What follows belongs to an exercise in optimizing a design on an open flow for small area, a short achievable clock period and few clock cycles; a production flow would make more cautious choices.
The RTL was checked by simulation tests, not by an equivalence proof against the original design.
Some runs may be left out. An edit can pass the tests and still lose a function that they never use.

`config.mk`:
```
export PLATFORM = sky130hd
export DESIGN_NAME = Milestone_1
export DESIGN_NICKNAME = Milestone_1
export VERILOG_FILES = /design/flow/design.v
export SDC_FILE = /design/flow/constraint.sdc
export NUM_CORES = 4
export LEC_CHECK = 0
export ABC_CLOCK_PERIOD_IN_PS = 4500
export CAP_MARGIN = 20
export CORE_MARGIN = 2
export CORE_UTILIZATION = 55
export CTS_CLUSTER_DIAMETER = 100
export CTS_CLUSTER_SIZE = 25
export SLEW_MARGIN = 20
```
`design.v`:
```
`timescale 1ns/100ps
`default_nettype none
module Milestone_1 (
	input  logic            Clock,
	input  logic            resetn,
	input  logic            start,
	input  logic   [15:0]   SRAM_read_data,
	output logic   [17:0]   SRAM_address,
	output logic   [15:0]   SRAM_write_data,
	output logic            SRAM_we_n,
	output logic            stop
);
localparam [17:0] U_BASE = 18'd38400;
localparam [17:0] V_BASE = 18'd57600;
localparam [17:0] RGB_BASE = 18'd146944;
logic        run, pre;
logic [2:0]  p, pa;
logic [7:0]  kk, kka;
logic [15:0] ycnt;
logic [17:0] waddr;
logic [7:0]  cyr, ylo;
logic [7:0]  uw [0:5];
logic [7:0]  vw [0:5];
logic [7:0]  uhi, ulo, vlo;
logic [8:0]  opu, opv;
logic        negu, negv;
logic [7:0]  bhold;
logic [2:0] np;
logic [7:0] nkk;
logic       row_end, last_row;
assign row_end  = (p == 3'd4) && (kk == 8'd160);
assign last_row = (ycnt == 16'd38400) && !pre;
always_comb begin
	nkk = kka;
	np  = pa + 3'd1;
	if (pa == 3'd4) begin
		np  = 3'd0;
		nkk = (kka == 8'd160) ? 8'd0 : kka + 8'd1;
	end
end
logic        n_rd_y, n_wr, n_rd_uv, b_rd_y, b_wr, b_rd_uv, b_isv;
logic [1:0]  b_off;
logic [17:0] uv_addr;
logic [1:0]  uv_off;
logic        uv_isv;
always_comb begin
	n_rd_y  = 1'b0;
	n_wr    = 1'b0;
	n_rd_uv = 1'b0;
	uv_off  = 2'd2;
	uv_isv  = 1'b0;
	if (nkk == 8'd0) begin
		case (np)
			3'd1: n_rd_y = 1'b1;
			3'd2: begin n_rd_uv = 1'b1; uv_isv = 1'b0; uv_off = 2'd2; end
			default: ;
		endcase
	end else begin
		case (np)
			3'd0: begin
				if (nkk == 8'd158) begin n_rd_uv = 1'b1; uv_isv = 1'b0; uv_off = pre ? 2'd0 : 2'd1; end
				else if (nkk == 8'd159) begin n_rd_uv = 1'b1; uv_isv = 1'b0; uv_off = pre ? 2'd1 : 2'd2; end
				else if (nkk == 8'd160) begin n_rd_uv = 1'b1; uv_isv = 1'b1; uv_off = 2'd0; end
				else if (!nkk[0]) begin
					uv_isv = 1'b0;
					n_rd_uv = (nkk <= 8'd154);
				end else begin
					uv_isv = 1'b1;
					n_rd_uv = (nkk <= 8'd155);
				end
			end
			3'd1: begin
				if (nkk == 8'd160) begin n_rd_uv = 1'b1; uv_isv = 1'b1; uv_off = 2'd1; end
				else n_rd_y = !pre;
			end
			default: n_wr = 1'b1;
		endcase
	end
end
assign uv_addr = {3'd0, ycnt[15:1]} + (b_isv ? V_BASE : U_BASE) + {16'd0, b_off};
always_ff @(posedge Clock or negedge resetn) begin
	if (~resetn) begin
		run <= 1'b0;
		stop <= 1'b0;
		ycnt <= 16'd0;
		waddr <= RGB_BASE;
		SRAM_we_n <= 1'b1;
	end else begin
		SRAM_we_n <= 1'b1;
		if (!run) begin
			run <= start && !stop;
		end else if (row_end && last_row) begin
			run <= 1'b0;
			stop <= 1'b1;
		end else if (b_rd_y) begin
			ycnt <= ycnt + 16'd1;
		end else if (b_wr && !pre) begin
			waddr <= waddr + 18'd1;
			SRAM_we_n <= 1'b0;
		end
	end
end
always_ff @(posedge Clock) begin
	if (!run) begin
		pre <= 1'b1;
		p <= 3'd0;
		kk <= 8'd158;
		pa <= 3'd1;
		kka <= 8'd158;
		SRAM_address <= U_BASE;
		b_rd_y <= 1'b0;
		b_wr <= 1'b0;
		b_rd_uv <= 1'b0;
		b_isv <= 1'b0;
		b_off <= 2'd0;
	end else begin
		p <= pa;
		kk <= kka;
		pa <= np;
		kka <= nkk;
		if (p == 3'd4 && kk == 8'd160) pre <= 1'b0;
		b_rd_y <= n_rd_y;
		b_wr <= n_wr;
		b_rd_uv <= n_rd_uv;
		b_isv <= uv_isv;
		b_off <= uv_off;
		if (b_rd_y)
			SRAM_address <= {2'd0, ycnt};
		else if (b_wr && !pre)
			SRAM_address <= waddr;
		else if (b_rd_uv)
			SRAM_address <= uv_addr;
	end
end
logic c_s1v, c_tmode, c_tm2, c_tm3, c_isv3, c_first_i, c_ld_opu, c_ld_opv;
logic c_cap_even, c_first_e, c_w1, c_w2;
always_ff @(posedge Clock) begin
	c_s1v      <= (pa == 3'd2);
	c_tmode    <= (pa == 3'd0) && (kka == 8'd0);
	c_tm2      <= c_tmode;
	c_tm3      <= c_tm2;
	c_isv3     <= (pa == 3'd4);
	c_first_i  <= (kka == 8'd0);
	c_ld_opu   <= (pa == 3'd3);
	c_ld_opv   <= (pa == 3'd4);
	c_cap_even <= (pa == 3'd4);
	c_first_e  <= (kka == 8'd1);
	c_w1       <= (pa == 3'd1);
	c_w2       <= (pa == 3'd2);
end
logic [7:0] rd_hi, rd_lo, vin;
assign rd_hi = SRAM_read_data[15:8];
assign rd_lo = SRAM_read_data[7:0];
assign vin = (kk >= 8'd157) ? vw[5] : (kk[0] ? rd_hi : vlo);
always_ff @(posedge Clock) begin
	if (p == 3'd3 && kk <= 8'd159) begin
		cyr <= rd_hi;
		ylo <= rd_lo;
	end else if (p == 3'd4) begin
		cyr <= ylo;
	end
	if (kk == 8'd159 && p == 3'd4) begin
		uw[0] <= uhi; uw[1] <= uhi; uw[2] <= uhi; uw[3] <= ulo;
	end else if (kk == 8'd159 && p == 3'd2) begin
		uw[4] <= rd_hi; uw[5] <= rd_lo;
	end else if (p == 3'd0 && kk != 8'd0 && kk != 8'd160) begin
		uw[0] <= uw[1]; uw[1] <= uw[2]; uw[2] <= uw[3]; uw[3] <= uw[4]; uw[4] <= uw[5];
		uw[5] <= (kk >= 8'd157) ? uw[5] : (kk[0] ? uhi : ulo);
	end
	if ((p == 3'd2 && !kk[0] && kk != 8'd0 && (kk <= 8'd154 || kk == 8'd158)) || (p == 3'd4 && kk == 8'd0)) begin
		uhi <= rd_hi;
		ulo <= rd_lo;
	end
	if (kk == 8'd160 && p == 3'd2) begin
		vw[1] <= rd_hi; vw[2] <= rd_hi; vw[3] <= rd_hi; vw[4] <= rd_lo;
	end else if (kk == 8'd160 && p == 3'd3) begin
		vw[5] <= rd_hi;
	end else if (p == 3'd2) begin
		vw[0] <= vw[1]; vw[1] <= vw[2]; vw[2] <= vw[3]; vw[3] <= vw[4]; vw[4] <= vw[5];
		vw[5] <= vin;
	end
	if ((p == 3'd2 && kk[0] && kk <= 8'd155) || (p == 3'd3 && kk == 8'd160)) vlo <= rd_lo;
end
logic        uadj;
logic [7:0]  ia, ib, ic, id, ie, ig;
logic [8:0]  q2, q3, p2, p3;
logic [7:0]  ar, gr, am, gm;
logic [0:0]  ntm;
logic [18:0] ira, irb, ira_r, irb_r, S;
logic [8:0]  iop;
logic        ineg, p3big, p3big2;
always_comb begin
	if (c_s1v) begin
		ia = vw[1]; ib = vw[2]; ic = vw[3]; id = vw[4]; ie = vw[5]; ig = vin;
	end else begin
		ia = uw[0]; ib = uw[1]; ic = uw[2]; id = uw[3]; ie = uw[4]; ig = uw[5];
	end
	q2 = {1'b0, ib} + {1'b0, ie};
	q3 = {1'b0, ic} + {1'b0, id};
end
always_ff @(posedge Clock) begin
	ar    <= ia;
	gr    <= ig;
	p2    <= q2;
	p3    <= q3;
	p3big <= (q3 >= 9'd413);
end
assign ntm = ~c_tm2;
assign am = c_tm2 ? 8'd0 : ar;
assign gm = c_tm2 ? 8'd0 : gr;
wire it_s0, it_c0, it_s1, it_c1, it_s2, it_c2, it_s3, it_c3, it_s4, it_c4, it_s5, it_c5, it_s6, it_c6, it_s7, it_c7, it_s8, it_c8, it_s9, it_c9, it_s10, it_c10, it_s11, it_c11, it_s12, it_c12, it_s13, it_c13, it_s14, it_c14, it_s15, it_c15, it_s16, it_c16, it_s17, it_c17, it_s18, it_c18, it_s19, it_c19, it_s20, it_c20, it_s21, it_c21, it_s22, it_c22, it_s23, it_c23, it_s24, it_c24, it_s25, it_c25, it_s26, it_c26, it_s27, it_c27, it_s28, it_c28, it_s29, it_c29, it_s30, it_c30, it_s31, it_c31, it_s32, it_c32, it_s33, it_c33, it_s34, it_c34, it_s35, it_c35, it_s36, it_c36, it_s37, it_c37, it_s38, it_c38, it_s39, it_c39, it_s40, it_c40, it_s41, it_c41, it_s42, it_c42, it_s43, it_c43, it_s44, it_c44, it_s45, it_c45, it_s46, it_c46, it_s47, it_c47, it_s48, it_c48, it_s49, it_c49, it_s50, it_c50, it_s51, it_c51, it_s52, it_c52, it_s53, it_c53, it_s54, it_c54, it_s55, it_c55, it_s56, it_c56, it_s57, it_c57, it_s58, it_c58, it_s59, it_c59, it_s60, it_c60, it_s61, it_c61, it_s62, it_c62, it_s63, it_c63, it_s64, it_c64, it_s65, it_c65, it_s66, it_c66, it_s67, it_c67, it_s68, it_c68, it_s69, it_c69, it_s70, it_c70, it_s71, it_c71, it_s72, it_c72, it_s73, it_c73, it_s74, it_c74, it_s75, it_c75, it_s76, it_c76, it_s77, it_c77, it_s78, it_c78, it_s79, it_c79, it_s80, it_c80, it_s81, it_c81, it_s82, it_c82, it_s83, it_c83, it_s84, it_c84, it_s85, it_c85, it_s86, it_c86, it_s87, it_c87, it_s88, it_c88, it_s89, it_c89, it_s90, it_c90;
assign it_s0 = ~p3[5] ^ p3[0];
assign it_c0 = ~p3[5] & p3[0];
assign it_s1 = ~p3[6] ^ p3[1] ^ ~p2[4];
assign it_c1 = (~p3[6] & p3[1]) | (~p3[6] & ~p2[4]) | (p3[1] & ~p2[4]);
assign it_s2 = p2[2] ^ ~p2[0] ^ am[6];
assign it_c2 = (p2[2] & ~p2[0]) | (p2[2] & am[6]) | (~p2[0] & am[6]);
assign it_s3 = ~p3[7] ^ p3[2] ^ p3[0];
assign it_c3 = (~p3[7] & p3[2]) | (~p3[7] & p3[0]) | (p3[2] & p3[0]);
assign it_s4 = ~p2[5] ^ p2[3] ^ ~p2[1];
assign it_c4 = (~p2[5] & p2[3]) | (~p2[5] & ~p2[1]) | (p2[3] & ~p2[1]);
assign it_s5 = am[7] ^ am[5] ^ am[3];
assign it_c5 = (am[7] & am[5]) | (am[7] & am[3]) | (am[5] & am[3]);
assign it_s6 = ~p3[8] ^ p3[3] ^ p3[1];
assign it_c6 = (~p3[8] & p3[3]) | (~p3[8] & p3[1]) | (p3[3] & p3[1]);
assign it_s7 = ~p2[6] ^ p2[4] ^ ~p2[2];
assign it_c7 = (~p2[6] & p2[4]) | (~p2[6] & ~p2[2]) | (p2[4] & ~p2[2]);
assign it_s8 = p3[4] ^ p3[2] ^ ~p2[7];
assign it_c8 = (p3[4] & p3[2]) | (p3[4] & ~p2[7]) | (p3[2] & ~p2[7]);
assign it_s9 = p2[5] ^ ~p2[3];
assign it_c9 = p2[5] & ~p2[3];
assign it_s10 = p3[5] ^ p3[3];
assign it_c10 = p3[5] & p3[3];
assign it_s11 = ~p3[2] ^ ~p2[0];
assign it_c11 = ~p3[2] & ~p2[0];
assign it_s12 = ~p3[3] ^ ~p2[1];
assign it_c12 = ~p3[3] & ~p2[1];
assign it_s13 = ~p3[4] ^ ~p2[2] ^ p2[0];
assign it_c13 = (~p3[4] & ~p2[2]) | (~p3[4] & p2[0]) | (~p2[2] & p2[0]);
assign it_s14 = am[4] ^ am[2] ^ am[0];
assign it_c14 = (am[4] & am[2]) | (am[4] & am[0]) | (am[2] & am[0]);
assign it_s15 = ~p2[3] ^ p2[1] ^ am[5];
assign it_c15 = (~p2[3] & p2[1]) | (~p2[3] & am[5]) | (p2[1] & am[5]);
assign it_s16 = am[3] ^ am[1] ^ gm[5];
assign it_c16 = (am[3] & am[1]) | (am[3] & gm[5]) | (am[1] & gm[5]);
assign it_s17 = gm[3] ^ gm[1];
assign it_c17 = gm[3] & gm[1];
assign it_s18 = am[4] ^ am[2] ^ gm[6];
assign it_c18 = (am[4] & am[2]) | (am[4] & gm[6]) | (am[2] & gm[6]);
assign it_s19 = gm[4] ^ gm[2] ^ 1'b1;
assign it_c19 = (gm[4] & gm[2]) | (gm[4] & 1'b1) | (gm[2] & 1'b1);
assign it_s20 = it_c0 ^ it_s1 ^ it_s2;
assign it_c20 = (it_c0 & it_s1) | (it_c0 & it_s2) | (it_s1 & it_s2);
assign it_s21 = gm[7] ^ gm[5] ^ gm[3];
assign it_c21 = (gm[7] & gm[5]) | (gm[7] & gm[3]) | (gm[5] & gm[3]);
assign it_s22 = ntm[0] ^ it_c1 ^ it_c2;
assign it_c22 = (ntm[0] & it_c1) | (ntm[0] & it_c2) | (it_c1 & it_c2);
assign it_s23 = it_s3 ^ it_s4 ^ it_s5;
assign it_c23 = (it_s3 & it_s4) | (it_s3 & it_s5) | (it_s4 & it_s5);
assign it_s24 = am[6] ^ am[4] ^ gm[6];
assign it_c24 = (am[6] & am[4]) | (am[6] & gm[6]) | (am[4] & gm[6]);
assign it_s25 = gm[4] ^ it_c3 ^ it_c4;
assign it_c25 = (gm[4] & it_c3) | (gm[4] & it_c4) | (it_c3 & it_c4);
assign it_s26 = it_c5 ^ it_s6 ^ it_s7;
assign it_c26 = (it_c5 & it_s6) | (it_c5 & it_s7) | (it_s6 & it_s7);
assign it_s27 = am[7] ^ am[5] ^ gm[7];
assign it_c27 = (am[7] & am[5]) | (am[7] & gm[7]) | (am[5] & gm[7]);
assign it_s28 = gm[5] ^ 1'b1 ^ it_c6;
assign it_c28 = (gm[5] & 1'b1) | (gm[5] & it_c6) | (1'b1 & it_c6);
assign it_s29 = it_c7 ^ it_s8 ^ it_s9;
assign it_c29 = (it_c7 & it_s8) | (it_c7 & it_s9) | (it_s8 & it_s9);
assign it_s30 = ~p2[8] ^ p2[6] ^ ~p2[4];
assign it_c30 = (~p2[8] & p2[6]) | (~p2[8] & ~p2[4]) | (p2[6] & ~p2[4]);
assign it_s31 = am[6] ^ gm[6] ^ 1'b1;
assign it_c31 = (am[6] & gm[6]) | (am[6] & 1'b1) | (gm[6] & 1'b1);
assign it_s32 = it_c8 ^ it_c9 ^ it_s10;
assign it_c32 = (it_c8 & it_c9) | (it_c8 & it_s10) | (it_c9 & it_s10);
assign it_s33 = p3[6] ^ p3[4] ^ p2[7];
assign it_c33 = (p3[6] & p3[4]) | (p3[6] & p2[7]) | (p3[4] & p2[7]);
assign it_s34 = ~p2[5] ^ am[7] ^ gm[7];
assign it_c34 = (~p2[5] & am[7]) | (~p2[5] & gm[7]) | (am[7] & gm[7]);
assign it_s35 = p3[7] ^ p3[5];
assign it_c35 = p3[7] & p3[5];
assign it_s36 = am[2] ^ am[0] ^ gm[2];
assign it_c36 = (am[2] & am[0]) | (am[2] & gm[2]) | (am[0] & gm[2]);
assign it_s37 = am[3] ^ am[1] ^ gm[3];
assign it_c37 = (am[3] & am[1]) | (am[3] & gm[3]) | (am[1] & gm[3]);
assign it_s38 = gm[1] ^ it_c11;
assign it_c38 = gm[1] & it_c11;
assign it_s39 = gm[4] ^ gm[2] ^ gm[0];
assign it_c39 = (gm[4] & gm[2]) | (gm[4] & gm[0]) | (gm[2] & gm[0]);
assign it_s40 = it_c12 ^ it_s13 ^ it_s14;
assign it_c40 = (it_c12 & it_s13) | (it_c12 & it_s14) | (it_s13 & it_s14);
assign it_s41 = it_s0 ^ it_c13 ^ it_c14;
assign it_c41 = (it_s0 & it_c13) | (it_s0 & it_c14) | (it_c13 & it_c14);
assign it_s42 = it_s15 ^ it_s16 ^ it_s17;
assign it_c42 = (it_s15 & it_s16) | (it_s15 & it_s17) | (it_s16 & it_s17);
assign it_s43 = it_c15 ^ it_c16 ^ it_c17;
assign it_c43 = (it_c15 & it_c16) | (it_c15 & it_c17) | (it_c16 & it_c17);
assign it_s44 = it_s18 ^ it_s19 ^ it_s20;
assign it_c44 = (it_s18 & it_s19) | (it_s18 & it_s20) | (it_s19 & it_s20);
assign it_s45 = it_c18 ^ it_c19 ^ it_c20;
assign it_c45 = (it_c18 & it_c19) | (it_c18 & it_c20) | (it_c19 & it_c20);
assign it_s46 = it_s21 ^ it_s22 ^ it_s23;
assign it_c46 = (it_s21 & it_s22) | (it_s21 & it_s23) | (it_s22 & it_s23);
assign it_s47 = it_c21 ^ it_c22 ^ it_c23;
assign it_c47 = (it_c21 & it_c22) | (it_c21 & it_c23) | (it_c22 & it_c23);
assign it_s48 = it_s24 ^ it_s25 ^ it_s26;
assign it_c48 = (it_s24 & it_s25) | (it_s24 & it_s26) | (it_s25 & it_s26);
assign it_s49 = it_c24 ^ it_c25 ^ it_c26;
assign it_c49 = (it_c24 & it_c25) | (it_c24 & it_c26) | (it_c25 & it_c26);
assign it_s50 = it_s27 ^ it_s28 ^ it_s29;
assign it_c50 = (it_s27 & it_s28) | (it_s27 & it_s29) | (it_s28 & it_s29);
assign it_s51 = it_c27 ^ it_c28 ^ it_c29;
assign it_c51 = (it_c27 & it_c28) | (it_c27 & it_c29) | (it_c28 & it_c29);
assign it_s52 = it_s30 ^ it_s31 ^ it_s32;
assign it_c52 = (it_s30 & it_s31) | (it_s30 & it_s32) | (it_s31 & it_s32);
assign it_s53 = it_c10 ^ it_c30 ^ it_c31;
assign it_c53 = (it_c10 & it_c30) | (it_c10 & it_c31) | (it_c30 & it_c31);
assign it_s54 = it_c32 ^ it_s33 ^ it_s34;
assign it_c54 = (it_c32 & it_s33) | (it_c32 & it_s34) | (it_s33 & it_s34);
assign it_s55 = p2[8] ^ ~p2[6] ^ 1'b1;
assign it_c55 = (p2[8] & ~p2[6]) | (p2[8] & 1'b1) | (~p2[6] & 1'b1);
assign it_s56 = it_c33 ^ it_c34 ^ it_s35;
assign it_c56 = (it_c33 & it_c34) | (it_c33 & it_s35) | (it_c34 & it_s35);
assign it_s57 = p3[8] ^ p3[6] ^ ~p2[7];
assign it_c57 = (p3[8] & p3[6]) | (p3[8] & ~p2[7]) | (p3[6] & ~p2[7]);
assign it_s58 = 1'b1 ^ it_c35;
assign it_c58 = 1'b1 & it_c35;
assign it_s59 = p3[7] ^ ~p2[8];
assign it_c59 = p3[7] & ~p2[8];
assign it_s60 = ~p3[0] ^ am[0];
assign it_c60 = ~p3[0] & am[0];
assign it_s61 = ~p3[1] ^ am[1];
assign it_c61 = ~p3[1] & am[1];
assign it_s62 = gm[0] ^ 1'b1 ^ it_s11;
assign it_c62 = (gm[0] & 1'b1) | (gm[0] & it_s11) | (1'b1 & it_s11);
assign it_s63 = it_s12 ^ it_c36 ^ it_s37;
assign it_c63 = (it_s12 & it_c36) | (it_s12 & it_s37) | (it_c36 & it_s37);
assign it_s64 = it_c37 ^ it_c38 ^ it_s39;
assign it_c64 = (it_c37 & it_c38) | (it_c37 & it_s39) | (it_c38 & it_s39);
assign it_s65 = it_c39 ^ it_c40 ^ it_s41;
assign it_c65 = (it_c39 & it_c40) | (it_c39 & it_s41) | (it_c40 & it_s41);
assign it_s66 = it_c41 ^ it_c42 ^ it_s43;
assign it_c66 = (it_c41 & it_c42) | (it_c41 & it_s43) | (it_c42 & it_s43);
assign it_s67 = it_c43 ^ it_c44 ^ it_s45;
assign it_c67 = (it_c43 & it_c44) | (it_c43 & it_s45) | (it_c44 & it_s45);
assign it_s68 = it_c45 ^ it_c46 ^ it_s47;
assign it_c68 = (it_c45 & it_c46) | (it_c45 & it_s47) | (it_c46 & it_s47);
assign it_s69 = it_c47 ^ it_c48 ^ it_s49;
assign it_c69 = (it_c47 & it_c48) | (it_c47 & it_s49) | (it_c48 & it_s49);
assign it_s70 = it_c49 ^ it_c50 ^ it_s51;
assign it_c70 = (it_c49 & it_c50) | (it_c49 & it_s51) | (it_c50 & it_s51);
assign it_s71 = it_c51 ^ it_c52 ^ it_s53;
assign it_c71 = (it_c51 & it_c52) | (it_c51 & it_s53) | (it_c52 & it_s53);
assign it_s72 = it_c53 ^ it_c54 ^ it_s55;
assign it_c72 = (it_c53 & it_c54) | (it_c53 & it_s55) | (it_c54 & it_s55);
assign it_s73 = it_c55 ^ it_c56 ^ it_s57;
assign it_c73 = (it_c55 & it_c56) | (it_c55 & it_s57) | (it_c56 & it_s57);
assign it_s74 = 1'b1 ^ it_c57 ^ it_c58;
assign it_c74 = (1'b1 & it_c57) | (1'b1 & it_c58) | (it_c57 & it_c58);
assign it_s75 = gm[0] ^ 1'b1;
assign it_c75 = gm[0] & 1'b1;
assign it_s76 = gm[1] ^ it_c60 ^ it_s61;
assign it_c76 = (gm[1] & it_c60) | (gm[1] & it_s61) | (it_c60 & it_s61);
assign it_s77 = it_s36 ^ it_c61 ^ it_s62;
assign it_c77 = (it_s36 & it_c61) | (it_s36 & it_s62) | (it_c61 & it_s62);
assign it_s78 = it_s38 ^ it_c62 ^ it_s63;
assign it_c78 = (it_s38 & it_c62) | (it_s38 & it_s63) | (it_c62 & it_s63);
assign it_s79 = it_s40 ^ it_c63 ^ it_s64;
assign it_c79 = (it_s40 & it_c63) | (it_s40 & it_s64) | (it_c63 & it_s64);
assign it_s80 = it_s42 ^ it_c64 ^ it_s65;
assign it_c80 = (it_s42 & it_c64) | (it_s42 & it_s65) | (it_c64 & it_s65);
assign it_s81 = it_s44 ^ it_c65 ^ it_s66;
assign it_c81 = (it_s44 & it_c65) | (it_s44 & it_s66) | (it_c65 & it_s66);
assign it_s82 = it_s46 ^ it_c66 ^ it_s67;
assign it_c82 = (it_s46 & it_c66) | (it_s46 & it_s67) | (it_c66 & it_s67);
assign it_s83 = it_s48 ^ it_c67 ^ it_s68;
assign it_c83 = (it_s48 & it_c67) | (it_s48 & it_s68) | (it_c67 & it_s68);
assign it_s84 = it_s50 ^ it_c68 ^ it_s69;
assign it_c84 = (it_s50 & it_c68) | (it_s50 & it_s69) | (it_c68 & it_s69);
assign it_s85 = it_s52 ^ it_c69 ^ it_s70;
assign it_c85 = (it_s52 & it_c69) | (it_s52 & it_s70) | (it_c69 & it_s70);
assign it_s86 = it_s54 ^ it_c70 ^ it_s71;
assign it_c86 = (it_s54 & it_c70) | (it_s54 & it_s71) | (it_c70 & it_s71);
assign it_s87 = it_s56 ^ it_c71 ^ it_s72;
assign it_c87 = (it_s56 & it_c71) | (it_s56 & it_s72) | (it_c71 & it_s72);
assign it_s88 = it_s58 ^ it_c72 ^ it_s73;
assign it_c88 = (it_s58 & it_c72) | (it_s58 & it_s73) | (it_c72 & it_s73);
assign it_s89 = it_s59 ^ it_c73 ^ it_s74;
assign it_c89 = (it_s59 & it_c73) | (it_s59 & it_s74) | (it_c73 & it_s74);
assign it_s90 = p3[8] ^ it_c59 ^ it_c74;
assign it_c90 = (p3[8] & it_c59) | (p3[8] & it_c74) | (it_c59 & it_c74);
assign ira = {1'b1, 1'b1, 1'b1, it_c89, it_c88, it_c87, it_c86, it_c85, it_c84, it_c83, it_c82, it_c81, it_c80, it_c79, it_c78, it_c77, it_c76, it_c75, it_s60};
assign irb = {1'b0, 1'b0, it_c90, it_s90, it_s89, it_s88, it_s87, it_s86, it_s85, it_s84, it_s83, it_s82, it_s81, it_s80, it_s79, it_s78, it_s77, it_s76, it_s75};
always_ff @(posedge Clock) begin
	ira_r  <= ira;
	irb_r  <= irb;
	p3big2 <= p3big;
end
assign S = ira_r + irb_r;
always_comb begin
	iop  = S[16:8] - 9'd128;
	ineg = S[18];
	if (c_first_i && !c_isv3) begin
		iop[8] = iop[8] ^ uadj;
		ineg = 1'b0;
	end else if (c_first_i && c_isv3 && p3big2) begin
		iop[8] = ~iop[8];
		ineg = ~(~S[18] & S[16]);
	end
end
always_ff @(posedge Clock) begin
	if (c_tm3) uadj <= S[18] | S[17] | S[16];
	if (c_ld_opu) begin
		opu  <= iop;
		negu <= ineg;
	end
	if (c_ld_opv) begin
		opv  <= iop;
		negv <= ineg;
	end
end
logic        e_even, e_negu, e_negv, e_first;
logic [7:0]  ey;
logic [8:0]  xu, xv;
always_ff @(posedge Clock) begin
	e_even  <= c_cap_even;
	e_negu  <= negu;
	e_negv  <= negv;
	e_first <= c_first_e;
	ey <= cyr;
	if (c_cap_even) begin
		xu <= {uw[2][7], ~uw[2][7], uw[2][6:0]};
		xv <= {vw[2][7], ~vw[2][7], vw[2][6:0]};
	end else begin
		xu <= {~opu[8], opu[7:0]};
		xv <= {~opv[8], opv[7:0]};
	end
end
logic [26:0] ra, rb, ga, gb, ba, bb;
logic [16:0] rlo, glo, blo;
wire er_s0, er_c0, er_s1, er_c1, er_s2, er_c2, er_s3, er_c3, er_s4, er_c4, er_s5, er_c5, er_s6, er_c6, er_s7, er_c7, er_s8, er_c8, er_s9, er_c9, er_s10, er_c10, er_s11, er_c11, er_s12, er_c12, er_s13, er_c13, er_s14, er_c14, er_s15, er_c15, er_s16, er_c16, er_s17, er_c17, er_s18, er_c18, er_s19, er_c19, er_s20, er_c20, er_s21, er_c21, er_s22, er_c22, er_s23, er_c23, er_s24, er_c24, er_s25, er_c25, er_s26, er_c26, er_s27, er_c27, er_s28, er_c28, er_s29, er_c29, er_s30, er_c30, er_s31, er_c31, er_s32, er_c32, er_s33, er_c33, er_s34, er_c34, er_s35, er_c35, er_s36, er_c36, er_s37, er_c37, er_s38, er_c38, er_s39, er_c39, er_s40, er_c40, er_s41, er_c41, er_s42, er_c42, er_s43, er_c43, er_s44, er_c44, er_s45, er_c45, er_s46, er_c46, er_s47, er_c47, er_s48, er_c48, er_s49, er_c49, er_s50, er_c50, er_s51, er_c51, er_s52, er_c52, er_s53, er_c53, er_s54, er_c54, er_s55, er_c55, er_s56, er_c56, er_s57, er_c57, er_s58, er_c58, er_s59, er_c59, er_s60, er_c60, er_s61, er_c61, er_s62, er_c62, er_s63, er_c63, er_s64, er_c64, er_s65, er_c65, er_s66, er_c66, er_s67, er_c67, er_s68, er_c68, er_s69, er_c69, er_s70, er_c70, er_s71, er_c71, er_s72, er_c72, er_s73, er_c73, er_s74, er_c74, er_s75, er_c75, er_s76, er_c76, er_s77, er_c77, er_s78, er_c78, er_s79, er_c79, er_s80, er_c80, er_s81, er_c81, er_s82, er_c82, er_s83, er_c83;
assign er_s0 = ey[5] ^ ey[3];
assign er_c0 = ey[5] & ey[3];
assign er_s1 = ey[6] ^ ey[4] ^ ey[2];
assign er_c1 = (ey[6] & ey[4]) | (ey[6] & ey[2]) | (ey[4] & ey[2]);
assign er_s2 = ey[7] ^ ey[5] ^ ey[3];
assign er_c2 = (ey[7] & ey[5]) | (ey[7] & ey[3]) | (ey[5] & ey[3]);
assign er_s3 = ey[0] ^ ~xv[5];
assign er_c3 = ey[0] & ~xv[5];
assign er_s4 = ey[6] ^ ey[4] ^ ey[1];
assign er_c4 = (ey[6] & ey[4]) | (ey[6] & ey[1]) | (ey[4] & ey[1]);
assign er_s5 = ~xv[6] ^ xv[4];
assign er_c5 = ~xv[6] & xv[4];
assign er_s6 = ey[7] ^ ey[5] ^ ey[2];
assign er_c6 = (ey[7] & ey[5]) | (ey[7] & ey[2]) | (ey[5] & ey[2]);
assign er_s7 = ~xv[7] ^ xv[5] ^ ~xv[3];
assign er_c7 = (~xv[7] & xv[5]) | (~xv[7] & ~xv[3]) | (xv[5] & ~xv[3]);
assign er_s8 = ey[6] ^ ey[3] ^ ~xv[8];
assign er_c8 = (ey[6] & ey[3]) | (ey[6] & ~xv[8]) | (ey[3] & ~xv[8]);
assign er_s9 = ~ey[4] ^ ~xv[6];
assign er_c9 = ~ey[4] & ~xv[6];
assign er_s10 = ~ey[5] ^ ~xv[7] ^ xv[5];
assign er_c10 = (~ey[5] & ~xv[7]) | (~ey[5] & xv[5]) | (~xv[7] & xv[5]);
assign er_s11 = ~ey[6] ^ ~xv[8] ^ xv[6];
assign er_c11 = (~ey[6] & ~xv[8]) | (~ey[6] & xv[6]) | (~xv[8] & xv[6]);
assign er_s12 = xv[4] ^ xv[1];
assign er_c12 = xv[4] & xv[1];
assign er_s13 = ~ey[7] ^ ey[0] ^ xv[7];
assign er_c13 = (~ey[7] & ey[0]) | (~ey[7] & xv[7]) | (ey[0] & xv[7]);
assign er_s14 = xv[5] ^ xv[2] ^ 1'b1;
assign er_c14 = (xv[5] & xv[2]) | (xv[5] & 1'b1) | (xv[2] & 1'b1);
assign er_s15 = ey[1] ^ xv[8] ^ xv[6];
assign er_c15 = (ey[1] & xv[8]) | (ey[1] & xv[6]) | (xv[8] & xv[6]);
assign er_s16 = xv[3] ^ 1'b1;
assign er_c16 = xv[3] & 1'b1;
assign er_s17 = ey[2] ^ ey[0] ^ xv[7];
assign er_c17 = (ey[2] & ey[0]) | (ey[2] & xv[7]) | (ey[0] & xv[7]);
assign er_s18 = xv[4] ^ ~xv[0] ^ 1'b1;
assign er_c18 = (xv[4] & ~xv[0]) | (xv[4] & 1'b1) | (~xv[0] & 1'b1);
assign er_s19 = ey[3] ^ ey[1] ^ xv[8];
assign er_c19 = (ey[3] & ey[1]) | (ey[3] & xv[8]) | (ey[1] & xv[8]);
assign er_s20 = xv[5] ^ ~xv[1];
assign er_c20 = xv[5] & ~xv[1];
assign er_s21 = ey[4] ^ ey[2] ^ ey[0];
assign er_c21 = (ey[4] & ey[2]) | (ey[4] & ey[0]) | (ey[2] & ey[0]);
assign er_s22 = xv[6] ^ ~xv[2] ^ xv[0];
assign er_c22 = (xv[6] & ~xv[2]) | (xv[6] & xv[0]) | (~xv[2] & xv[0]);
assign er_s23 = ey[1] ^ xv[7] ^ ~xv[3];
assign er_c23 = (ey[1] & xv[7]) | (ey[1] & ~xv[3]) | (xv[7] & ~xv[3]);
assign er_s24 = xv[1] ^ 1'b1 ^ er_s0;
assign er_c24 = (xv[1] & 1'b1) | (xv[1] & er_s0) | (1'b1 & er_s0);
assign er_s25 = xv[8] ^ ~xv[4] ^ xv[2];
assign er_c25 = (xv[8] & ~xv[4]) | (xv[8] & xv[2]) | (~xv[4] & xv[2]);
assign er_s26 = ~xv[0] ^ er_c0 ^ er_s1;
assign er_c26 = (~xv[0] & er_c0) | (~xv[0] & er_s1) | (er_c0 & er_s1);
assign er_s27 = xv[3] ^ ~xv[1] ^ 1'b1;
assign er_c27 = (xv[3] & ~xv[1]) | (xv[3] & 1'b1) | (~xv[1] & 1'b1);
assign er_s28 = er_c1 ^ er_s2 ^ er_s3;
assign er_c28 = (er_c1 & er_s2) | (er_c1 & er_s3) | (er_s2 & er_s3);
assign er_s29 = ~xv[2] ^ xv[0] ^ er_c2;
assign er_c29 = (~xv[2] & xv[0]) | (~xv[2] & er_c2) | (xv[0] & er_c2);
assign er_s30 = er_c3 ^ er_s4 ^ er_s5;
assign er_c30 = (er_c3 & er_s4) | (er_c3 & er_s5) | (er_s4 & er_s5);
assign er_s31 = xv[1] ^ 1'b1 ^ er_c4;
assign er_c31 = (xv[1] & 1'b1) | (xv[1] & er_c4) | (1'b1 & er_c4);
assign er_s32 = er_c5 ^ er_s6 ^ er_s7;
assign er_c32 = (er_c5 & er_s6) | (er_c5 & er_s7) | (er_s6 & er_s7);
assign er_s33 = xv[6] ^ ~xv[4] ^ xv[2];
assign er_c33 = (xv[6] & ~xv[4]) | (xv[6] & xv[2]) | (~xv[4] & xv[2]);
assign er_s34 = er_c6 ^ er_c7 ^ er_s8;
assign er_c34 = (er_c6 & er_c7) | (er_c6 & er_s8) | (er_c7 & er_s8);
assign er_s35 = ey[7] ^ ey[4] ^ xv[7];
assign er_c35 = (ey[7] & ey[4]) | (ey[7] & xv[7]) | (ey[4] & xv[7]);
assign er_s36 = ~xv[5] ^ xv[3] ^ er_c8;
assign er_c36 = (~xv[5] & xv[3]) | (~xv[5] & er_c8) | (xv[3] & er_c8);
assign er_s37 = ey[5] ^ xv[8] ^ ~xv[6];
assign er_c37 = (ey[5] & xv[8]) | (ey[5] & ~xv[6]) | (xv[8] & ~xv[6]);
assign er_s38 = ey[6] ^ ~xv[7];
assign er_c38 = ey[6] & ~xv[7];
assign er_s39 = ~ey[0] ^ ~xv[2];
assign er_c39 = ~ey[0] & ~xv[2];
assign er_s40 = ~ey[1] ^ ~xv[3];
assign er_c40 = ~ey[1] & ~xv[3];
assign er_s41 = ~ey[2] ^ ~xv[4] ^ xv[2];
assign er_c41 = (~ey[2] & ~xv[4]) | (~ey[2] & xv[2]) | (~xv[4] & xv[2]);
assign er_s42 = ~ey[3] ^ ~xv[5] ^ xv[3];
assign er_c42 = (~ey[3] & ~xv[5]) | (~ey[3] & xv[3]) | (~xv[5] & xv[3]);
assign er_s43 = xv[4] ^ xv[2] ^ 1'b1;
assign er_c43 = (xv[4] & xv[2]) | (xv[4] & 1'b1) | (xv[2] & 1'b1);
assign er_s44 = xv[3] ^ xv[0] ^ er_c9;
assign er_c44 = (xv[3] & xv[0]) | (xv[3] & er_c9) | (xv[0] & er_c9);
assign er_s45 = 1'b1 ^ er_c10 ^ er_s11;
assign er_c45 = (1'b1 & er_c10) | (1'b1 & er_s11) | (er_c10 & er_s11);
assign er_s46 = er_c11 ^ er_c12 ^ er_s13;
assign er_c46 = (er_c11 & er_c12) | (er_c11 & er_s13) | (er_c12 & er_s13);
assign er_s47 = er_c13 ^ er_c14 ^ er_s15;
assign er_c47 = (er_c13 & er_c14) | (er_c13 & er_s15) | (er_c14 & er_s15);
assign er_s48 = er_c15 ^ er_c16 ^ er_s17;
assign er_c48 = (er_c15 & er_c16) | (er_c15 & er_s17) | (er_c16 & er_s17);
assign er_s49 = er_c17 ^ er_c18 ^ er_s19;
assign er_c49 = (er_c17 & er_c18) | (er_c17 & er_s19) | (er_c18 & er_s19);
assign er_s50 = er_c19 ^ er_c20 ^ er_s21;
assign er_c50 = (er_c19 & er_c20) | (er_c19 & er_s21) | (er_c20 & er_s21);
assign er_s51 = er_c21 ^ er_c22 ^ er_s23;
assign er_c51 = (er_c21 & er_c22) | (er_c21 & er_s23) | (er_c22 & er_s23);
assign er_s52 = er_c23 ^ er_c24 ^ er_s25;
assign er_c52 = (er_c23 & er_c24) | (er_c23 & er_s25) | (er_c24 & er_s25);
assign er_s53 = er_c25 ^ er_c26 ^ er_s27;
assign er_c53 = (er_c25 & er_c26) | (er_c25 & er_s27) | (er_c26 & er_s27);
assign er_s54 = er_c27 ^ er_c28 ^ er_s29;
assign er_c54 = (er_c27 & er_c28) | (er_c27 & er_s29) | (er_c28 & er_s29);
assign er_s55 = er_c29 ^ er_c30 ^ er_s31;
assign er_c55 = (er_c29 & er_c30) | (er_c29 & er_s31) | (er_c30 & er_s31);
assign er_s56 = er_c31 ^ er_c32 ^ er_s33;
assign er_c56 = (er_c31 & er_c32) | (er_c31 & er_s33) | (er_c32 & er_s33);
assign er_s57 = er_c33 ^ er_c34 ^ er_s35;
assign er_c57 = (er_c33 & er_c34) | (er_c33 & er_s35) | (er_c34 & er_s35);
assign er_s58 = xv[4] ^ er_c35 ^ er_c36;
assign er_c58 = (xv[4] & er_c35) | (xv[4] & er_c36) | (er_c35 & er_c36);
assign er_s59 = xv[5] ^ 1'b1 ^ er_c37;
assign er_c59 = (xv[5] & 1'b1) | (xv[5] & er_c37) | (1'b1 & er_c37);
assign er_s60 = ey[7] ^ ~xv[8] ^ xv[6];
assign er_c60 = (ey[7] & ~xv[8]) | (ey[7] & xv[6]) | (~xv[8] & xv[6]);
assign er_s61 = xv[0] ^ 1'b1;
assign er_c61 = xv[0] & 1'b1;
assign er_s62 = xv[1] ^ er_c39 ^ er_s40;
assign er_c62 = (xv[1] & er_c39) | (xv[1] & er_s40) | (er_c39 & er_s40);
assign er_s63 = xv[0] ^ er_c40 ^ er_s41;
assign er_c63 = (xv[0] & er_c40) | (xv[0] & er_s41) | (er_c40 & er_s41);
assign er_s64 = xv[1] ^ er_c41 ^ er_s42;
assign er_c64 = (xv[1] & er_c41) | (xv[1] & er_s42) | (er_c41 & er_s42);
assign er_s65 = er_s9 ^ er_c42 ^ er_s43;
assign er_c65 = (er_s9 & er_c42) | (er_s9 & er_s43) | (er_c42 & er_s43);
assign er_s66 = er_s10 ^ er_c43 ^ er_s44;
assign er_c66 = (er_s10 & er_c43) | (er_s10 & er_s44) | (er_c43 & er_s44);
assign er_s67 = er_s12 ^ er_c44 ^ er_s45;
assign er_c67 = (er_s12 & er_c44) | (er_s12 & er_s45) | (er_c44 & er_s45);
assign er_s68 = er_s14 ^ er_c45 ^ er_s46;
assign er_c68 = (er_s14 & er_c45) | (er_s14 & er_s46) | (er_c45 & er_s46);
assign er_s69 = er_s16 ^ er_c46 ^ er_s47;
assign er_c69 = (er_s16 & er_c46) | (er_s16 & er_s47) | (er_c46 & er_s47);
assign er_s70 = er_s18 ^ er_c47 ^ er_s48;
assign er_c70 = (er_s18 & er_c47) | (er_s18 & er_s48) | (er_c47 & er_s48);
assign er_s71 = er_s20 ^ er_c48 ^ er_s49;
assign er_c71 = (er_s20 & er_c48) | (er_s20 & er_s49) | (er_c48 & er_s49);
assign er_s72 = er_s22 ^ er_c49 ^ er_s50;
assign er_c72 = (er_s22 & er_c49) | (er_s22 & er_s50) | (er_c49 & er_s50);
assign er_s73 = er_s24 ^ er_c50 ^ er_s51;
assign er_c73 = (er_s24 & er_c50) | (er_s24 & er_s51) | (er_c50 & er_s51);
assign er_s74 = er_s26 ^ er_c51 ^ er_s52;
assign er_c74 = (er_s26 & er_c51) | (er_s26 & er_s52) | (er_c51 & er_s52);
assign er_s75 = er_s28 ^ er_c52 ^ er_s53;
assign er_c75 = (er_s28 & er_c52) | (er_s28 & er_s53) | (er_c52 & er_s53);
assign er_s76 = er_s30 ^ er_c53 ^ er_s54;
assign er_c76 = (er_s30 & er_c53) | (er_s30 & er_s54) | (er_c53 & er_s54);
assign er_s77 = er_s32 ^ er_c54 ^ er_s55;
assign er_c77 = (er_s32 & er_c54) | (er_s32 & er_s55) | (er_c54 & er_s55);
assign er_s78 = er_s34 ^ er_c55 ^ er_s56;
assign er_c78 = (er_s34 & er_c55) | (er_s34 & er_s56) | (er_c55 & er_s56);
assign er_s79 = er_s36 ^ er_c56 ^ er_s57;
assign er_c79 = (er_s36 & er_c56) | (er_s36 & er_s57) | (er_c56 & er_s57);
assign er_s80 = er_s37 ^ er_c57 ^ er_s58;
assign er_c80 = (er_s37 & er_c57) | (er_s37 & er_s58) | (er_c57 & er_s58);
assign er_s81 = er_s38 ^ er_c58 ^ er_s59;
assign er_c81 = (er_s38 & er_c58) | (er_s38 & er_s59) | (er_c58 & er_s59);
assign er_s82 = er_c38 ^ er_c59 ^ er_s60;
assign er_c82 = (er_c38 & er_c59) | (er_c38 & er_s60) | (er_c59 & er_s60);
assign er_s83 = xv[7] ^ 1'b1 ^ er_c60;
assign er_c83 = (xv[7] & 1'b1) | (xv[7] & er_c60) | (1'b1 & er_c60);
assign ra = {1'b1, xv[8], er_c82, er_c81, er_c80, er_c79, er_c78, er_c77, er_c76, er_c75, er_c74, er_c73, er_c72, er_c71, er_c70, er_c69, er_c68, er_c67, er_c66, er_c65, er_c64, er_c63, er_c62, er_c61, er_s39, ~xv[1], ~xv[0]};
assign rb = {1'b0, er_c83, er_s83, er_s82, er_s81, er_s80, er_s79, er_s78, er_s77, er_s76, er_s75, er_s74, er_s73, er_s72, er_s71, er_s70, er_s69, er_s68, er_s67, er_s66, er_s65, er_s64, er_s63, er_s62, er_s61, 1'b0, 1'b1};
wire eg_s0, eg_c0, eg_s1, eg_c1, eg_s2, eg_c2, eg_s3, eg_c3, eg_s4, eg_c4, eg_s5, eg_c5, eg_s6, eg_c6, eg_s7, eg_c7, eg_s8, eg_c8, eg_s9, eg_c9, eg_s10, eg_c10, eg_s11, eg_c11, eg_s12, eg_c12, eg_s13, eg_c13, eg_s14, eg_c14, eg_s15, eg_c15, eg_s16, eg_c16, eg_s17, eg_c17, eg_s18, eg_c18, eg_s19, eg_c19, eg_s20, eg_c20, eg_s21, eg_c21, eg_s22, eg_c22, eg_s23, eg_c23, eg_s24, eg_c24, eg_s25, eg_c25, eg_s26, eg_c26, eg_s27, eg_c27, eg_s28, eg_c28, eg_s29, eg_c29, eg_s30, eg_c30, eg_s31, eg_c31, eg_s32, eg_c32, eg_s33, eg_c33, eg_s34, eg_c34, eg_s35, eg_c35, eg_s36, eg_c36, eg_s37, eg_c37, eg_s38, eg_c38, eg_s39, eg_c39, eg_s40, eg_c40, eg_s41, eg_c41, eg_s42, eg_c42, eg_s43, eg_c43, eg_s44, eg_c44, eg_s45, eg_c45, eg_s46, eg_c46, eg_s47, eg_c47, eg_s48, eg_c48, eg_s49, eg_c49, eg_s50, eg_c50, eg_s51, eg_c51, eg_s52, eg_c52, eg_s53, eg_c53, eg_s54, eg_c54, eg_s55, eg_c55, eg_s56, eg_c56, eg_s57, eg_c57, eg_s58, eg_c58, eg_s59, eg_c59, eg_s60, eg_c60, eg_s61, eg_c61, eg_s62, eg_c62, eg_s63, eg_c63, eg_s64, eg_c64, eg_s65, eg_c65, eg_s66, eg_c66, eg_s67, eg_c67, eg_s68, eg_c68, eg_s69, eg_c69, eg_s70, eg_c70, eg_s71, eg_c71, eg_s72, eg_c72, eg_s73, eg_c73, eg_s74, eg_c74, eg_s75, eg_c75, eg_s76, eg_c76, eg_s77, eg_c77, eg_s78, eg_c78, eg_s79, eg_c79, eg_s80, eg_c80, eg_s81, eg_c81, eg_s82, eg_c82, eg_s83, eg_c83, eg_s84, eg_c84, eg_s85, eg_c85, eg_s86, eg_c86, eg_s87, eg_c87, eg_s88, eg_c88, eg_s89, eg_c89, eg_s90, eg_c90, eg_s91, eg_c91, eg_s92, eg_c92, eg_s93, eg_c93, eg_s94, eg_c94, eg_s95, eg_c95, eg_s96, eg_c96, eg_s97, eg_c97, eg_s98, eg_c98, eg_s99, eg_c99, eg_s100, eg_c100, eg_s101, eg_c101, eg_s102, eg_c102, eg_s103, eg_c103, eg_s104, eg_c104, eg_s105, eg_c105, eg_s106, eg_c106;
assign eg_s0 = ey[7] ^ ey[5];
assign eg_c0 = ey[7] & ey[5];
assign eg_s1 = ey[6] ^ ey[4] ^ ey[1];
assign eg_c1 = (ey[6] & ey[4]) | (ey[6] & ey[1]) | (ey[4] & ey[1]);
assign eg_s2 = ey[7] ^ ey[5];
assign eg_c2 = ey[7] & ey[5];
assign eg_s3 = ey[4] ^ ey[2] ^ ey[0];
assign eg_c3 = (ey[4] & ey[2]) | (ey[4] & ey[0]) | (ey[2] & ey[0]);
assign eg_s4 = ~xu[8] ^ ~xu[3];
assign eg_c4 = ~xu[8] & ~xu[3];
assign eg_s5 = ey[5] ^ ey[3] ^ ey[1];
assign eg_c5 = (ey[5] & ey[3]) | (ey[5] & ey[1]) | (ey[3] & ey[1]);
assign eg_s6 = ~xu[4] ^ xu[1];
assign eg_c6 = ~xu[4] & xu[1];
assign eg_s7 = ey[6] ^ ey[4] ^ ey[2];
assign eg_c7 = (ey[6] & ey[4]) | (ey[6] & ey[2]) | (ey[4] & ey[2]);
assign eg_s8 = ~xu[5] ^ xu[2] ^ ~xu[0];
assign eg_c8 = (~xu[5] & xu[2]) | (~xu[5] & ~xu[0]) | (xu[2] & ~xu[0]);
assign eg_s9 = ~xv[3] ^ xv[1];
assign eg_c9 = ~xv[3] & xv[1];
assign eg_s10 = ey[3] ^ ey[0] ^ ~xu[6];
assign eg_c10 = (ey[3] & ey[0]) | (ey[3] & ~xu[6]) | (ey[0] & ~xu[6]);
assign eg_s11 = xu[3] ^ ~xu[1] ^ ~xv[4];
assign eg_c11 = (xu[3] & ~xu[1]) | (xu[3] & ~xv[4]) | (~xu[1] & ~xv[4]);
assign eg_s12 = xv[2] ^ ~xv[0] ^ eg_s0;
assign eg_c12 = (xv[2] & ~xv[0]) | (xv[2] & eg_s0) | (~xv[0] & eg_s0);
assign eg_s13 = ~xu[7] ^ xu[4] ^ ~xu[2];
assign eg_c13 = (~xu[7] & xu[4]) | (~xu[7] & ~xu[2]) | (xu[4] & ~xu[2]);
assign eg_s14 = ~xv[5] ^ xv[3] ^ ~xv[1];
assign eg_c14 = (~xv[5] & xv[3]) | (~xv[5] & ~xv[1]) | (xv[3] & ~xv[1]);
assign eg_s15 = 1'b1 ^ eg_c0 ^ eg_s1;
assign eg_c15 = (1'b1 & eg_c0) | (1'b1 & eg_s1) | (eg_c0 & eg_s1);
assign eg_s16 = ey[2] ^ ~xu[8] ^ xu[5];
assign eg_c16 = (ey[2] & ~xu[8]) | (ey[2] & xu[5]) | (~xu[8] & xu[5]);
assign eg_s17 = ~xu[3] ^ ~xv[6] ^ xv[4];
assign eg_c17 = (~xu[3] & ~xv[6]) | (~xu[3] & xv[4]) | (~xv[6] & xv[4]);
assign eg_s18 = ~xv[2] ^ eg_c1 ^ eg_s2;
assign eg_c18 = (~xv[2] & eg_c1) | (~xv[2] & eg_s2) | (eg_c1 & eg_s2);
assign eg_s19 = ey[6] ^ ey[3] ^ xu[6];
assign eg_c19 = (ey[6] & ey[3]) | (ey[6] & xu[6]) | (ey[3] & xu[6]);
assign eg_s20 = ~xu[4] ^ ~xv[7] ^ xv[5];
assign eg_c20 = (~xu[4] & ~xv[7]) | (~xu[4] & xv[5]) | (~xv[7] & xv[5]);
assign eg_s21 = ~xv[3] ^ 1'b1 ^ eg_c2;
assign eg_c21 = (~xv[3] & 1'b1) | (~xv[3] & eg_c2) | (1'b1 & eg_c2);
assign eg_s22 = ey[7] ^ ey[4] ^ xu[7];
assign eg_c22 = (ey[7] & ey[4]) | (ey[7] & xu[7]) | (ey[4] & xu[7]);
assign eg_s23 = ~xu[5] ^ ~xv[8] ^ xv[6];
assign eg_c23 = (~xu[5] & ~xv[8]) | (~xu[5] & xv[6]) | (~xv[8] & xv[6]);
assign eg_s24 = ~xv[4] ^ 1'b1;
assign eg_c24 = ~xv[4] & 1'b1;
assign eg_s25 = ey[5] ^ xu[8] ^ ~xu[6];
assign eg_c25 = (ey[5] & xu[8]) | (ey[5] & ~xu[6]) | (xu[8] & ~xu[6]);
assign eg_s26 = xv[7] ^ ~xv[5];
assign eg_c26 = xv[7] & ~xv[5];
assign eg_s27 = ey[6] ^ ~xu[7];
assign eg_c27 = ey[6] & ~xu[7];
assign eg_s28 = ~ey[3] ^ xu[2];
assign eg_c28 = ~ey[3] & xu[2];
assign eg_s29 = ~ey[4] ^ xu[3] ^ ~xu[1];
assign eg_c29 = (~ey[4] & xu[3]) | (~ey[4] & ~xu[1]) | (xu[3] & ~xu[1]);
assign eg_s30 = ~ey[5] ^ xu[4] ^ ~xu[2];
assign eg_c30 = (~ey[5] & xu[4]) | (~ey[5] & ~xu[2]) | (xu[4] & ~xu[2]);
assign eg_s31 = ~xv[7] ^ ~xv[2];
assign eg_c31 = ~xv[7] & ~xv[2];
assign eg_s32 = ~ey[6] ^ xu[5] ^ ~xu[3];
assign eg_c32 = (~ey[6] & xu[5]) | (~ey[6] & ~xu[3]) | (xu[5] & ~xu[3]);
assign eg_s33 = ~xv[8] ^ ~xv[3] ^ 1'b1;
assign eg_c33 = (~xv[8] & ~xv[3]) | (~xv[8] & 1'b1) | (~xv[3] & 1'b1);
assign eg_s34 = ~ey[7] ^ ey[0] ^ xu[6];
assign eg_c34 = (~ey[7] & ey[0]) | (~ey[7] & xu[6]) | (ey[0] & xu[6]);
assign eg_s35 = ~xu[4] ^ ~xv[4] ^ 1'b1;
assign eg_c35 = (~xu[4] & ~xv[4]) | (~xu[4] & 1'b1) | (~xv[4] & 1'b1);
assign eg_s36 = ey[1] ^ xu[7] ^ ~xu[5];
assign eg_c36 = (ey[1] & xu[7]) | (ey[1] & ~xu[5]) | (xu[7] & ~xu[5]);
assign eg_s37 = ~xu[0] ^ ~xv[5] ^ 1'b1;
assign eg_c37 = (~xu[0] & ~xv[5]) | (~xu[0] & 1'b1) | (~xv[5] & 1'b1);
assign eg_s38 = ey[2] ^ ey[0] ^ xu[8];
assign eg_c38 = (ey[2] & ey[0]) | (ey[2] & xu[8]) | (ey[0] & xu[8]);
assign eg_s39 = ~xu[6] ^ ~xu[1] ^ ~xv[6];
assign eg_c39 = (~xu[6] & ~xu[1]) | (~xu[6] & ~xv[6]) | (~xu[1] & ~xv[6]);
assign eg_s40 = ey[3] ^ ey[1] ^ ~xu[7];
assign eg_c40 = (ey[3] & ey[1]) | (ey[3] & ~xu[7]) | (ey[1] & ~xu[7]);
assign eg_s41 = ~xu[2] ^ ~xv[7] ^ ~xv[0];
assign eg_c41 = (~xu[2] & ~xv[7]) | (~xu[2] & ~xv[0]) | (~xv[7] & ~xv[0]);
assign eg_s42 = xu[0] ^ ~xv[8] ^ ~xv[1];
assign eg_c42 = (xu[0] & ~xv[8]) | (xu[0] & ~xv[1]) | (~xv[8] & ~xv[1]);
assign eg_s43 = 1'b1 ^ eg_s3 ^ eg_s4;
assign eg_c43 = (1'b1 & eg_s3) | (1'b1 & eg_s4) | (eg_s3 & eg_s4);
assign eg_s44 = ~xv[2] ^ xv[0] ^ eg_c3;
assign eg_c44 = (~xv[2] & xv[0]) | (~xv[2] & eg_c3) | (xv[0] & eg_c3);
assign eg_s45 = eg_c4 ^ eg_s5 ^ eg_s6;
assign eg_c45 = (eg_c4 & eg_s5) | (eg_c4 & eg_s6) | (eg_s5 & eg_s6);
assign eg_s46 = 1'b1 ^ eg_c5 ^ eg_c6;
assign eg_c46 = (1'b1 & eg_c5) | (1'b1 & eg_c6) | (eg_c5 & eg_c6);
assign eg_s47 = eg_s7 ^ eg_s8 ^ eg_s9;
assign eg_c47 = (eg_s7 & eg_s8) | (eg_s7 & eg_s9) | (eg_s8 & eg_s9);
assign eg_s48 = eg_c7 ^ eg_c8 ^ eg_c9;
assign eg_c48 = (eg_c7 & eg_c8) | (eg_c7 & eg_c9) | (eg_c8 & eg_c9);
assign eg_s49 = eg_s10 ^ eg_s11 ^ eg_s12;
assign eg_c49 = (eg_s10 & eg_s11) | (eg_s10 & eg_s12) | (eg_s11 & eg_s12);
assign eg_s50 = eg_c10 ^ eg_c11 ^ eg_c12;
assign eg_c50 = (eg_c10 & eg_c11) | (eg_c10 & eg_c12) | (eg_c11 & eg_c12);
assign eg_s51 = eg_s13 ^ eg_s14 ^ eg_s15;
assign eg_c51 = (eg_s13 & eg_s14) | (eg_s13 & eg_s15) | (eg_s14 & eg_s15);
assign eg_s52 = eg_c13 ^ eg_c14 ^ eg_c15;
assign eg_c52 = (eg_c13 & eg_c14) | (eg_c13 & eg_c15) | (eg_c14 & eg_c15);
assign eg_s53 = eg_s16 ^ eg_s17 ^ eg_s18;
assign eg_c53 = (eg_s16 & eg_s17) | (eg_s16 & eg_s18) | (eg_s17 & eg_s18);
assign eg_s54 = eg_c16 ^ eg_c17 ^ eg_c18;
assign eg_c54 = (eg_c16 & eg_c17) | (eg_c16 & eg_c18) | (eg_c17 & eg_c18);
assign eg_s55 = eg_s19 ^ eg_s20 ^ eg_s21;
assign eg_c55 = (eg_s19 & eg_s20) | (eg_s19 & eg_s21) | (eg_s20 & eg_s21);
assign eg_s56 = eg_c19 ^ eg_c20 ^ eg_c21;
assign eg_c56 = (eg_c19 & eg_c20) | (eg_c19 & eg_c21) | (eg_c20 & eg_c21);
assign eg_s57 = eg_s22 ^ eg_s23 ^ eg_s24;
assign eg_c57 = (eg_s22 & eg_s23) | (eg_s22 & eg_s24) | (eg_s23 & eg_s24);
assign eg_s58 = 1'b1 ^ eg_c22 ^ eg_c23;
assign eg_c58 = (1'b1 & eg_c22) | (1'b1 & eg_c23) | (eg_c22 & eg_c23);
assign eg_s59 = eg_c24 ^ eg_s25 ^ eg_s26;
assign eg_c59 = (eg_c24 & eg_s25) | (eg_c24 & eg_s26) | (eg_s25 & eg_s26);
assign eg_s60 = xv[8] ^ ~xv[6] ^ 1'b1;
assign eg_c60 = (xv[8] & ~xv[6]) | (xv[8] & 1'b1) | (~xv[6] & 1'b1);
assign eg_s61 = eg_c25 ^ eg_c26 ^ eg_s27;
assign eg_c61 = (eg_c25 & eg_c26) | (eg_c25 & eg_s27) | (eg_c26 & eg_s27);
assign eg_s62 = ey[7] ^ ~xu[8] ^ ~xv[7];
assign eg_c62 = (ey[7] & ~xu[8]) | (ey[7] & ~xv[7]) | (~xu[8] & ~xv[7]);
assign eg_s63 = 1'b1 ^ eg_c27;
assign eg_c63 = 1'b1 & eg_c27;
assign eg_s64 = ~xu[0] ^ ~xv[5];
assign eg_c64 = ~xu[0] & ~xv[5];
assign eg_s65 = ~xv[6] ^ ~xv[1] ^ eg_c28;
assign eg_c65 = (~xv[6] & ~xv[1]) | (~xv[6] & eg_c28) | (~xv[1] & eg_c28);
assign eg_s66 = 1'b1 ^ eg_c29 ^ eg_s30;
assign eg_c66 = (1'b1 & eg_c29) | (1'b1 & eg_s30) | (eg_c29 & eg_s30);
assign eg_s67 = eg_c30 ^ eg_c31 ^ eg_s32;
assign eg_c67 = (eg_c30 & eg_c31) | (eg_c30 & eg_s32) | (eg_c31 & eg_s32);
assign eg_s68 = eg_c32 ^ eg_c33 ^ eg_s34;
assign eg_c68 = (eg_c32 & eg_c33) | (eg_c32 & eg_s34) | (eg_c33 & eg_s34);
assign eg_s69 = eg_c34 ^ eg_c35 ^ eg_s36;
assign eg_c69 = (eg_c34 & eg_c35) | (eg_c34 & eg_s36) | (eg_c35 & eg_s36);
assign eg_s70 = eg_c36 ^ eg_c37 ^ eg_s38;
assign eg_c70 = (eg_c36 & eg_c37) | (eg_c36 & eg_s38) | (eg_c37 & eg_s38);
assign eg_s71 = eg_c38 ^ eg_c39 ^ eg_s40;
assign eg_c71 = (eg_c38 & eg_c39) | (eg_c38 & eg_s40) | (eg_c39 & eg_s40);
assign eg_s72 = eg_c40 ^ eg_c41 ^ eg_s42;
assign eg_c72 = (eg_c40 & eg_c41) | (eg_c40 & eg_s42) | (eg_c41 & eg_s42);
assign eg_s73 = eg_c42 ^ eg_c43 ^ eg_s44;
assign eg_c73 = (eg_c42 & eg_c43) | (eg_c42 & eg_s44) | (eg_c43 & eg_s44);
assign eg_s74 = eg_c44 ^ eg_c45 ^ eg_s46;
assign eg_c74 = (eg_c44 & eg_c45) | (eg_c44 & eg_s46) | (eg_c45 & eg_s46);
assign eg_s75 = eg_c46 ^ eg_c47 ^ eg_s48;
assign eg_c75 = (eg_c46 & eg_c47) | (eg_c46 & eg_s48) | (eg_c47 & eg_s48);
assign eg_s76 = eg_c48 ^ eg_c49 ^ eg_s50;
assign eg_c76 = (eg_c48 & eg_c49) | (eg_c48 & eg_s50) | (eg_c49 & eg_s50);
assign eg_s77 = eg_c50 ^ eg_c51 ^ eg_s52;
assign eg_c77 = (eg_c50 & eg_c51) | (eg_c50 & eg_s52) | (eg_c51 & eg_s52);
assign eg_s78 = eg_c52 ^ eg_c53 ^ eg_s54;
assign eg_c78 = (eg_c52 & eg_c53) | (eg_c52 & eg_s54) | (eg_c53 & eg_s54);
assign eg_s79 = eg_c54 ^ eg_c55 ^ eg_s56;
assign eg_c79 = (eg_c54 & eg_c55) | (eg_c54 & eg_s56) | (eg_c55 & eg_s56);
assign eg_s80 = eg_c56 ^ eg_c57 ^ eg_s58;
assign eg_c80 = (eg_c56 & eg_c57) | (eg_c56 & eg_s58) | (eg_c57 & eg_s58);
assign eg_s81 = eg_c58 ^ eg_c59 ^ eg_s60;
assign eg_c81 = (eg_c58 & eg_c59) | (eg_c58 & eg_s60) | (eg_c59 & eg_s60);
assign eg_s82 = eg_c60 ^ eg_c61 ^ eg_s62;
assign eg_c82 = (eg_c60 & eg_c61) | (eg_c60 & eg_s62) | (eg_c61 & eg_s62);
assign eg_s83 = ~xv[8] ^ 1'b1 ^ eg_c62;
assign eg_c83 = (~xv[8] & 1'b1) | (~xv[8] & eg_c62) | (1'b1 & eg_c62);
assign eg_s84 = ~ey[0] ^ ~xv[2];
assign eg_c84 = ~ey[0] & ~xv[2];
assign eg_s85 = ~ey[1] ^ xu[0] ^ ~xv[3];
assign eg_c85 = (~ey[1] & xu[0]) | (~ey[1] & ~xv[3]) | (xu[0] & ~xv[3]);
assign eg_s86 = ~ey[2] ^ xu[1] ^ ~xv[4];
assign eg_c86 = (~ey[2] & xu[1]) | (~ey[2] & ~xv[4]) | (xu[1] & ~xv[4]);
assign eg_s87 = ~xv[0] ^ eg_s28 ^ eg_s64;
assign eg_c87 = (~xv[0] & eg_s28) | (~xv[0] & eg_s64) | (eg_s28 & eg_s64);
assign eg_s88 = eg_s29 ^ eg_c64 ^ eg_s65;
assign eg_c88 = (eg_s29 & eg_c64) | (eg_s29 & eg_s65) | (eg_c64 & eg_s65);
assign eg_s89 = eg_s31 ^ eg_c65 ^ eg_s66;
assign eg_c89 = (eg_s31 & eg_c65) | (eg_s31 & eg_s66) | (eg_c65 & eg_s66);
assign eg_s90 = eg_s33 ^ eg_c66 ^ eg_s67;
assign eg_c90 = (eg_s33 & eg_c66) | (eg_s33 & eg_s67) | (eg_c66 & eg_s67);
assign eg_s91 = eg_s35 ^ eg_c67 ^ eg_s68;
assign eg_c91 = (eg_s35 & eg_c67) | (eg_s35 & eg_s68) | (eg_c67 & eg_s68);
assign eg_s92 = eg_s37 ^ eg_c68 ^ eg_s69;
assign eg_c92 = (eg_s37 & eg_c68) | (eg_s37 & eg_s69) | (eg_c68 & eg_s69);
assign eg_s93 = eg_s39 ^ eg_c69 ^ eg_s70;
assign eg_c93 = (eg_s39 & eg_c69) | (eg_s39 & eg_s70) | (eg_c69 & eg_s70);
assign eg_s94 = eg_s41 ^ eg_c70 ^ eg_s71;
assign eg_c94 = (eg_s41 & eg_c70) | (eg_s41 & eg_s71) | (eg_c70 & eg_s71);
assign eg_s95 = eg_s43 ^ eg_c71 ^ eg_s72;
assign eg_c95 = (eg_s43 & eg_c71) | (eg_s43 & eg_s72) | (eg_c71 & eg_s72);
assign eg_s96 = eg_s45 ^ eg_c72 ^ eg_s73;
assign eg_c96 = (eg_s45 & eg_c72) | (eg_s45 & eg_s73) | (eg_c72 & eg_s73);
assign eg_s97 = eg_s47 ^ eg_c73 ^ eg_s74;
assign eg_c97 = (eg_s47 & eg_c73) | (eg_s47 & eg_s74) | (eg_c73 & eg_s74);
assign eg_s98 = eg_s49 ^ eg_c74 ^ eg_s75;
assign eg_c98 = (eg_s49 & eg_c74) | (eg_s49 & eg_s75) | (eg_c74 & eg_s75);
assign eg_s99 = eg_s51 ^ eg_c75 ^ eg_s76;
assign eg_c99 = (eg_s51 & eg_c75) | (eg_s51 & eg_s76) | (eg_c75 & eg_s76);
assign eg_s100 = eg_s53 ^ eg_c76 ^ eg_s77;
assign eg_c100 = (eg_s53 & eg_c76) | (eg_s53 & eg_s77) | (eg_c76 & eg_s77);
assign eg_s101 = eg_s55 ^ eg_c77 ^ eg_s78;
assign eg_c101 = (eg_s55 & eg_c77) | (eg_s55 & eg_s78) | (eg_c77 & eg_s78);
assign eg_s102 = eg_s57 ^ eg_c78 ^ eg_s79;
assign eg_c102 = (eg_s57 & eg_c78) | (eg_s57 & eg_s79) | (eg_c78 & eg_s79);
assign eg_s103 = eg_s59 ^ eg_c79 ^ eg_s80;
assign eg_c103 = (eg_s59 & eg_c79) | (eg_s59 & eg_s80) | (eg_c79 & eg_s80);
assign eg_s104 = eg_s61 ^ eg_c80 ^ eg_s81;
assign eg_c104 = (eg_s61 & eg_c80) | (eg_s61 & eg_s81) | (eg_c80 & eg_s81);
assign eg_s105 = eg_s63 ^ eg_c81 ^ eg_s82;
assign eg_c105 = (eg_s63 & eg_c81) | (eg_s63 & eg_s82) | (eg_c81 & eg_s82);
assign eg_s106 = eg_c63 ^ eg_c82 ^ eg_s83;
assign eg_c106 = (eg_c63 & eg_c82) | (eg_c63 & eg_s83) | (eg_c82 & eg_s83);
assign ga = {1'b1, eg_c83, eg_c105, eg_c104, eg_c103, eg_c102, eg_c101, eg_c100, eg_c99, eg_c98, eg_c97, eg_c96, eg_c95, eg_c94, eg_c93, eg_c92, eg_c91, eg_c90, eg_c89, eg_c88, eg_c87, eg_c86, eg_c85, eg_c84, 1'b1, ~xv[1], ~xv[0]};
assign gb = {1'b0, eg_c106, eg_s106, eg_s105, eg_s104, eg_s103, eg_s102, eg_s101, eg_s100, eg_s99, eg_s98, eg_s97, eg_s96, eg_s95, eg_s94, eg_s93, eg_s92, eg_s91, eg_s90, eg_s89, eg_s88, eg_s87, eg_s86, eg_s85, eg_s84, 1'b0, 1'b1};
wire eb_s0, eb_c0, eb_s1, eb_c1, eb_s2, eb_c2, eb_s3, eb_c3, eb_s4, eb_c4, eb_s5, eb_c5, eb_s6, eb_c6, eb_s7, eb_c7, eb_s8, eb_c8, eb_s9, eb_c9, eb_s10, eb_c10, eb_s11, eb_c11, eb_s12, eb_c12, eb_s13, eb_c13, eb_s14, eb_c14, eb_s15, eb_c15, eb_s16, eb_c16, eb_s17, eb_c17, eb_s18, eb_c18, eb_s19, eb_c19, eb_s20, eb_c20, eb_s21, eb_c21, eb_s22, eb_c22, eb_s23, eb_c23, eb_s24, eb_c24, eb_s25, eb_c25, eb_s26, eb_c26, eb_s27, eb_c27, eb_s28, eb_c28, eb_s29, eb_c29, eb_s30, eb_c30, eb_s31, eb_c31, eb_s32, eb_c32, eb_s33, eb_c33, eb_s34, eb_c34, eb_s35, eb_c35, eb_s36, eb_c36, eb_s37, eb_c37, eb_s38, eb_c38, eb_s39, eb_c39, eb_s40, eb_c40, eb_s41, eb_c41, eb_s42, eb_c42, eb_s43, eb_c43, eb_s44, eb_c44, eb_s45, eb_c45, eb_s46, eb_c46, eb_s47, eb_c47, eb_s48, eb_c48, eb_s49, eb_c49, eb_s50, eb_c50, eb_s51, eb_c51, eb_s52, eb_c52, eb_s53, eb_c53, eb_s54, eb_c54, eb_s55, eb_c55, eb_s56, eb_c56, eb_s57, eb_c57, eb_s58, eb_c58, eb_s59, eb_c59, eb_s60, eb_c60, eb_s61, eb_c61, eb_s62, eb_c62, eb_s63, eb_c63, eb_s64, eb_c64, eb_s65, eb_c65, eb_s66, eb_c66, eb_s67, eb_c67, eb_s68, eb_c68, eb_s69, eb_c69;
assign eb_s0 = ey[4] ^ ey[2];
assign eb_c0 = ey[4] & ey[2];
assign eb_s1 = ~ey[4] ^ ~xu[6];
assign eb_c1 = ~ey[4] & ~xu[6];
assign eb_s2 = ~ey[5] ^ ~xu[7] ^ ~xu[5];
assign eb_c2 = (~ey[5] & ~xu[7]) | (~ey[5] & ~xu[5]) | (~xu[7] & ~xu[5]);
assign eb_s3 = ~ey[6] ^ ~xu[8] ^ ~xu[6];
assign eb_c3 = (~ey[6] & ~xu[8]) | (~ey[6] & ~xu[6]) | (~xu[8] & ~xu[6]);
assign eb_s4 = xu[3] ^ xu[1];
assign eb_c4 = xu[3] & xu[1];
assign eb_s5 = ~ey[7] ^ ey[0] ^ ~xu[7];
assign eb_c5 = (~ey[7] & ey[0]) | (~ey[7] & ~xu[7]) | (ey[0] & ~xu[7]);
assign eb_s6 = xu[4] ^ xu[2] ^ 1'b1;
assign eb_c6 = (xu[4] & xu[2]) | (xu[4] & 1'b1) | (xu[2] & 1'b1);
assign eb_s7 = ey[1] ^ ~xu[8] ^ xu[5];
assign eb_c7 = (ey[1] & ~xu[8]) | (ey[1] & xu[5]) | (~xu[8] & xu[5]);
assign eb_s8 = xu[3] ^ xu[0] ^ 1'b1;
assign eb_c8 = (xu[3] & xu[0]) | (xu[3] & 1'b1) | (xu[0] & 1'b1);
assign eb_s9 = ey[2] ^ ey[0] ^ xu[6];
assign eb_c9 = (ey[2] & ey[0]) | (ey[2] & xu[6]) | (ey[0] & xu[6]);
assign eb_s10 = xu[4] ^ xu[1];
assign eb_c10 = xu[4] & xu[1];
assign eb_s11 = ey[3] ^ ey[1] ^ xu[7];
assign eb_c11 = (ey[3] & ey[1]) | (ey[3] & xu[7]) | (ey[1] & xu[7]);
assign eb_s12 = xu[5] ^ xu[2] ^ 1'b1;
assign eb_c12 = (xu[5] & xu[2]) | (xu[5] & 1'b1) | (xu[2] & 1'b1);
assign eb_s13 = ey[0] ^ xu[8] ^ xu[6];
assign eb_c13 = (ey[0] & xu[8]) | (ey[0] & xu[6]) | (xu[8] & xu[6]);
assign eb_s14 = xu[3] ^ 1'b1 ^ eb_s0;
assign eb_c14 = (xu[3] & 1'b1) | (xu[3] & eb_s0) | (1'b1 & eb_s0);
assign eb_s15 = ey[5] ^ ey[3] ^ ey[1];
assign eb_c15 = (ey[5] & ey[3]) | (ey[5] & ey[1]) | (ey[3] & ey[1]);
assign eb_s16 = xu[7] ^ xu[4] ^ eb_c0;
assign eb_c16 = (xu[7] & xu[4]) | (xu[7] & eb_c0) | (xu[4] & eb_c0);
assign eb_s17 = ey[6] ^ ey[4] ^ ey[2];
assign eb_c17 = (ey[6] & ey[4]) | (ey[6] & ey[2]) | (ey[4] & ey[2]);
assign eb_s18 = xu[8] ^ xu[5] ^ 1'b1;
assign eb_c18 = (xu[8] & xu[5]) | (xu[8] & 1'b1) | (xu[5] & 1'b1);
assign eb_s19 = ey[7] ^ ey[5] ^ ey[3];
assign eb_c19 = (ey[7] & ey[5]) | (ey[7] & ey[3]) | (ey[5] & ey[3]);
assign eb_s20 = ey[0] ^ xu[6];
assign eb_c20 = ey[0] & xu[6];
assign eb_s21 = ey[6] ^ ey[4] ^ ey[1];
assign eb_c21 = (ey[6] & ey[4]) | (ey[6] & ey[1]) | (ey[4] & ey[1]);
assign eb_s22 = xu[7] ^ xu[0];
assign eb_c22 = xu[7] & xu[0];
assign eb_s23 = ey[7] ^ ey[5] ^ ey[2];
assign eb_c23 = (ey[7] & ey[5]) | (ey[7] & ey[2]) | (ey[5] & ey[2]);
assign eb_s24 = xu[8] ^ xu[1];
assign eb_c24 = xu[8] & xu[1];
assign eb_s25 = ey[6] ^ ey[3] ^ xu[2];
assign eb_c25 = (ey[6] & ey[3]) | (ey[6] & xu[2]) | (ey[3] & xu[2]);
assign eb_s26 = ~ey[1] ^ ~xu[3];
assign eb_c26 = ~ey[1] & ~xu[3];
assign eb_s27 = ~ey[2] ^ ~xu[4];
assign eb_c27 = ~ey[2] & ~xu[4];
assign eb_s28 = ~ey[3] ^ ~xu[5] ^ ~xu[3];
assign eb_c28 = (~ey[3] & ~xu[5]) | (~ey[3] & ~xu[3]) | (~xu[5] & ~xu[3]);
assign eb_s29 = ~xu[4] ^ xu[1] ^ 1'b1;
assign eb_c29 = (~xu[4] & xu[1]) | (~xu[4] & 1'b1) | (xu[1] & 1'b1);
assign eb_s30 = xu[2] ^ xu[0] ^ eb_c1;
assign eb_c30 = (xu[2] & xu[0]) | (xu[2] & eb_c1) | (xu[0] & eb_c1);
assign eb_s31 = 1'b1 ^ eb_c2 ^ eb_s3;
assign eb_c31 = (1'b1 & eb_c2) | (1'b1 & eb_s3) | (eb_c2 & eb_s3);
assign eb_s32 = eb_c3 ^ eb_c4 ^ eb_s5;
assign eb_c32 = (eb_c3 & eb_c4) | (eb_c3 & eb_s5) | (eb_c4 & eb_s5);
assign eb_s33 = eb_c5 ^ eb_c6 ^ eb_s7;
assign eb_c33 = (eb_c5 & eb_c6) | (eb_c5 & eb_s7) | (eb_c6 & eb_s7);
assign eb_s34 = eb_c7 ^ eb_c8 ^ eb_s9;
assign eb_c34 = (eb_c7 & eb_c8) | (eb_c7 & eb_s9) | (eb_c8 & eb_s9);
assign eb_s35 = eb_c9 ^ eb_c10 ^ eb_s11;
assign eb_c35 = (eb_c9 & eb_c10) | (eb_c9 & eb_s11) | (eb_c10 & eb_s11);
assign eb_s36 = eb_c11 ^ eb_c12 ^ eb_s13;
assign eb_c36 = (eb_c11 & eb_c12) | (eb_c11 & eb_s13) | (eb_c12 & eb_s13);
assign eb_s37 = eb_c13 ^ eb_c14 ^ eb_s15;
assign eb_c37 = (eb_c13 & eb_c14) | (eb_c13 & eb_s15) | (eb_c14 & eb_s15);
assign eb_s38 = eb_c15 ^ eb_c16 ^ eb_s17;
assign eb_c38 = (eb_c15 & eb_c16) | (eb_c15 & eb_s17) | (eb_c16 & eb_s17);
assign eb_s39 = eb_c17 ^ eb_c18 ^ eb_s19;
assign eb_c39 = (eb_c17 & eb_c18) | (eb_c17 & eb_s19) | (eb_c18 & eb_s19);
assign eb_s40 = eb_c19 ^ eb_c20 ^ eb_s21;
assign eb_c40 = (eb_c19 & eb_c20) | (eb_c19 & eb_s21) | (eb_c20 & eb_s21);
assign eb_s41 = eb_c21 ^ eb_c22 ^ eb_s23;
assign eb_c41 = (eb_c21 & eb_c22) | (eb_c21 & eb_s23) | (eb_c22 & eb_s23);
assign eb_s42 = 1'b1 ^ eb_c23 ^ eb_c24;
assign eb_c42 = (1'b1 & eb_c23) | (1'b1 & eb_c24) | (eb_c23 & eb_c24);
assign eb_s43 = ey[7] ^ ey[4] ^ xu[3];
assign eb_c43 = (ey[7] & ey[4]) | (ey[7] & xu[3]) | (ey[4] & xu[3]);
assign eb_s44 = ey[5] ^ xu[4];
assign eb_c44 = ey[5] & xu[4];
assign eb_s45 = ey[6] ^ xu[5];
assign eb_c45 = ey[6] & xu[5];
assign eb_s46 = ey[7] ^ xu[6];
assign eb_c46 = ey[7] & xu[6];
assign eb_s47 = ~ey[0] ^ ~xu[2];
assign eb_c47 = ~ey[0] & ~xu[2];
assign eb_s48 = ~xu[1] ^ 1'b1 ^ eb_s26;
assign eb_c48 = (~xu[1] & 1'b1) | (~xu[1] & eb_s26) | (1'b1 & eb_s26);
assign eb_s49 = ~xu[2] ^ eb_c26 ^ eb_s27;
assign eb_c49 = (~xu[2] & eb_c26) | (~xu[2] & eb_s27) | (eb_c26 & eb_s27);
assign eb_s50 = xu[0] ^ eb_c27 ^ eb_s28;
assign eb_c50 = (xu[0] & eb_c27) | (xu[0] & eb_s28) | (eb_c27 & eb_s28);
assign eb_s51 = eb_s1 ^ eb_c28 ^ eb_s29;
assign eb_c51 = (eb_s1 & eb_c28) | (eb_s1 & eb_s29) | (eb_c28 & eb_s29);
assign eb_s52 = eb_s2 ^ eb_c29 ^ eb_s30;
assign eb_c52 = (eb_s2 & eb_c29) | (eb_s2 & eb_s30) | (eb_c29 & eb_s30);
assign eb_s53 = eb_s4 ^ eb_c30 ^ eb_s31;
assign eb_c53 = (eb_s4 & eb_c30) | (eb_s4 & eb_s31) | (eb_c30 & eb_s31);
assign eb_s54 = eb_s6 ^ eb_c31 ^ eb_s32;
assign eb_c54 = (eb_s6 & eb_c31) | (eb_s6 & eb_s32) | (eb_c31 & eb_s32);
assign eb_s55 = eb_s8 ^ eb_c32 ^ eb_s33;
assign eb_c55 = (eb_s8 & eb_c32) | (eb_s8 & eb_s33) | (eb_c32 & eb_s33);
assign eb_s56 = eb_s10 ^ eb_c33 ^ eb_s34;
assign eb_c56 = (eb_s10 & eb_c33) | (eb_s10 & eb_s34) | (eb_c33 & eb_s34);
assign eb_s57 = eb_s12 ^ eb_c34 ^ eb_s35;
assign eb_c57 = (eb_s12 & eb_c34) | (eb_s12 & eb_s35) | (eb_c34 & eb_s35);
assign eb_s58 = eb_s14 ^ eb_c35 ^ eb_s36;
assign eb_c58 = (eb_s14 & eb_c35) | (eb_s14 & eb_s36) | (eb_c35 & eb_s36);
assign eb_s59 = eb_s16 ^ eb_c36 ^ eb_s37;
assign eb_c59 = (eb_s16 & eb_c36) | (eb_s16 & eb_s37) | (eb_c36 & eb_s37);
assign eb_s60 = eb_s18 ^ eb_c37 ^ eb_s38;
assign eb_c60 = (eb_s18 & eb_c37) | (eb_s18 & eb_s38) | (eb_c37 & eb_s38);
assign eb_s61 = eb_s20 ^ eb_c38 ^ eb_s39;
assign eb_c61 = (eb_s20 & eb_c38) | (eb_s20 & eb_s39) | (eb_c38 & eb_s39);
assign eb_s62 = eb_s22 ^ eb_c39 ^ eb_s40;
assign eb_c62 = (eb_s22 & eb_c39) | (eb_s22 & eb_s40) | (eb_c39 & eb_s40);
assign eb_s63 = eb_s24 ^ eb_c40 ^ eb_s41;
assign eb_c63 = (eb_s24 & eb_c40) | (eb_s24 & eb_s41) | (eb_c40 & eb_s41);
assign eb_s64 = eb_s25 ^ eb_c41 ^ eb_s42;
assign eb_c64 = (eb_s25 & eb_c41) | (eb_s25 & eb_s42) | (eb_c41 & eb_s42);
assign eb_s65 = eb_c25 ^ eb_c42 ^ eb_s43;
assign eb_c65 = (eb_c25 & eb_c42) | (eb_c25 & eb_s43) | (eb_c42 & eb_s43);
assign eb_s66 = 1'b1 ^ eb_c43 ^ eb_s44;
assign eb_c66 = (1'b1 & eb_c43) | (1'b1 & eb_s44) | (eb_c43 & eb_s44);
assign eb_s67 = 1'b1 ^ eb_c44 ^ eb_s45;
assign eb_c67 = (1'b1 & eb_c44) | (1'b1 & eb_s45) | (eb_c44 & eb_s45);
assign eb_s68 = 1'b1 ^ eb_c45 ^ eb_s46;
assign eb_c68 = (1'b1 & eb_c45) | (1'b1 & eb_s46) | (eb_c45 & eb_s46);
assign eb_s69 = xu[7] ^ 1'b1 ^ eb_c46;
assign eb_c69 = (xu[7] & 1'b1) | (xu[7] & eb_c46) | (1'b1 & eb_c46);
assign ba = {1'b1, xu[8], eb_c68, eb_c67, eb_c66, eb_c65, eb_c64, eb_c63, eb_c62, eb_c61, eb_c60, eb_c59, eb_c58, eb_c57, eb_c56, eb_c55, eb_c54, eb_c53, eb_c52, eb_c51, eb_c50, eb_c49, eb_c48, eb_c47, ~xu[0], ~xu[1], ~xu[0]};
assign bb = {1'b0, eb_c69, eb_s69, eb_s68, eb_s67, eb_s66, eb_s65, eb_s64, eb_s63, eb_s62, eb_s61, eb_s60, eb_s59, eb_s58, eb_s57, eb_s56, eb_s55, eb_s54, eb_s53, eb_s52, eb_s51, eb_s50, eb_s49, eb_s48, eb_s47, 1'b0, 1'b1};
assign rlo = {1'b0, ra[15:0]} + {1'b0, rb[15:0]};
assign glo = {1'b0, ga[15:0]} + {1'b0, gb[15:0]};
assign blo = {1'b0, ba[15:0]} + {1'b0, bb[15:0]};
logic [10:0] rha, rhb, gha, ghb, bha, bhb;
logic        rc, gc, bc;
logic        e2_even, e2_negu, e2_negv, e2_first;
always_ff @(posedge Clock) begin
	rha <= ra[26:16]; rhb <= rb[26:16]; rc <= rlo[16];
	gha <= ga[26:16]; ghb <= gb[26:16]; gc <= glo[16];
	bha <= ba[26:16]; bhb <= bb[26:16]; bc <= blo[16];
	e2_even  <= e_even;
	e2_negu  <= e_negu;
	e2_negv  <= e_negv;
	e2_first <= e_first;
end
logic [10:0] hr, hg, hb;
logic [7:0]  cr, cg, cb, fr, fg, fb;
assign hr = rha + rhb + {10'd0, rc};
assign hg = gha + ghb + {10'd0, gc};
assign hb = bha + bhb + {10'd0, bc};
function automatic [7:0] clip11(input logic [10:0] h);
	clip11 = h[10] ? 8'd0 : (|h[9:8]) ? 8'd255 : h[7:0];
endfunction
always_comb begin
	cr = clip11(hr);
	cg = clip11(hg);
	cb = clip11(hb);
	fr = cr; fg = cg; fb = cb;
	if (!e2_even) begin
		if (e2_negv) fr = 8'd0;
		if (e2_negu) fb = 8'd255;
		if (e2_negu) fg = 8'd0;
		else if (e2_negv) fg = e2_first ? 8'd0 : 8'd255;
	end
end
always_ff @(posedge Clock) begin
	bhold <= fb;
	if (c_w1)
		SRAM_write_data <= {fr, fg};
	else if (c_w2)
		SRAM_write_data <= {bhold, fr};
	else
		SRAM_write_data <= {fg, fb};
end
endmodule
```
`standard.sh`:
```
#!/bin/bash
# synth_recipe.tcl (not shown) runs the flow's synth.tcl, then flattens the netlist and writes it again
# the make line also repeats each setting of config.mk as NAME=value (left out here)
make -C /OpenROAD-flow-scripts/flow DESIGN_CONFIG=/design/flow/config.mk WORK_HOME=/design/flow/orfs CLKGATE_MAP_FILE= SYNTH_SCRIPT=/design/flow/synth_recipe.tcl "${@:-finish}"
```
`constraint.sdc`:
```
create_clock -name core_clock -period 11.0 [get_ports {Clock}]
set_input_delay 2.2000 -clock core_clock [delete_from_list [all_inputs] [get_ports {Clock}]]
set_output_delay 2.2000 -clock core_clock [all_outputs]
set_load 0.01 [all_outputs]
```
`flow/run.sh`:
```
#!/bin/bash
set -euo pipefail
export BUFFER_PORTS_ARGS="-buffer_cell sky130_fd_sc_hd__buf_2"
export SETUP_SLACK_MARGIN=7.6
bash standard.sh > standard_flow.log 2>&1
```
run_1/wire_density.png
Drawn at 1.5 px/um. The die is cut into 22 by 22 equal tiles; dark blue is low, red is high, scaled to the fullest tile. Values are wire area over tile area, all layers added.
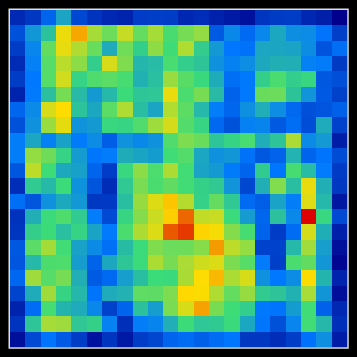
- nearly empty tiles: 0.40%
- tiles over half the peak: 30%
- mean over tiles: 0.21
- emptiest ninth of the die: north-east
vias: 17500
routed wire length: 65.2 mm
GRT Overall Usage: 26.6%
wire per inst: 20.4 um

run_1/final_all.png
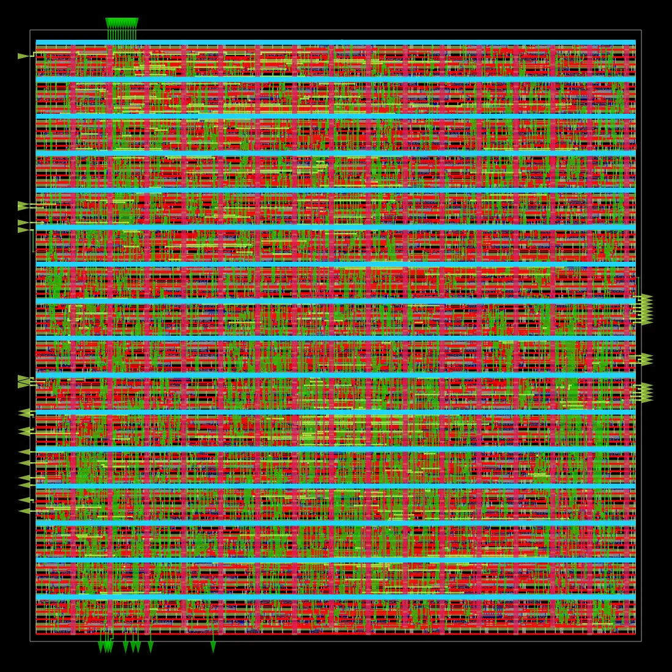
post-route design area: 28900 sq um
Ports: 55

==> results.sh, run 1 <==
export IMPL_h_tree_depth=1
export IMPL_globalplace_congestion=0.903
export IMPL_critPathLaunchType="flop"
export IMPL_cts_tree="built"
export IMPL_timing_final_crit_share_pct=30.9
export IMPL_yosys_top_cells_area="fa_1 20%, dfxtp_1 18%, edfxtp_1 17%"
export IMPL_core_area_sq_um=47900
export IMPL_topRoutingLayerUsed="met4"
export IMPL_slew_headroom_pct=31.8
export IMPL_synth_simple_gate_area_share_pct=10.0
export IMPL_wl_met3_mm=3.81
export IMPL_fp_dieH_um=225
export IMPL_yosysTopAreaCell="fa_1"
export IMPL_status="timing/DRC/antenna clean"
export IMPL_synthAdderAreaFrac_pct=29.4
export IMPL_fin_cells=3189
export IMPL_path_delay_family="adder cells"
export IMPL_finalSetupViolCount=0
export IMPL_netlist_instances=2496
export IMPL_largest_reg_flops=48
export IMPL_fin_crit_ns=3.40
export IMPL_fin_util_pct=60.2
export IMPL_synth_top_family_by_area="adder cells"
export IMPL_nNetsFinal=3050
export IMPL_final_common_cell="inv_1"
export IMPL_critPathCaptureType="flop"
export IMPL_grt_pass1_wl_mm=103
export IMPL_grt_overflow=0
export IMPL_synth_cell_types=84
export IMPL_clockBufferDepth=3
export IMPL_ys_flop_type="dfxtp_1"
export IMPL_cp_num_buf_inv=3
export IMPL_drive_above_1_share_pct=11.0
export IMPL_drt_pass1_iterations=7
export IMPL_cp_required_ns=11.45
export IMPL_hp_class="flop to flop"
export IMPL_worst_pin_slew_ns=1.02
export IMPL_insertion_delay_ns=0.57
export IMPL_cpPeakStageDelay_ns=0.58
export IMPL_timing_fmax_mhz=294
export IMPL_path_max_fanout=4
export IMPL_synth_compound_area_share_pct=8.75
export IMPL_synth_edf_count=149
export IMPL_gr_usage_met3_pct=3.70
export IMPL_largest_registers="uw: 48 flops, vw: 40 flops"
export IMPL_yosysMostFrequentCell="inv_1"
export IMPL_multi_input_area_sq_um=14600
export IMPL_synth_top_cell_area_share_pct=19.7
export IMPL_antenna_left=0
export IMPL_fp_dieW_um=225
export IMPL_drc_errors=0
export IMPL_worst_path_max_delay_cell="fa_2"
export IMPL_clk_pin_slew_worst_paths_ns=0.10
export IMPL_timing_hold_ws_ns=0.330
export IMPL_numCtsBuffers=21
export IMPL_yosys_register_bits=432
export IMPL_startpoint="ey[0]$_DFF_P_"
export IMPL_syn_nets=2986
export IMPL_die_area_sq_um=50600
export IMPL_final_cell_mix="459 x inv_1, 259 x fa_1, 250 x nand2_1, 219 x dfxtp_1, 205 x ha_1"
export IMPL_synthTopCellsByCount="477 x inv_1, 264 x fa_1, 250 x nand2_1, 246 x dfxtp_1, 207 x ha_1"
export IMPL_maxCapViolCount=0
export IMPL_avgSynthCellArea_sq_um=10.7
export IMPL_place_inst=3116
export IMPL_synth_xor_area_share_pct=2.78
export IMPL_cp_arrival_ns=3.86
export IMPL_clkSinkCount=432
export IMPL_ctsResizeCount=48
export IMPL_vias_per_cell=5.47
export IMPL_yosys_warnings=3
export IMPL_cts_hold_buf=0
export IMPL_dr_wl_met2_mm=29.0
export IMPL_use_met1_pct=40.0
export IMPL_post_cts_buffers=26
export IMPL_wl_met1_mm=30.8
export IMPL_regMostFlops="uw"
export IMPL_clock_root_buffer="clkbuf_16"
export IMPL_timing_final_ws_setup_ns=7.60
export IMPL_hold_path_startpoint="e_negu$_DFF_P_"
export IMPL_place_ws_ns=7.10
export IMPL_drt_iter0_markers=1313
export IMPL_finClkSkew_ns=0.0302
export IMPL_grt_pass1_vias=17400
export IMPL_met2_usage_pct=40.8
export IMPL_crit_chain="buf_6, fa_2, fa_2, inv_1, fa_1, fa_1, inv_1, ha_1, or3_1, o21ai_1, a21oi_1"
export IMPL_async_flop_share_pct=8.56
export IMPL_synthMuxAreaShare_pct=2.89
export IMPL_grt_max_degree=48
export IMPL_path_class="flop to flop"
export IMPL_antenna_found_initial=3
export IMPL_hpwl_mm=51.3
export IMPL_rows=80
export IMPL_netlist_area_sq_um=26800
export IMPL_hold_viol=0
export IMPL_place_area_sq_um=27800
Testbench counts for the RTL of run 1, summed over its fixed seeds: cycles 772,864.
run_1/port_nets.png
Drawn at 2 px/um.
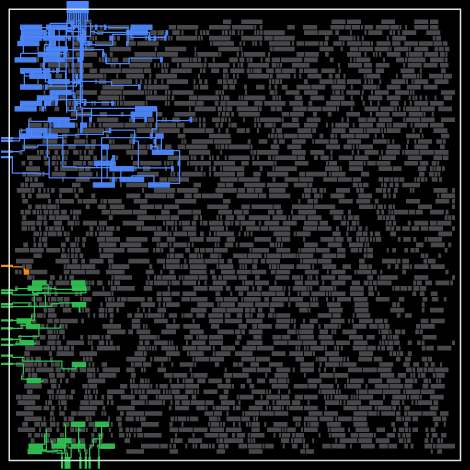
- orange: `start` (direction input; end cells 1; wire 9.80 um)
- blue: `SRAM_read_data` (direction input; end cells 88; wire 1640 um)
- green: `SRAM_address` (direction output; end cells 18; wire 496 um)
IO buf count: 54

run 1: final timing paths:
check	endpoint	slack, ns	depth (start not counted)
worst max-delay path	gc$_DFF_P_	7.60	11
worst min-delay path	e2_negu$_DFF_P_	0.33	0
worst max register to register	gc$_DFF_P_	7.60	11
worst min register to register	e2_negu$_DFF_P_	0.33	0
max in group asynchronous	waddr[3]$_DFFE_PN0P_	8.73	1
min in group asynchronous	stop$_DFFE_PN0P_	1.72	1
run 1: final cells by class:
| type | instances | area share [%] |
|---|---|---|
| Tap cell | 615 | 2.67 |
| Antenna cell | 1 | 0.00867 |
| Clock inverter | 3 | 0.0997 |
| Sequential cell | 432 | 36.1 |
| Timing Repair Buffer | 104 | 2.30 |
| Multi-Input combinational cell | 1522 | 50.5 |
| Clock buffer | 33 | 1.98 |
| Inverter | 479 | 6.43 |
run_1/zoom.png
Region (31, 144) to (81, 194) um. Cells in gray, sequential cells in the stronger gray; small squares are vias.
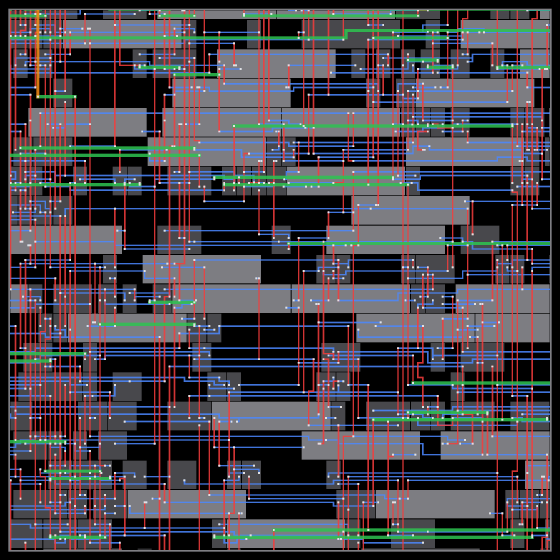

==> run 2: changes to the inputs <==
--- a/config.mk
+++ b/config.mk
@@ -9,6 +9,6 @@
 export CAP_MARGIN = 20
 export CORE_MARGIN = 2
 export CORE_UTILIZATION = 55
-export CTS_CLUSTER_DIAMETER = 100
-export CTS_CLUSTER_SIZE = 25
+export CTS_CLUSTER_DIAMETER = 80
+export CTS_CLUSTER_SIZE = 32
 export SLEW_MARGIN = 20
run_2/zoom.png
Region (31, 144) to (81, 194) um. Cells in gray, sequential cells in the stronger gray; small squares are vias.
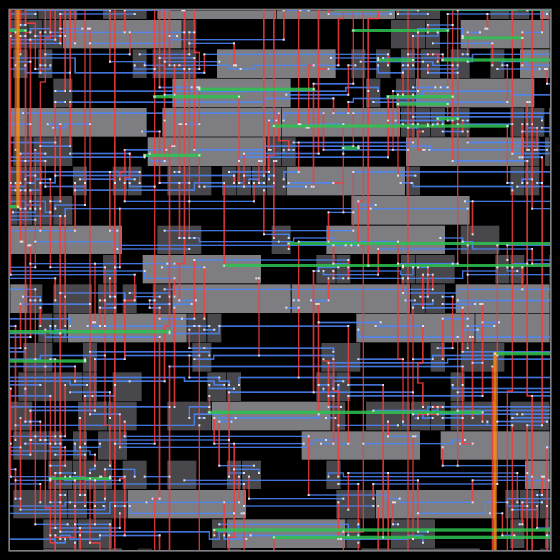
- green: met3
- blue: met1
- red: met2
- orange: met4
- cells with their middle in the window: 143
- most frequent: nand2_1 (47), edfxtp_1 (27), o21ai_0 (23)
- sequential cells in the window: 27
- netlist names of flops here include: `uw` (14), `vw` (8), `ulo` (3)

run_2/metal_stack.png
Drawn at 2 px/um. Two of the layers only.
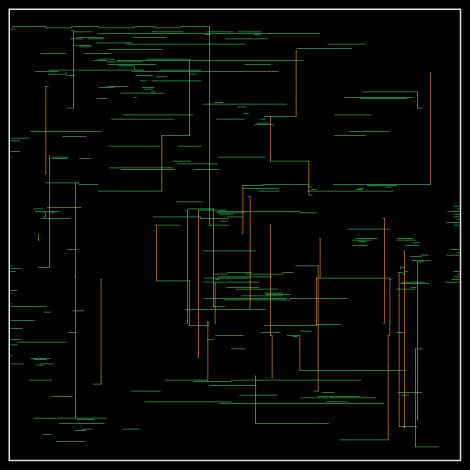
- green: met3 (wire length 3600 um)
- orange: met4 (wire length 1620 um)

==> run 2 against run 1 <==
Compared with the run above:
- final cell count up 0.47%
- die area stayed put
- global-route usage up 0.074 points
- still clean
- register-to-register slack is essentially flat
- routed wire length rose by 0.13%
- critical endpoint is now SRAM_we_n
- highest routed layer unchanged
- largest cell class unchanged
==> results.sh, run 2 <==
export IMPL_clockBufferDepth=3
export IMPL_cts_tree="built"
export IMPL_antenna_left=0
export IMPL_r2r_start="ey[3]$_DFF_P_"
export IMPL_initial_core_util_pct=55.9
export IMPL_avgSynthCellArea_sq_um=10.7
export IMPL_hpwl_mm=51.3
export IMPL_fin_crit_ns=3.44
export IMPL_syn_nets=2986
export IMPL_synthAdderAreaFrac_pct=29.4
export IMPL_path_class="flop to primary output"
export IMPL_synth_top_family_by_area="adder cells"
export IMPL_portBuffers=54
export IMPL_crit_path_end="SRAM_we_n"
export IMPL_min_delay_path_depth=0
export IMPL_globalplace_congestion=0.903
export IMPL_place_area_sq_um=27800
export IMPL_synth_top_cell_area_share_pct=19.7
export IMPL_largest_reg_flops=48
export IMPL_drv_slew=0
export IMPL_async_flop_share_pct=8.56
export IMPL_slew_headroom_pct=32.7
export IMPL_cpPeakStageDelay_ns=0.54
export IMPL_vias_per_cell=5.46
export IMPL_maxCapViolCount=0
export IMPL_rsz0062_at_grt="true"
export IMPL_place_ws_ns=7.10
export IMPL_die_area_sq_um=50600
export IMPL_hold_end="e2_negv$_DFF_P_"
export IMPL_synth_simple_gate_area_share_pct=10.0
export IMPL_grtUsageTotal_pct=26.7
export IMPL_numCtsBuffers=28
export IMPL_io_pins=55
export IMPL_timing_final_crit_share_pct=31.3
export IMPL_cp_num_buf_inv=1
export IMPL_yosys_register_bits=432
export IMPL_cp_depth=1
export IMPL_grt_pass1_wl_mm=103
export IMPL_fp_dieW_um=225
export IMPL_yosys_warnings=3
export IMPL_fin_area_sq_um=29400
export IMPL_wl_per_cell_um=20.4
export IMPL_yosys_top_cells_area="fa_1 20%, dfxtp_1 18%, edfxtp_1 17%"
export IMPL_path_delay_family="flip-flops"
export IMPL_hp_class="flop to flop"
export IMPL_yosysMostFrequentCell="inv_1"
export IMPL_synth_cell_types=84
export IMPL_fin_cells=3204
export IMPL_place_inst=3116
export IMPL_grt_max_degree=48
export IMPL_finalSetupViolCount=0
export IMPL_fin_util_pct=61.3
export IMPL_worst_pin_slew_ns=1.01
export IMPL_core_area_sq_um=47900
export IMPL_grt_pass1_vias=17500
export IMPL_vias=17500
export IMPL_antenna_found_initial=2
export IMPL_r2r_end="gc$_DFF_P_"
export IMPL_grt_overflow=0
export IMPL_drt_pass1_iterations=7
export IMPL_rr_worst_depth=12
export IMPL_netlist_instances=2496
export IMPL_ys_flop_type="dfxtp_1"
export IMPL_worst_path_max_delay_cell="dfstp_2"
export IMPL_path_max_fanout=1
export IMPL_startpoint="SRAM_we_n$_DFF_PN1_"
export IMPL_final_cell_mix="459 x inv_1, 262 x fa_1, 250 x nand2_1, 219 x dfxtp_1, 204 x ha_1"
export IMPL_drt_iter0_markers=1255
export IMPL_synth_edf_count=149
export IMPL_seq_area_frac_synth_pct=38.5
export IMPL_finClkSkew_ns=0.0287
export IMPL_critPathCaptureType="primary output"
export IMPL_hold_path_startpoint="e_negv$_DFF_P_"
export IMPL_nNetsFinal=3056
export IMPL_regMostFlops="uw"
export IMPL_status="timing/DRC/antenna clean"
export IMPL_clk_pin_slew_worst_paths_ns=0.10
export IMPL_netlist_area_sq_um=26800
export IMPL_cp_required_ns=8.80
export IMPL_fillers=3998
export IMPL_timing_hold_ws_ns=0.339
export IMPL_synthToLayoutAreaGrowth_pct=9.47
export IMPL_final_common_cell="inv_1"
export IMPL_largest_registers="uw: 48 flops, vw: 40 flops"
export IMPL_synth_xor_area_share_pct=2.78
export IMPL_insertion_delay_ns=0.61
export IMPL_synth_compound_area_share_pct=8.75
export IMPL_crit_chain="buf_6"
export IMPL_fp_dieH_um=225
export IMPL_clkSinkCount=432
export IMPL_critPathLaunchType="flop"
export IMPL_h_tree_depth=1
export IMPL_regToRegSetupSlack_ns=7.60
export IMPL_synthMuxAreaShare_pct=2.89
export IMPL_yosysTopAreaCell="fa_1"
export IMPL_hold_viol=0
export IMPL_synthTopCellsByCount="477 x inv_1, 264 x fa_1, 250 x nand2_1, 246 x dfxtp_1, 207 x ha_1"
export IMPL_clock_root_buffer="clkbuf_16"
export IMPL_timing_fmax_mhz=291
export IMPL_drc_errors=0
export IMPL_timing_final_ws_setup_ns=7.56
export IMPL_cp_arrival_ns=1.24
export IMPL_drive_above_1_share_pct=11.8
export IMPL_setup_tns_ns=0
run_2/final_all.png
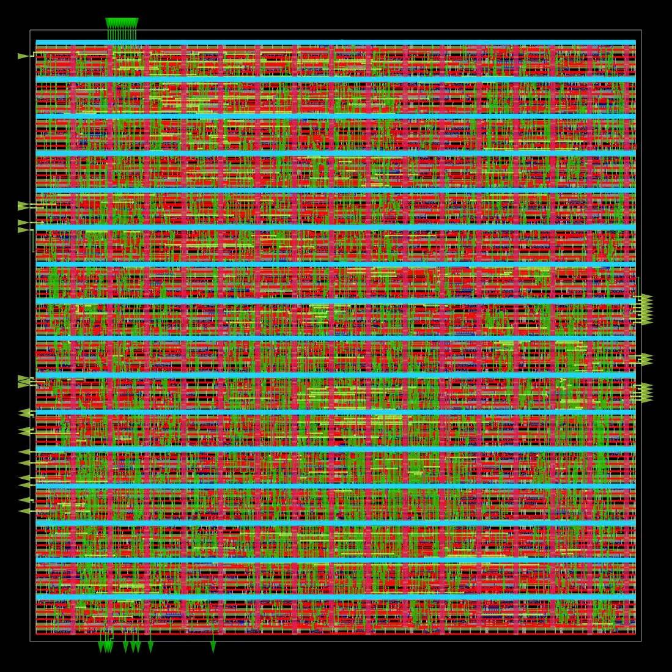
routed wire length: 65.3 mm
Rows: 80

==> run 2: cell counts after synthesis <==
No cell type changed its count.
==> run 2: layer usage <==
layer,vias to the layer above,track usage [%],share of wire [%]
li1,8308,-,-
met1,8638,40.0,47
met2,466,41.2,45
met3,73,3.70,5.5
met4,0,6.17,2.5
met5,-,0,0
==> run 2: final cells by class <==
class / count / area (sq um) / area share [%]
Multi-Input combinational cell: 1522 / 14600 / 49.6
Sequential cell: 432 / 10400 / 35.4
Inverter: 479 / 1860 / 6.32
Tap cell: 615 / 769 / 2.62
Clock buffer: 29 / 726 / 2.47
Timing Repair Buffer: 103 / 672 / 2.29
Clock inverter: 23 / 367 / 1.25
Antenna cell: 1 / 2.50 / 0.00852
==> run 2: timing repair <==
action | in CTS | in global routing
buffers inserted | 26 | 9
gates resized for setup | 49 | 27
pin swaps | 13 | 11
setup endpoints to repair | 11 | 21
hold buffers | 0 | 0
run_2/port_nets.png
Drawn at 2 px/um.
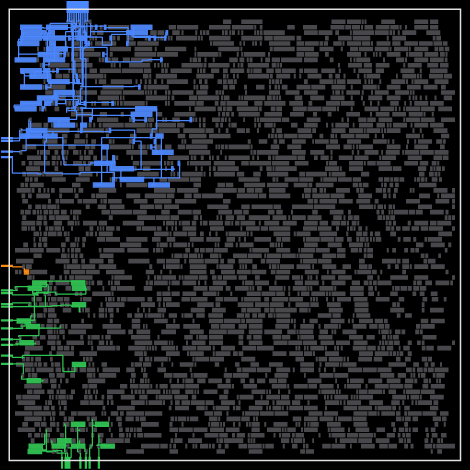

--- run 3: outline of the changes from run 2 ---
design.v: 1018 -> 983 lines; modules unchanged: 0
  Milestone_1: edited, 1016 -> 981 lines
==> run.sh (new file) <==
#!/bin/bash
# synth_recipe.tcl (not shown) runs the flow's synth.tcl, then flattens the netlist and writes it again
# the make line also repeats each setting of config.mk as NAME=value (left out here)
make -C /OpenROAD-flow-scripts/flow DESIGN_CONFIG=/design/flow/config.mk WORK_HOME=/design/flow/orfs CLKGATE_MAP_FILE= SYNTH_SCRIPT=/design/flow/synth_recipe.tcl finish
--- a/config.mk
+++ b/config.mk
@@ -9,6 +9,5 @@
 export CAP_MARGIN = 20
 export CORE_MARGIN = 2
-export CORE_UTILIZATION = 55
-export CTS_CLUSTER_DIAMETER = 80
-export CTS_CLUSTER_SIZE = 32
+export CORE_UTILIZATION = 40
+export SETUP_SLACK_MARGIN = 5
 export SLEW_MARGIN = 20
removed: flow/run.sh
removed: standard.sh
run_3/port_nets.png
Drawn at 2 px/um.
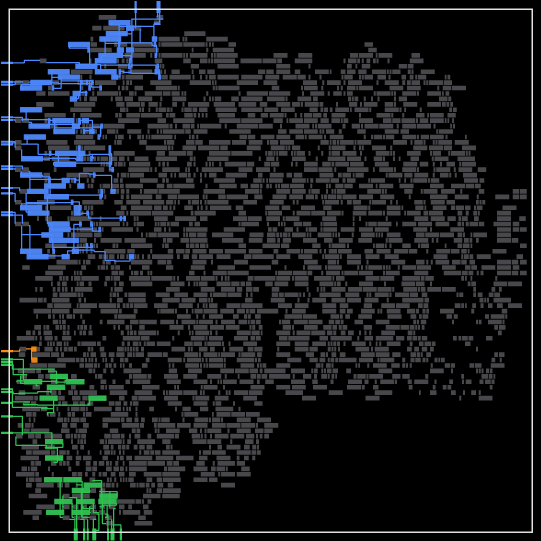
- blue: `SRAM_read_data` (direction input; end cells 104; wire 1190 um)
- orange: `start` (direction input; end cells 2; wire 15.3 um)
- green: `SRAM_address` (direction output; end cells 18; wire 610 um)

run_3/final_all.png
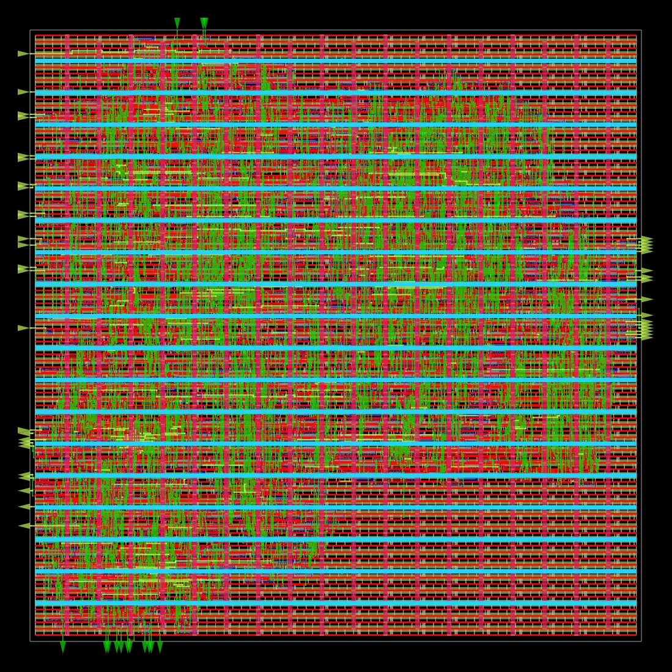
post-route design area: 29600 sq um
die height: 261 um
routed wire length: 65.3 mm
full die area: 68000 sq um
Rows: 94

==> run 3 against run 2 <==
Compared with the run above:
- critical endpoint is now SRAM_address[16]$_DFFE_PN0P_
- via count shrank 0.29%
- area after synthesis shrank 1.7%
- largest cell class unchanged
- critical path type is now flop to flop
- count of clock-buffer cells in the layout grew 37
==> results.sh, run 3 <==
export IMPL_drt_pass1_iterations=8
export IMPL_clockBufferDepth=3
export IMPL_path_max_fanout=8
export IMPL_synthToLayoutAreaGrowth_pct=12.2
export IMPL_wl_met3_mm=2.36
export IMPL_syn_nets=2940
export IMPL_place_area_sq_um=27900
export IMPL_ys_flop_type="dfxtp_1"
export IMPL_crit_path_end="SRAM_address[16]$_DFFE_PN0P_"
export IMPL_setup_tns_ns=0
export IMPL_fp_dieW_um=261
export IMPL_vias_per_cell=5.08
export IMPL_worst_pin_slew_ns=1.03
export IMPL_critPathLaunchType="flop"
export IMPL_regMostFlops="uw"
export IMPL_status="timing/DRC/antenna clean"
export IMPL_initial_core_util_pct=40.2
export IMPL_rsz0062_at_grt="false"
export IMPL_portBuffers=54
export IMPL_crit_chain="inv_1, ha_1, or4b_4, nor3_1, nand2_1, o21ai_0, a21oi_1, fa_1, and4_1, a31oi_1, o21ai_0, a221o_1, a211oi_1, nor3_1, mux2_2"
export IMPL_globalplace_congestion=0.905
export IMPL_antenna_left=0
export IMPL_met2_usage_pct=35.4
export IMPL_hpwl_mm=50.4
export IMPL_clk_pin_slew_worst_paths_ns=0.07
export IMPL_io_pins=55
export IMPL_insertion_delay_ns=0.60
export IMPL_slew_headroom_pct=30.8
export IMPL_maxCapViolCount=0
export IMPL_grtUsageTotal_pct=19.8
export IMPL_yosys_top_cells_area="fa_1 19%, edfxtp_1 17%, dfxtp_1 15%"
export IMPL_drive_above_1_share_pct=7.67
export IMPL_synth_cell_types=77
export IMPL_yosys_register_bits=420
export IMPL_dr_wl_met2_mm=33.2
export IMPL_yosysTopAreaCell="fa_1"
export IMPL_gr_usage_met3_pct=2.61
export IMPL_timing_final_crit_share_pct=42.5
export IMPL_synth_edf_count=149
export IMPL_grt_max_degree=81
export IMPL_grt_pass1_wl_mm=104
export IMPL_avgSynthCellArea_sq_um=10.7
export IMPL_r2r_start="kka[0]$_DFFE_PN0P_"
export IMPL_post_cts_buffers=0
export IMPL_nNetsFinal=3006
export IMPL_startpoint="kka[0]$_DFFE_PN0P_"
export IMPL_fin_util_pct=45.1
export IMPL_topRoutingLayerUsed="met4"
export IMPL_hold_path_startpoint="e_negv$_DFF_P_"
export IMPL_hp_class="flop to flop"
export IMPL_fillers=6026
export IMPL_fin_cells=3433
export IMPL_worst_path_max_delay_cell="nor3_1"
export IMPL_cpPeakStageDelay_ns=0.75
export IMPL_grt_pass1_vias=18300
export IMPL_drt_iter0_markers=990
export IMPL_clock_root_buffer="clkbuf_16"
export IMPL_rr_worst_depth=15
export IMPL_place_ws_ns=5.79
export IMPL_timing_final_ws_setup_ns=6.33
export IMPL_drv_slew=0
export IMPL_cts_tree="built"
export IMPL_netlist_area_sq_um=26400
export IMPL_critPathCaptureType="flop"
export IMPL_finClkSkew_ns=0.0168
export IMPL_drc_errors=0
export IMPL_largest_registers="uw: 48 flops, vw: 40 flops"
export IMPL_yosysMostFrequentCell="inv_1"
export IMPL_numCtsBuffers=49
export IMPL_cp_depth=15
export IMPL_ctsResizeCount=0
export IMPL_hold_viol=0
export IMPL_yosys_warnings=3
export IMPL_clkSinkCount=420
export IMPL_timing_hold_ws_ns=0.322
export IMPL_h_tree_depth=2
export IMPL_r2r_end="SRAM_address[16]$_DFFE_PN0P_"
export IMPL_antenna_found_initial=2
export IMPL_place_inst=3340
export IMPL_grt_overflow=0
export IMPL_final_common_cell="inv_1"
export IMPL_netlist_instances=2461
export IMPL_min_delay_path_depth=0
export IMPL_synthTopCellsByCount="412 x inv_1, 303 x nand2_1, 245 x fa_1, 215 x ha_1, 191 x dfxtp_1"
export IMPL_path_delay_family="simple AND/OR/NAND/NOR gates"
export IMPL_synth_top_cell_area_share_pct=18.6
export IMPL_finalSetupViolCount=0
Testbench counts for the RTL of run 3, summed over its fixed seeds: cycles 774,744.
run_3/wire_density.png
Drawn at 1.5 px/um. The die is cut into 26 by 26 equal tiles; dark blue is low, red is high, scaled to the fullest tile. Values are wire area over tile area, all layers added.
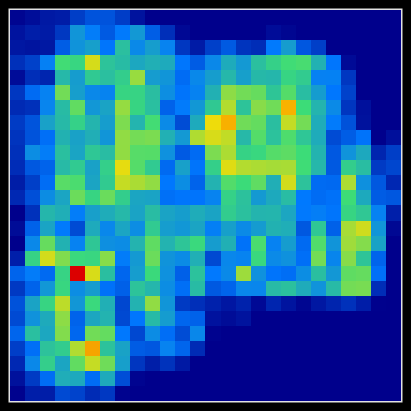
- nearly empty tiles: 22%
- mean over tiles: 0.15
- emptiest ninth of the die: south-east
- densest ninth of the die: center
- fullest tile: 0.57
- tiles over half the peak: 14%
vias: 17400
wire per inst: 19.0 um

[run 3: cell types whose count changed after synthesis, moves of 21 or more]
cell and delta:
dfxtp_1 -55, mux2_2 +21, nand2_1 +53, dfrtp_1 +43, inv_1 -65, nor2_1 +47
[run 3: cells by family (layout without fill, tap and decap cells)]
group | Yosys count | count (layout) | share of synthesized area, %
simple gates | 585 | 585 | 10.1
compound gates | 344 | 344 | 8.48
mux | 91 | 91 | 3.76
other cells | 0 | 2 | 0
flops | 420 | 420 | 39.1
xor+xnor | 86 | 86 | 2.86
buf+inv | 474 | 580 | 6.80
fa+ha+maj | 461 | 461 | 28.9
[run 3: layout make-up]
class | instances | area [sq um] | area share [%]
tap | 864 | 1080 | 3.66
antenna | 2 | 5.00 | 0.0169
multi-input combinational | 1567 | 14300 | 48.2
clock buffer | 66 | 1360 | 4.60
timing repair buffer | 76 | 707 | 2.39
inverter | 413 | 1550 | 5.24
clock inverter | 25 | 298 | 1.01
sequential | 420 | 10300 | 34.9
run_3/metal_stack.png
Drawn at 2 px/um. Two of the layers only.
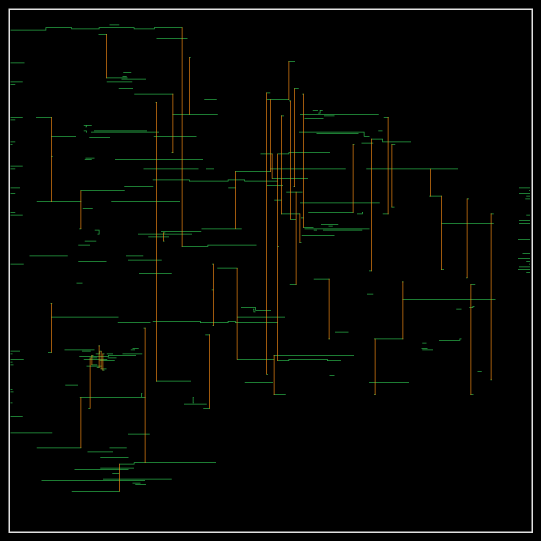

==> run 4: changes to the inputs <==
--- a/design.v
+++ b/design.v
@@ -50,7 +50,8 @@
 		end
 	end
 end
-logic        n_rd_y, n_wr, n_rd_uv;
+logic        n_rd_y, n_wr, n_rd_uv, b_rd_y, b_wr, b_rd_uv, b_isv;
+logic [1:0]  b_off;
 logic [17:0] uv_addr;
 logic [1:0]  uv_off;
 logic        uv_isv;
@@ -60,35 +61,35 @@
 	n_rd_uv = 1'b0;
 	uv_off  = 2'd2;
 	uv_isv  = 1'b0;
-	if (xga) begin
-		n_rd_uv = 1'b1; uv_isv = 1'b1; uv_off = (pa == 3'd5) ? 2'd0 : 2'd1;
-	end else if (kka == 8'd0) begin
-		case (pa)
+	if (nxg) begin
+		n_rd_uv = 1'b1; uv_isv = 1'b1; uv_off = (np == 3'd5) ? 2'd0 : 2'd1;
+	end else if (nkk == 8'd0) begin
+		case (np)
 			3'd1: n_rd_y = 1'b1;
 			3'd2: begin n_rd_uv = 1'b1; uv_isv = 1'b0; uv_off = 2'd2; end
 			default: ;
 		endcase
 	end else begin
-		case (pa)
+		case (np)
 			3'd0: begin
-				if (!kka[0]) begin
+				if (!nkk[0]) begin
 					uv_isv = 1'b0;
-					if (kka == 8'd160) begin n_rd_uv = 1'b1; uv_off = 2'd0; end
-					else n_rd_uv = (kka <= 8'd154);
+					if (nkk == 8'd160) begin n_rd_uv = 1'b1; uv_off = 2'd0; end
+					else n_rd_uv = (nkk <= 8'd154);
 				end else begin
 					uv_isv = 1'b1;
-					n_rd_uv = (kka <= 8'd155);
+					n_rd_uv = (nkk <= 8'd155);
 				end
 			end
 			3'd1: begin
-				if (kka == 8'd160) begin n_rd_uv = 1'b1; uv_isv = 1'b0; uv_off = 2'd1; end
+				if (nkk == 8'd160) begin n_rd_uv = 1'b1; uv_isv = 1'b0; uv_off = 2'd1; end
 				else n_rd_y = 1'b1;
 			end
-			default: n_wr = !pre;
+			default: n_wr = 1'b1;
 		endcase
 	end
 end
-assign uv_addr = {3'd0, ycnt[15:1]} + (uv_isv ? V_BASE : U_BASE) + {16'd0, uv_off};
+assign uv_addr = {3'd0, ycnt[15:1]} + (b_isv ? V_BASE : U_BASE) + {16'd0, b_off};
 always_ff @(posedge Clock or negedge resetn) begin
 	if (~resetn) begin
 		run <= 1'b0;
@@ -102,6 +103,11 @@
 		xga <= 1'b0;
 		ycnt <= 16'd0;
 		waddr <= RGB_BASE;
+		b_rd_y <= 1'b0;
+		b_wr <= 1'b0;
+		b_rd_uv <= 1'b0;
+		b_isv <= 1'b0;
+		b_off <= 2'd0;
 		SRAM_address <= 18'd0;
 		SRAM_we_n <= 1'b1;
 	end else begin
@@ -115,6 +121,11 @@
 				pa <= 3'd1;
 				kka <= 8'd160;
 				SRAM_address <= U_BASE;
+				b_rd_y <= 1'b0;
+				b_wr <= 1'b0;
+				b_rd_uv <= 1'b1;
+				b_isv <= 1'b0;
+				b_off <= 2'd1;
 			end
 		end else if (row_end && last_row) begin
 			run <= 1'b0;
@@ -127,14 +138,19 @@
 			kka <= nkk;
 			xga <= nxg;
 			if (xga) pre <= 1'b0;
-			if (n_rd_y) begin
+			b_rd_y <= n_rd_y;
+			b_wr <= n_wr;
+			b_rd_uv <= n_rd_uv;
+			b_isv <= uv_isv;
+			b_off <= uv_off;
+			if (b_rd_y) begin
 				SRAM_address <= {2'd0, ycnt};
 				ycnt <= ycnt + 16'd1;
-			end else if (n_wr) begin
+			end else if (b_wr && !pre) begin
 				SRAM_address <= waddr;
 				waddr <= waddr + 18'd1;
 				SRAM_we_n <= 1'b0;
-			end else if (n_rd_uv) begin
+			end else if (b_rd_uv) begin
 				SRAM_address <= uv_addr;
 			end
 		end
run_4/metal_stack.png
Drawn at 2 px/um. Two of the layers only.
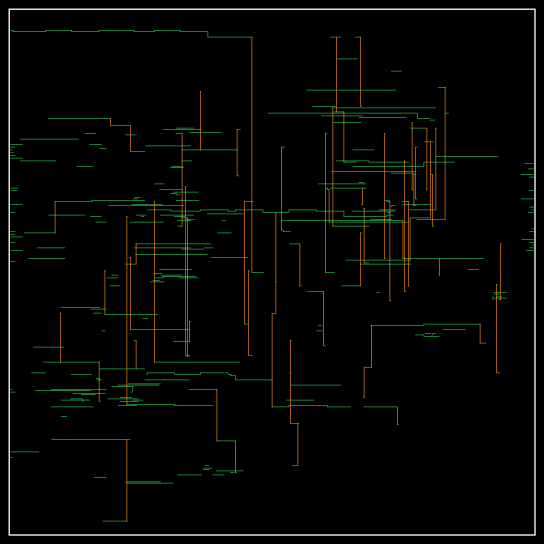
- green: met3 (wire length 3040 um)
- orange: met4 (wire length 2130 um)

run_4/final_all.png
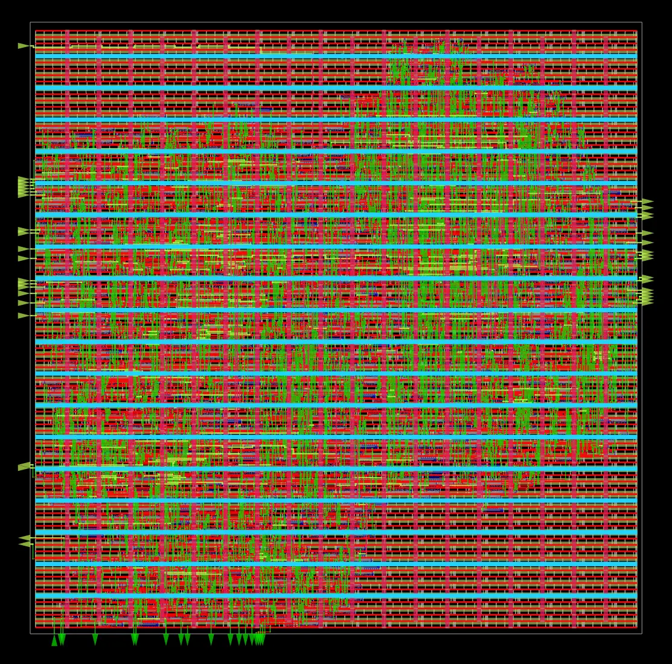
Core Util, Final: 45.3%
Die Wd: 262 um

run_4/wire_density.png
Drawn at 1.5 px/um. The die is cut into 26 by 26 equal tiles; dark blue is low, red is high, scaled to the fullest tile. Values are wire area over tile area, all layers added.
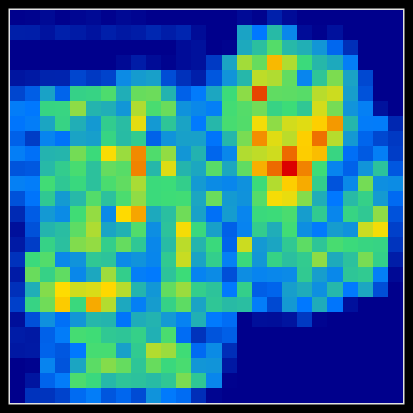
- emptiest ninth of the die: south-east
- nearly empty tiles: 20%
- tiles over half the peak: 21%
- mean over tiles: 0.15
- fullest tile: 0.49
GRT Overall Usage: 19.6%
wire per inst: 18.7 um
vias: 17700
routed wire length: 65.1 mm

==> run 4 against run 3 <==
Compared with the run above:
- utilization increased by 0.16 points
- sequential share of layout area increased by 0.20 points
- count of clock-buffer cells in the layout decreased by 10
- critical path depth decreased by 1
- cell area increased by 0.89%
- area after synthesis increased by 1.1%
- final cell count increased by 1.6%
- non-clock buffer count increased by 2
- synthesized cell count increased by 2.4%
- critical path type is now input pin to flop
==> results.sh, run 4 <==
export IMPL_syn_nets=2999
export IMPL_avgSynthCellArea_sq_um=10.6
export IMPL_io_pins=55
export IMPL_status="timing/DRC/antenna clean"
export IMPL_slew_headroom_pct=37.1
export IMPL_initial_core_util_pct=40.4
export IMPL_cts_hold_buf=0
export IMPL_timing_fmax_mhz=226
export IMPL_clock_root_buffer="clkbuf_16"
export IMPL_r2r_start="ey[0]$_DFF_P_"
export IMPL_hold_viol=0
export IMPL_finalSetupViolCount=0
export IMPL_drt_pass1_iterations=5
export IMPL_rsz0062_at_grt="false"
export IMPL_regToRegSetupSlack_ns=6.78
export IMPL_insertion_delay_ns=0.62
export IMPL_setup_tns_ns=0
export IMPL_final_cell_mix="418 x inv_1, 329 x nand2_1, 245 x fa_1, 214 x ha_1, 190 x dfxtp_1"
export IMPL_ctsResizeCount=0
export IMPL_globalplace_congestion=0.935
export IMPL_wl_met1_mm=28.7
export IMPL_place_area_sq_um=28200
export IMPL_r2r_end="gc$_DFF_P_"
export IMPL_seq_area_frac_synth_pct=39.3
export IMPL_gr_usage_met3_pct=3.40
export IMPL_met2_usage_pct=33.0
export IMPL_place_inst=3393
export IMPL_async_flop_share_pct=20.2
export IMPL_synth_edf_count=149
export IMPL_regMostFlops="uw"
export IMPL_wl_met3_mm=3.04
export IMPL_hp_class="flop to flop"
export IMPL_path_max_fanout=7
export IMPL_topRoutingLayerUsed="met4"
export IMPL_hpwl_mm=50.6
export IMPL_largest_registers="uw: 48 flops, vw: 40 flops"
export IMPL_core_area_sq_um=65900
export IMPL_timing_final_crit_share_pct=40.3
export IMPL_path_class="input pin to flop"
export IMPL_rows=94
export IMPL_fin_cells=3488
export IMPL_synth_top_cell_area_share_pct=18.4
export IMPL_drt_iter0_markers=1017
export IMPL_yosys_register_bits=426
export IMPL_use_met1_pct=25.6
export IMPL_hold_end="e_first$_DFF_P_"
export IMPL_startpoint="SRAM_read_data[8]"
export IMPL_vias_per_cell=5.08
export IMPL_fillers=6163
export IMPL_drc_errors=0
export IMPL_clk_pin_slew_worst_paths_ns=0.06
export IMPL_synthToLayoutAreaGrowth_pct=12.0
export IMPL_min_delay_path_depth=0
export IMPL_fin_crit_ns=4.43
export IMPL_yosysMostFrequentCell="inv_1"
export IMPL_clkSinkCount=426
Testbench counts for the RTL of run 4, summed over its fixed seeds: cycles 774,744.
[run 4: kinds of logic (layout without fill, tap and decap cells)]
family | Yosys count | count (layout) | synth area share (%)
simple gates | 619 | 619 | 10.5
buf+inv | 491 | 593 | 7.04
fa+ha+maj | 460 | 460 | 28.5
flops | 426 | 426 | 39.3
compound gates | 351 | 351 | 8.26
mux | 89 | 89 | 3.61
xor+xnor | 85 | 85 | 2.79
other cells | 0 | 1 | 0
[run 4: area by class of cell]
cell class / count / area (sq um) / share of cell area, %
Multi-Input combinational cell: 1604 / 14300 / 48.0
Sequential cell: 426 / 10500 / 35.1
Inverter: 421 / 1580 / 5.30
Clock buffer: 56 / 1320 / 4.41
Tap cell: 864 / 1080 / 3.62
Timing Repair Buffer: 78 / 718 / 2.41
Clock inverter: 38 / 355 / 1.19
Antenna cell: 1 / 2.50 / 0.00839
[run 4: worst max-delay path, cell delays in order]
cell and delay, ns:
clkdlybuf4s50_1 0.54, mux2i_1 0.19, nand2_1 0.07, o21ai_0 0.12, mux2i_1 0.13, ha_1 0.24, fa_1 0.40, a21o_1 0.17
a21oi_1 0.23, o21bai_1 0.09, a21oi_1 0.23, o21bai_1 0.09, a21oi_1 0.14, nor2_1 0.06

[port drivers added, routing unchanged]
The results above use ideal ports. As a check the final layouts listed here were re-extracted and re-timed, cells and wires unchanged.
Step 1 assumes that a clkbuf_16 drives the clock port and a buf_2 every other input.
Step 2 also shifts input and output timing later by t, the mid clock arrival at the registers, as if the neighbouring blocks saw the same clock.
a / b / c = no drivers / after step 1 / after step 2; a / b = the first two.
| run | t (ns) | setup WS [ns] | slew at the worst register clock pin (ns) |
|---|---|---|---|
| run 1 | 0.615 | 7.600 / 7.555 / 7.600 | 0.10 / 0.10 |
| run 2 | 0.655 | 7.562 / 7.505 / 7.598 | 0.11 / 0.11 |
| run 3 | 0.659 | 6.327 / 6.327 / 5.750 | 0.07 / 0.07 |
| run 4 | 0.661 | 6.571 / 6.609 / 5.948 | 0.07 / 0.07 |
After both steps every run listed still meets setup and hold. The setup slack of run 4, which loses most, moves by +0.038 ns with the drivers and by -0.623 ns with both steps.
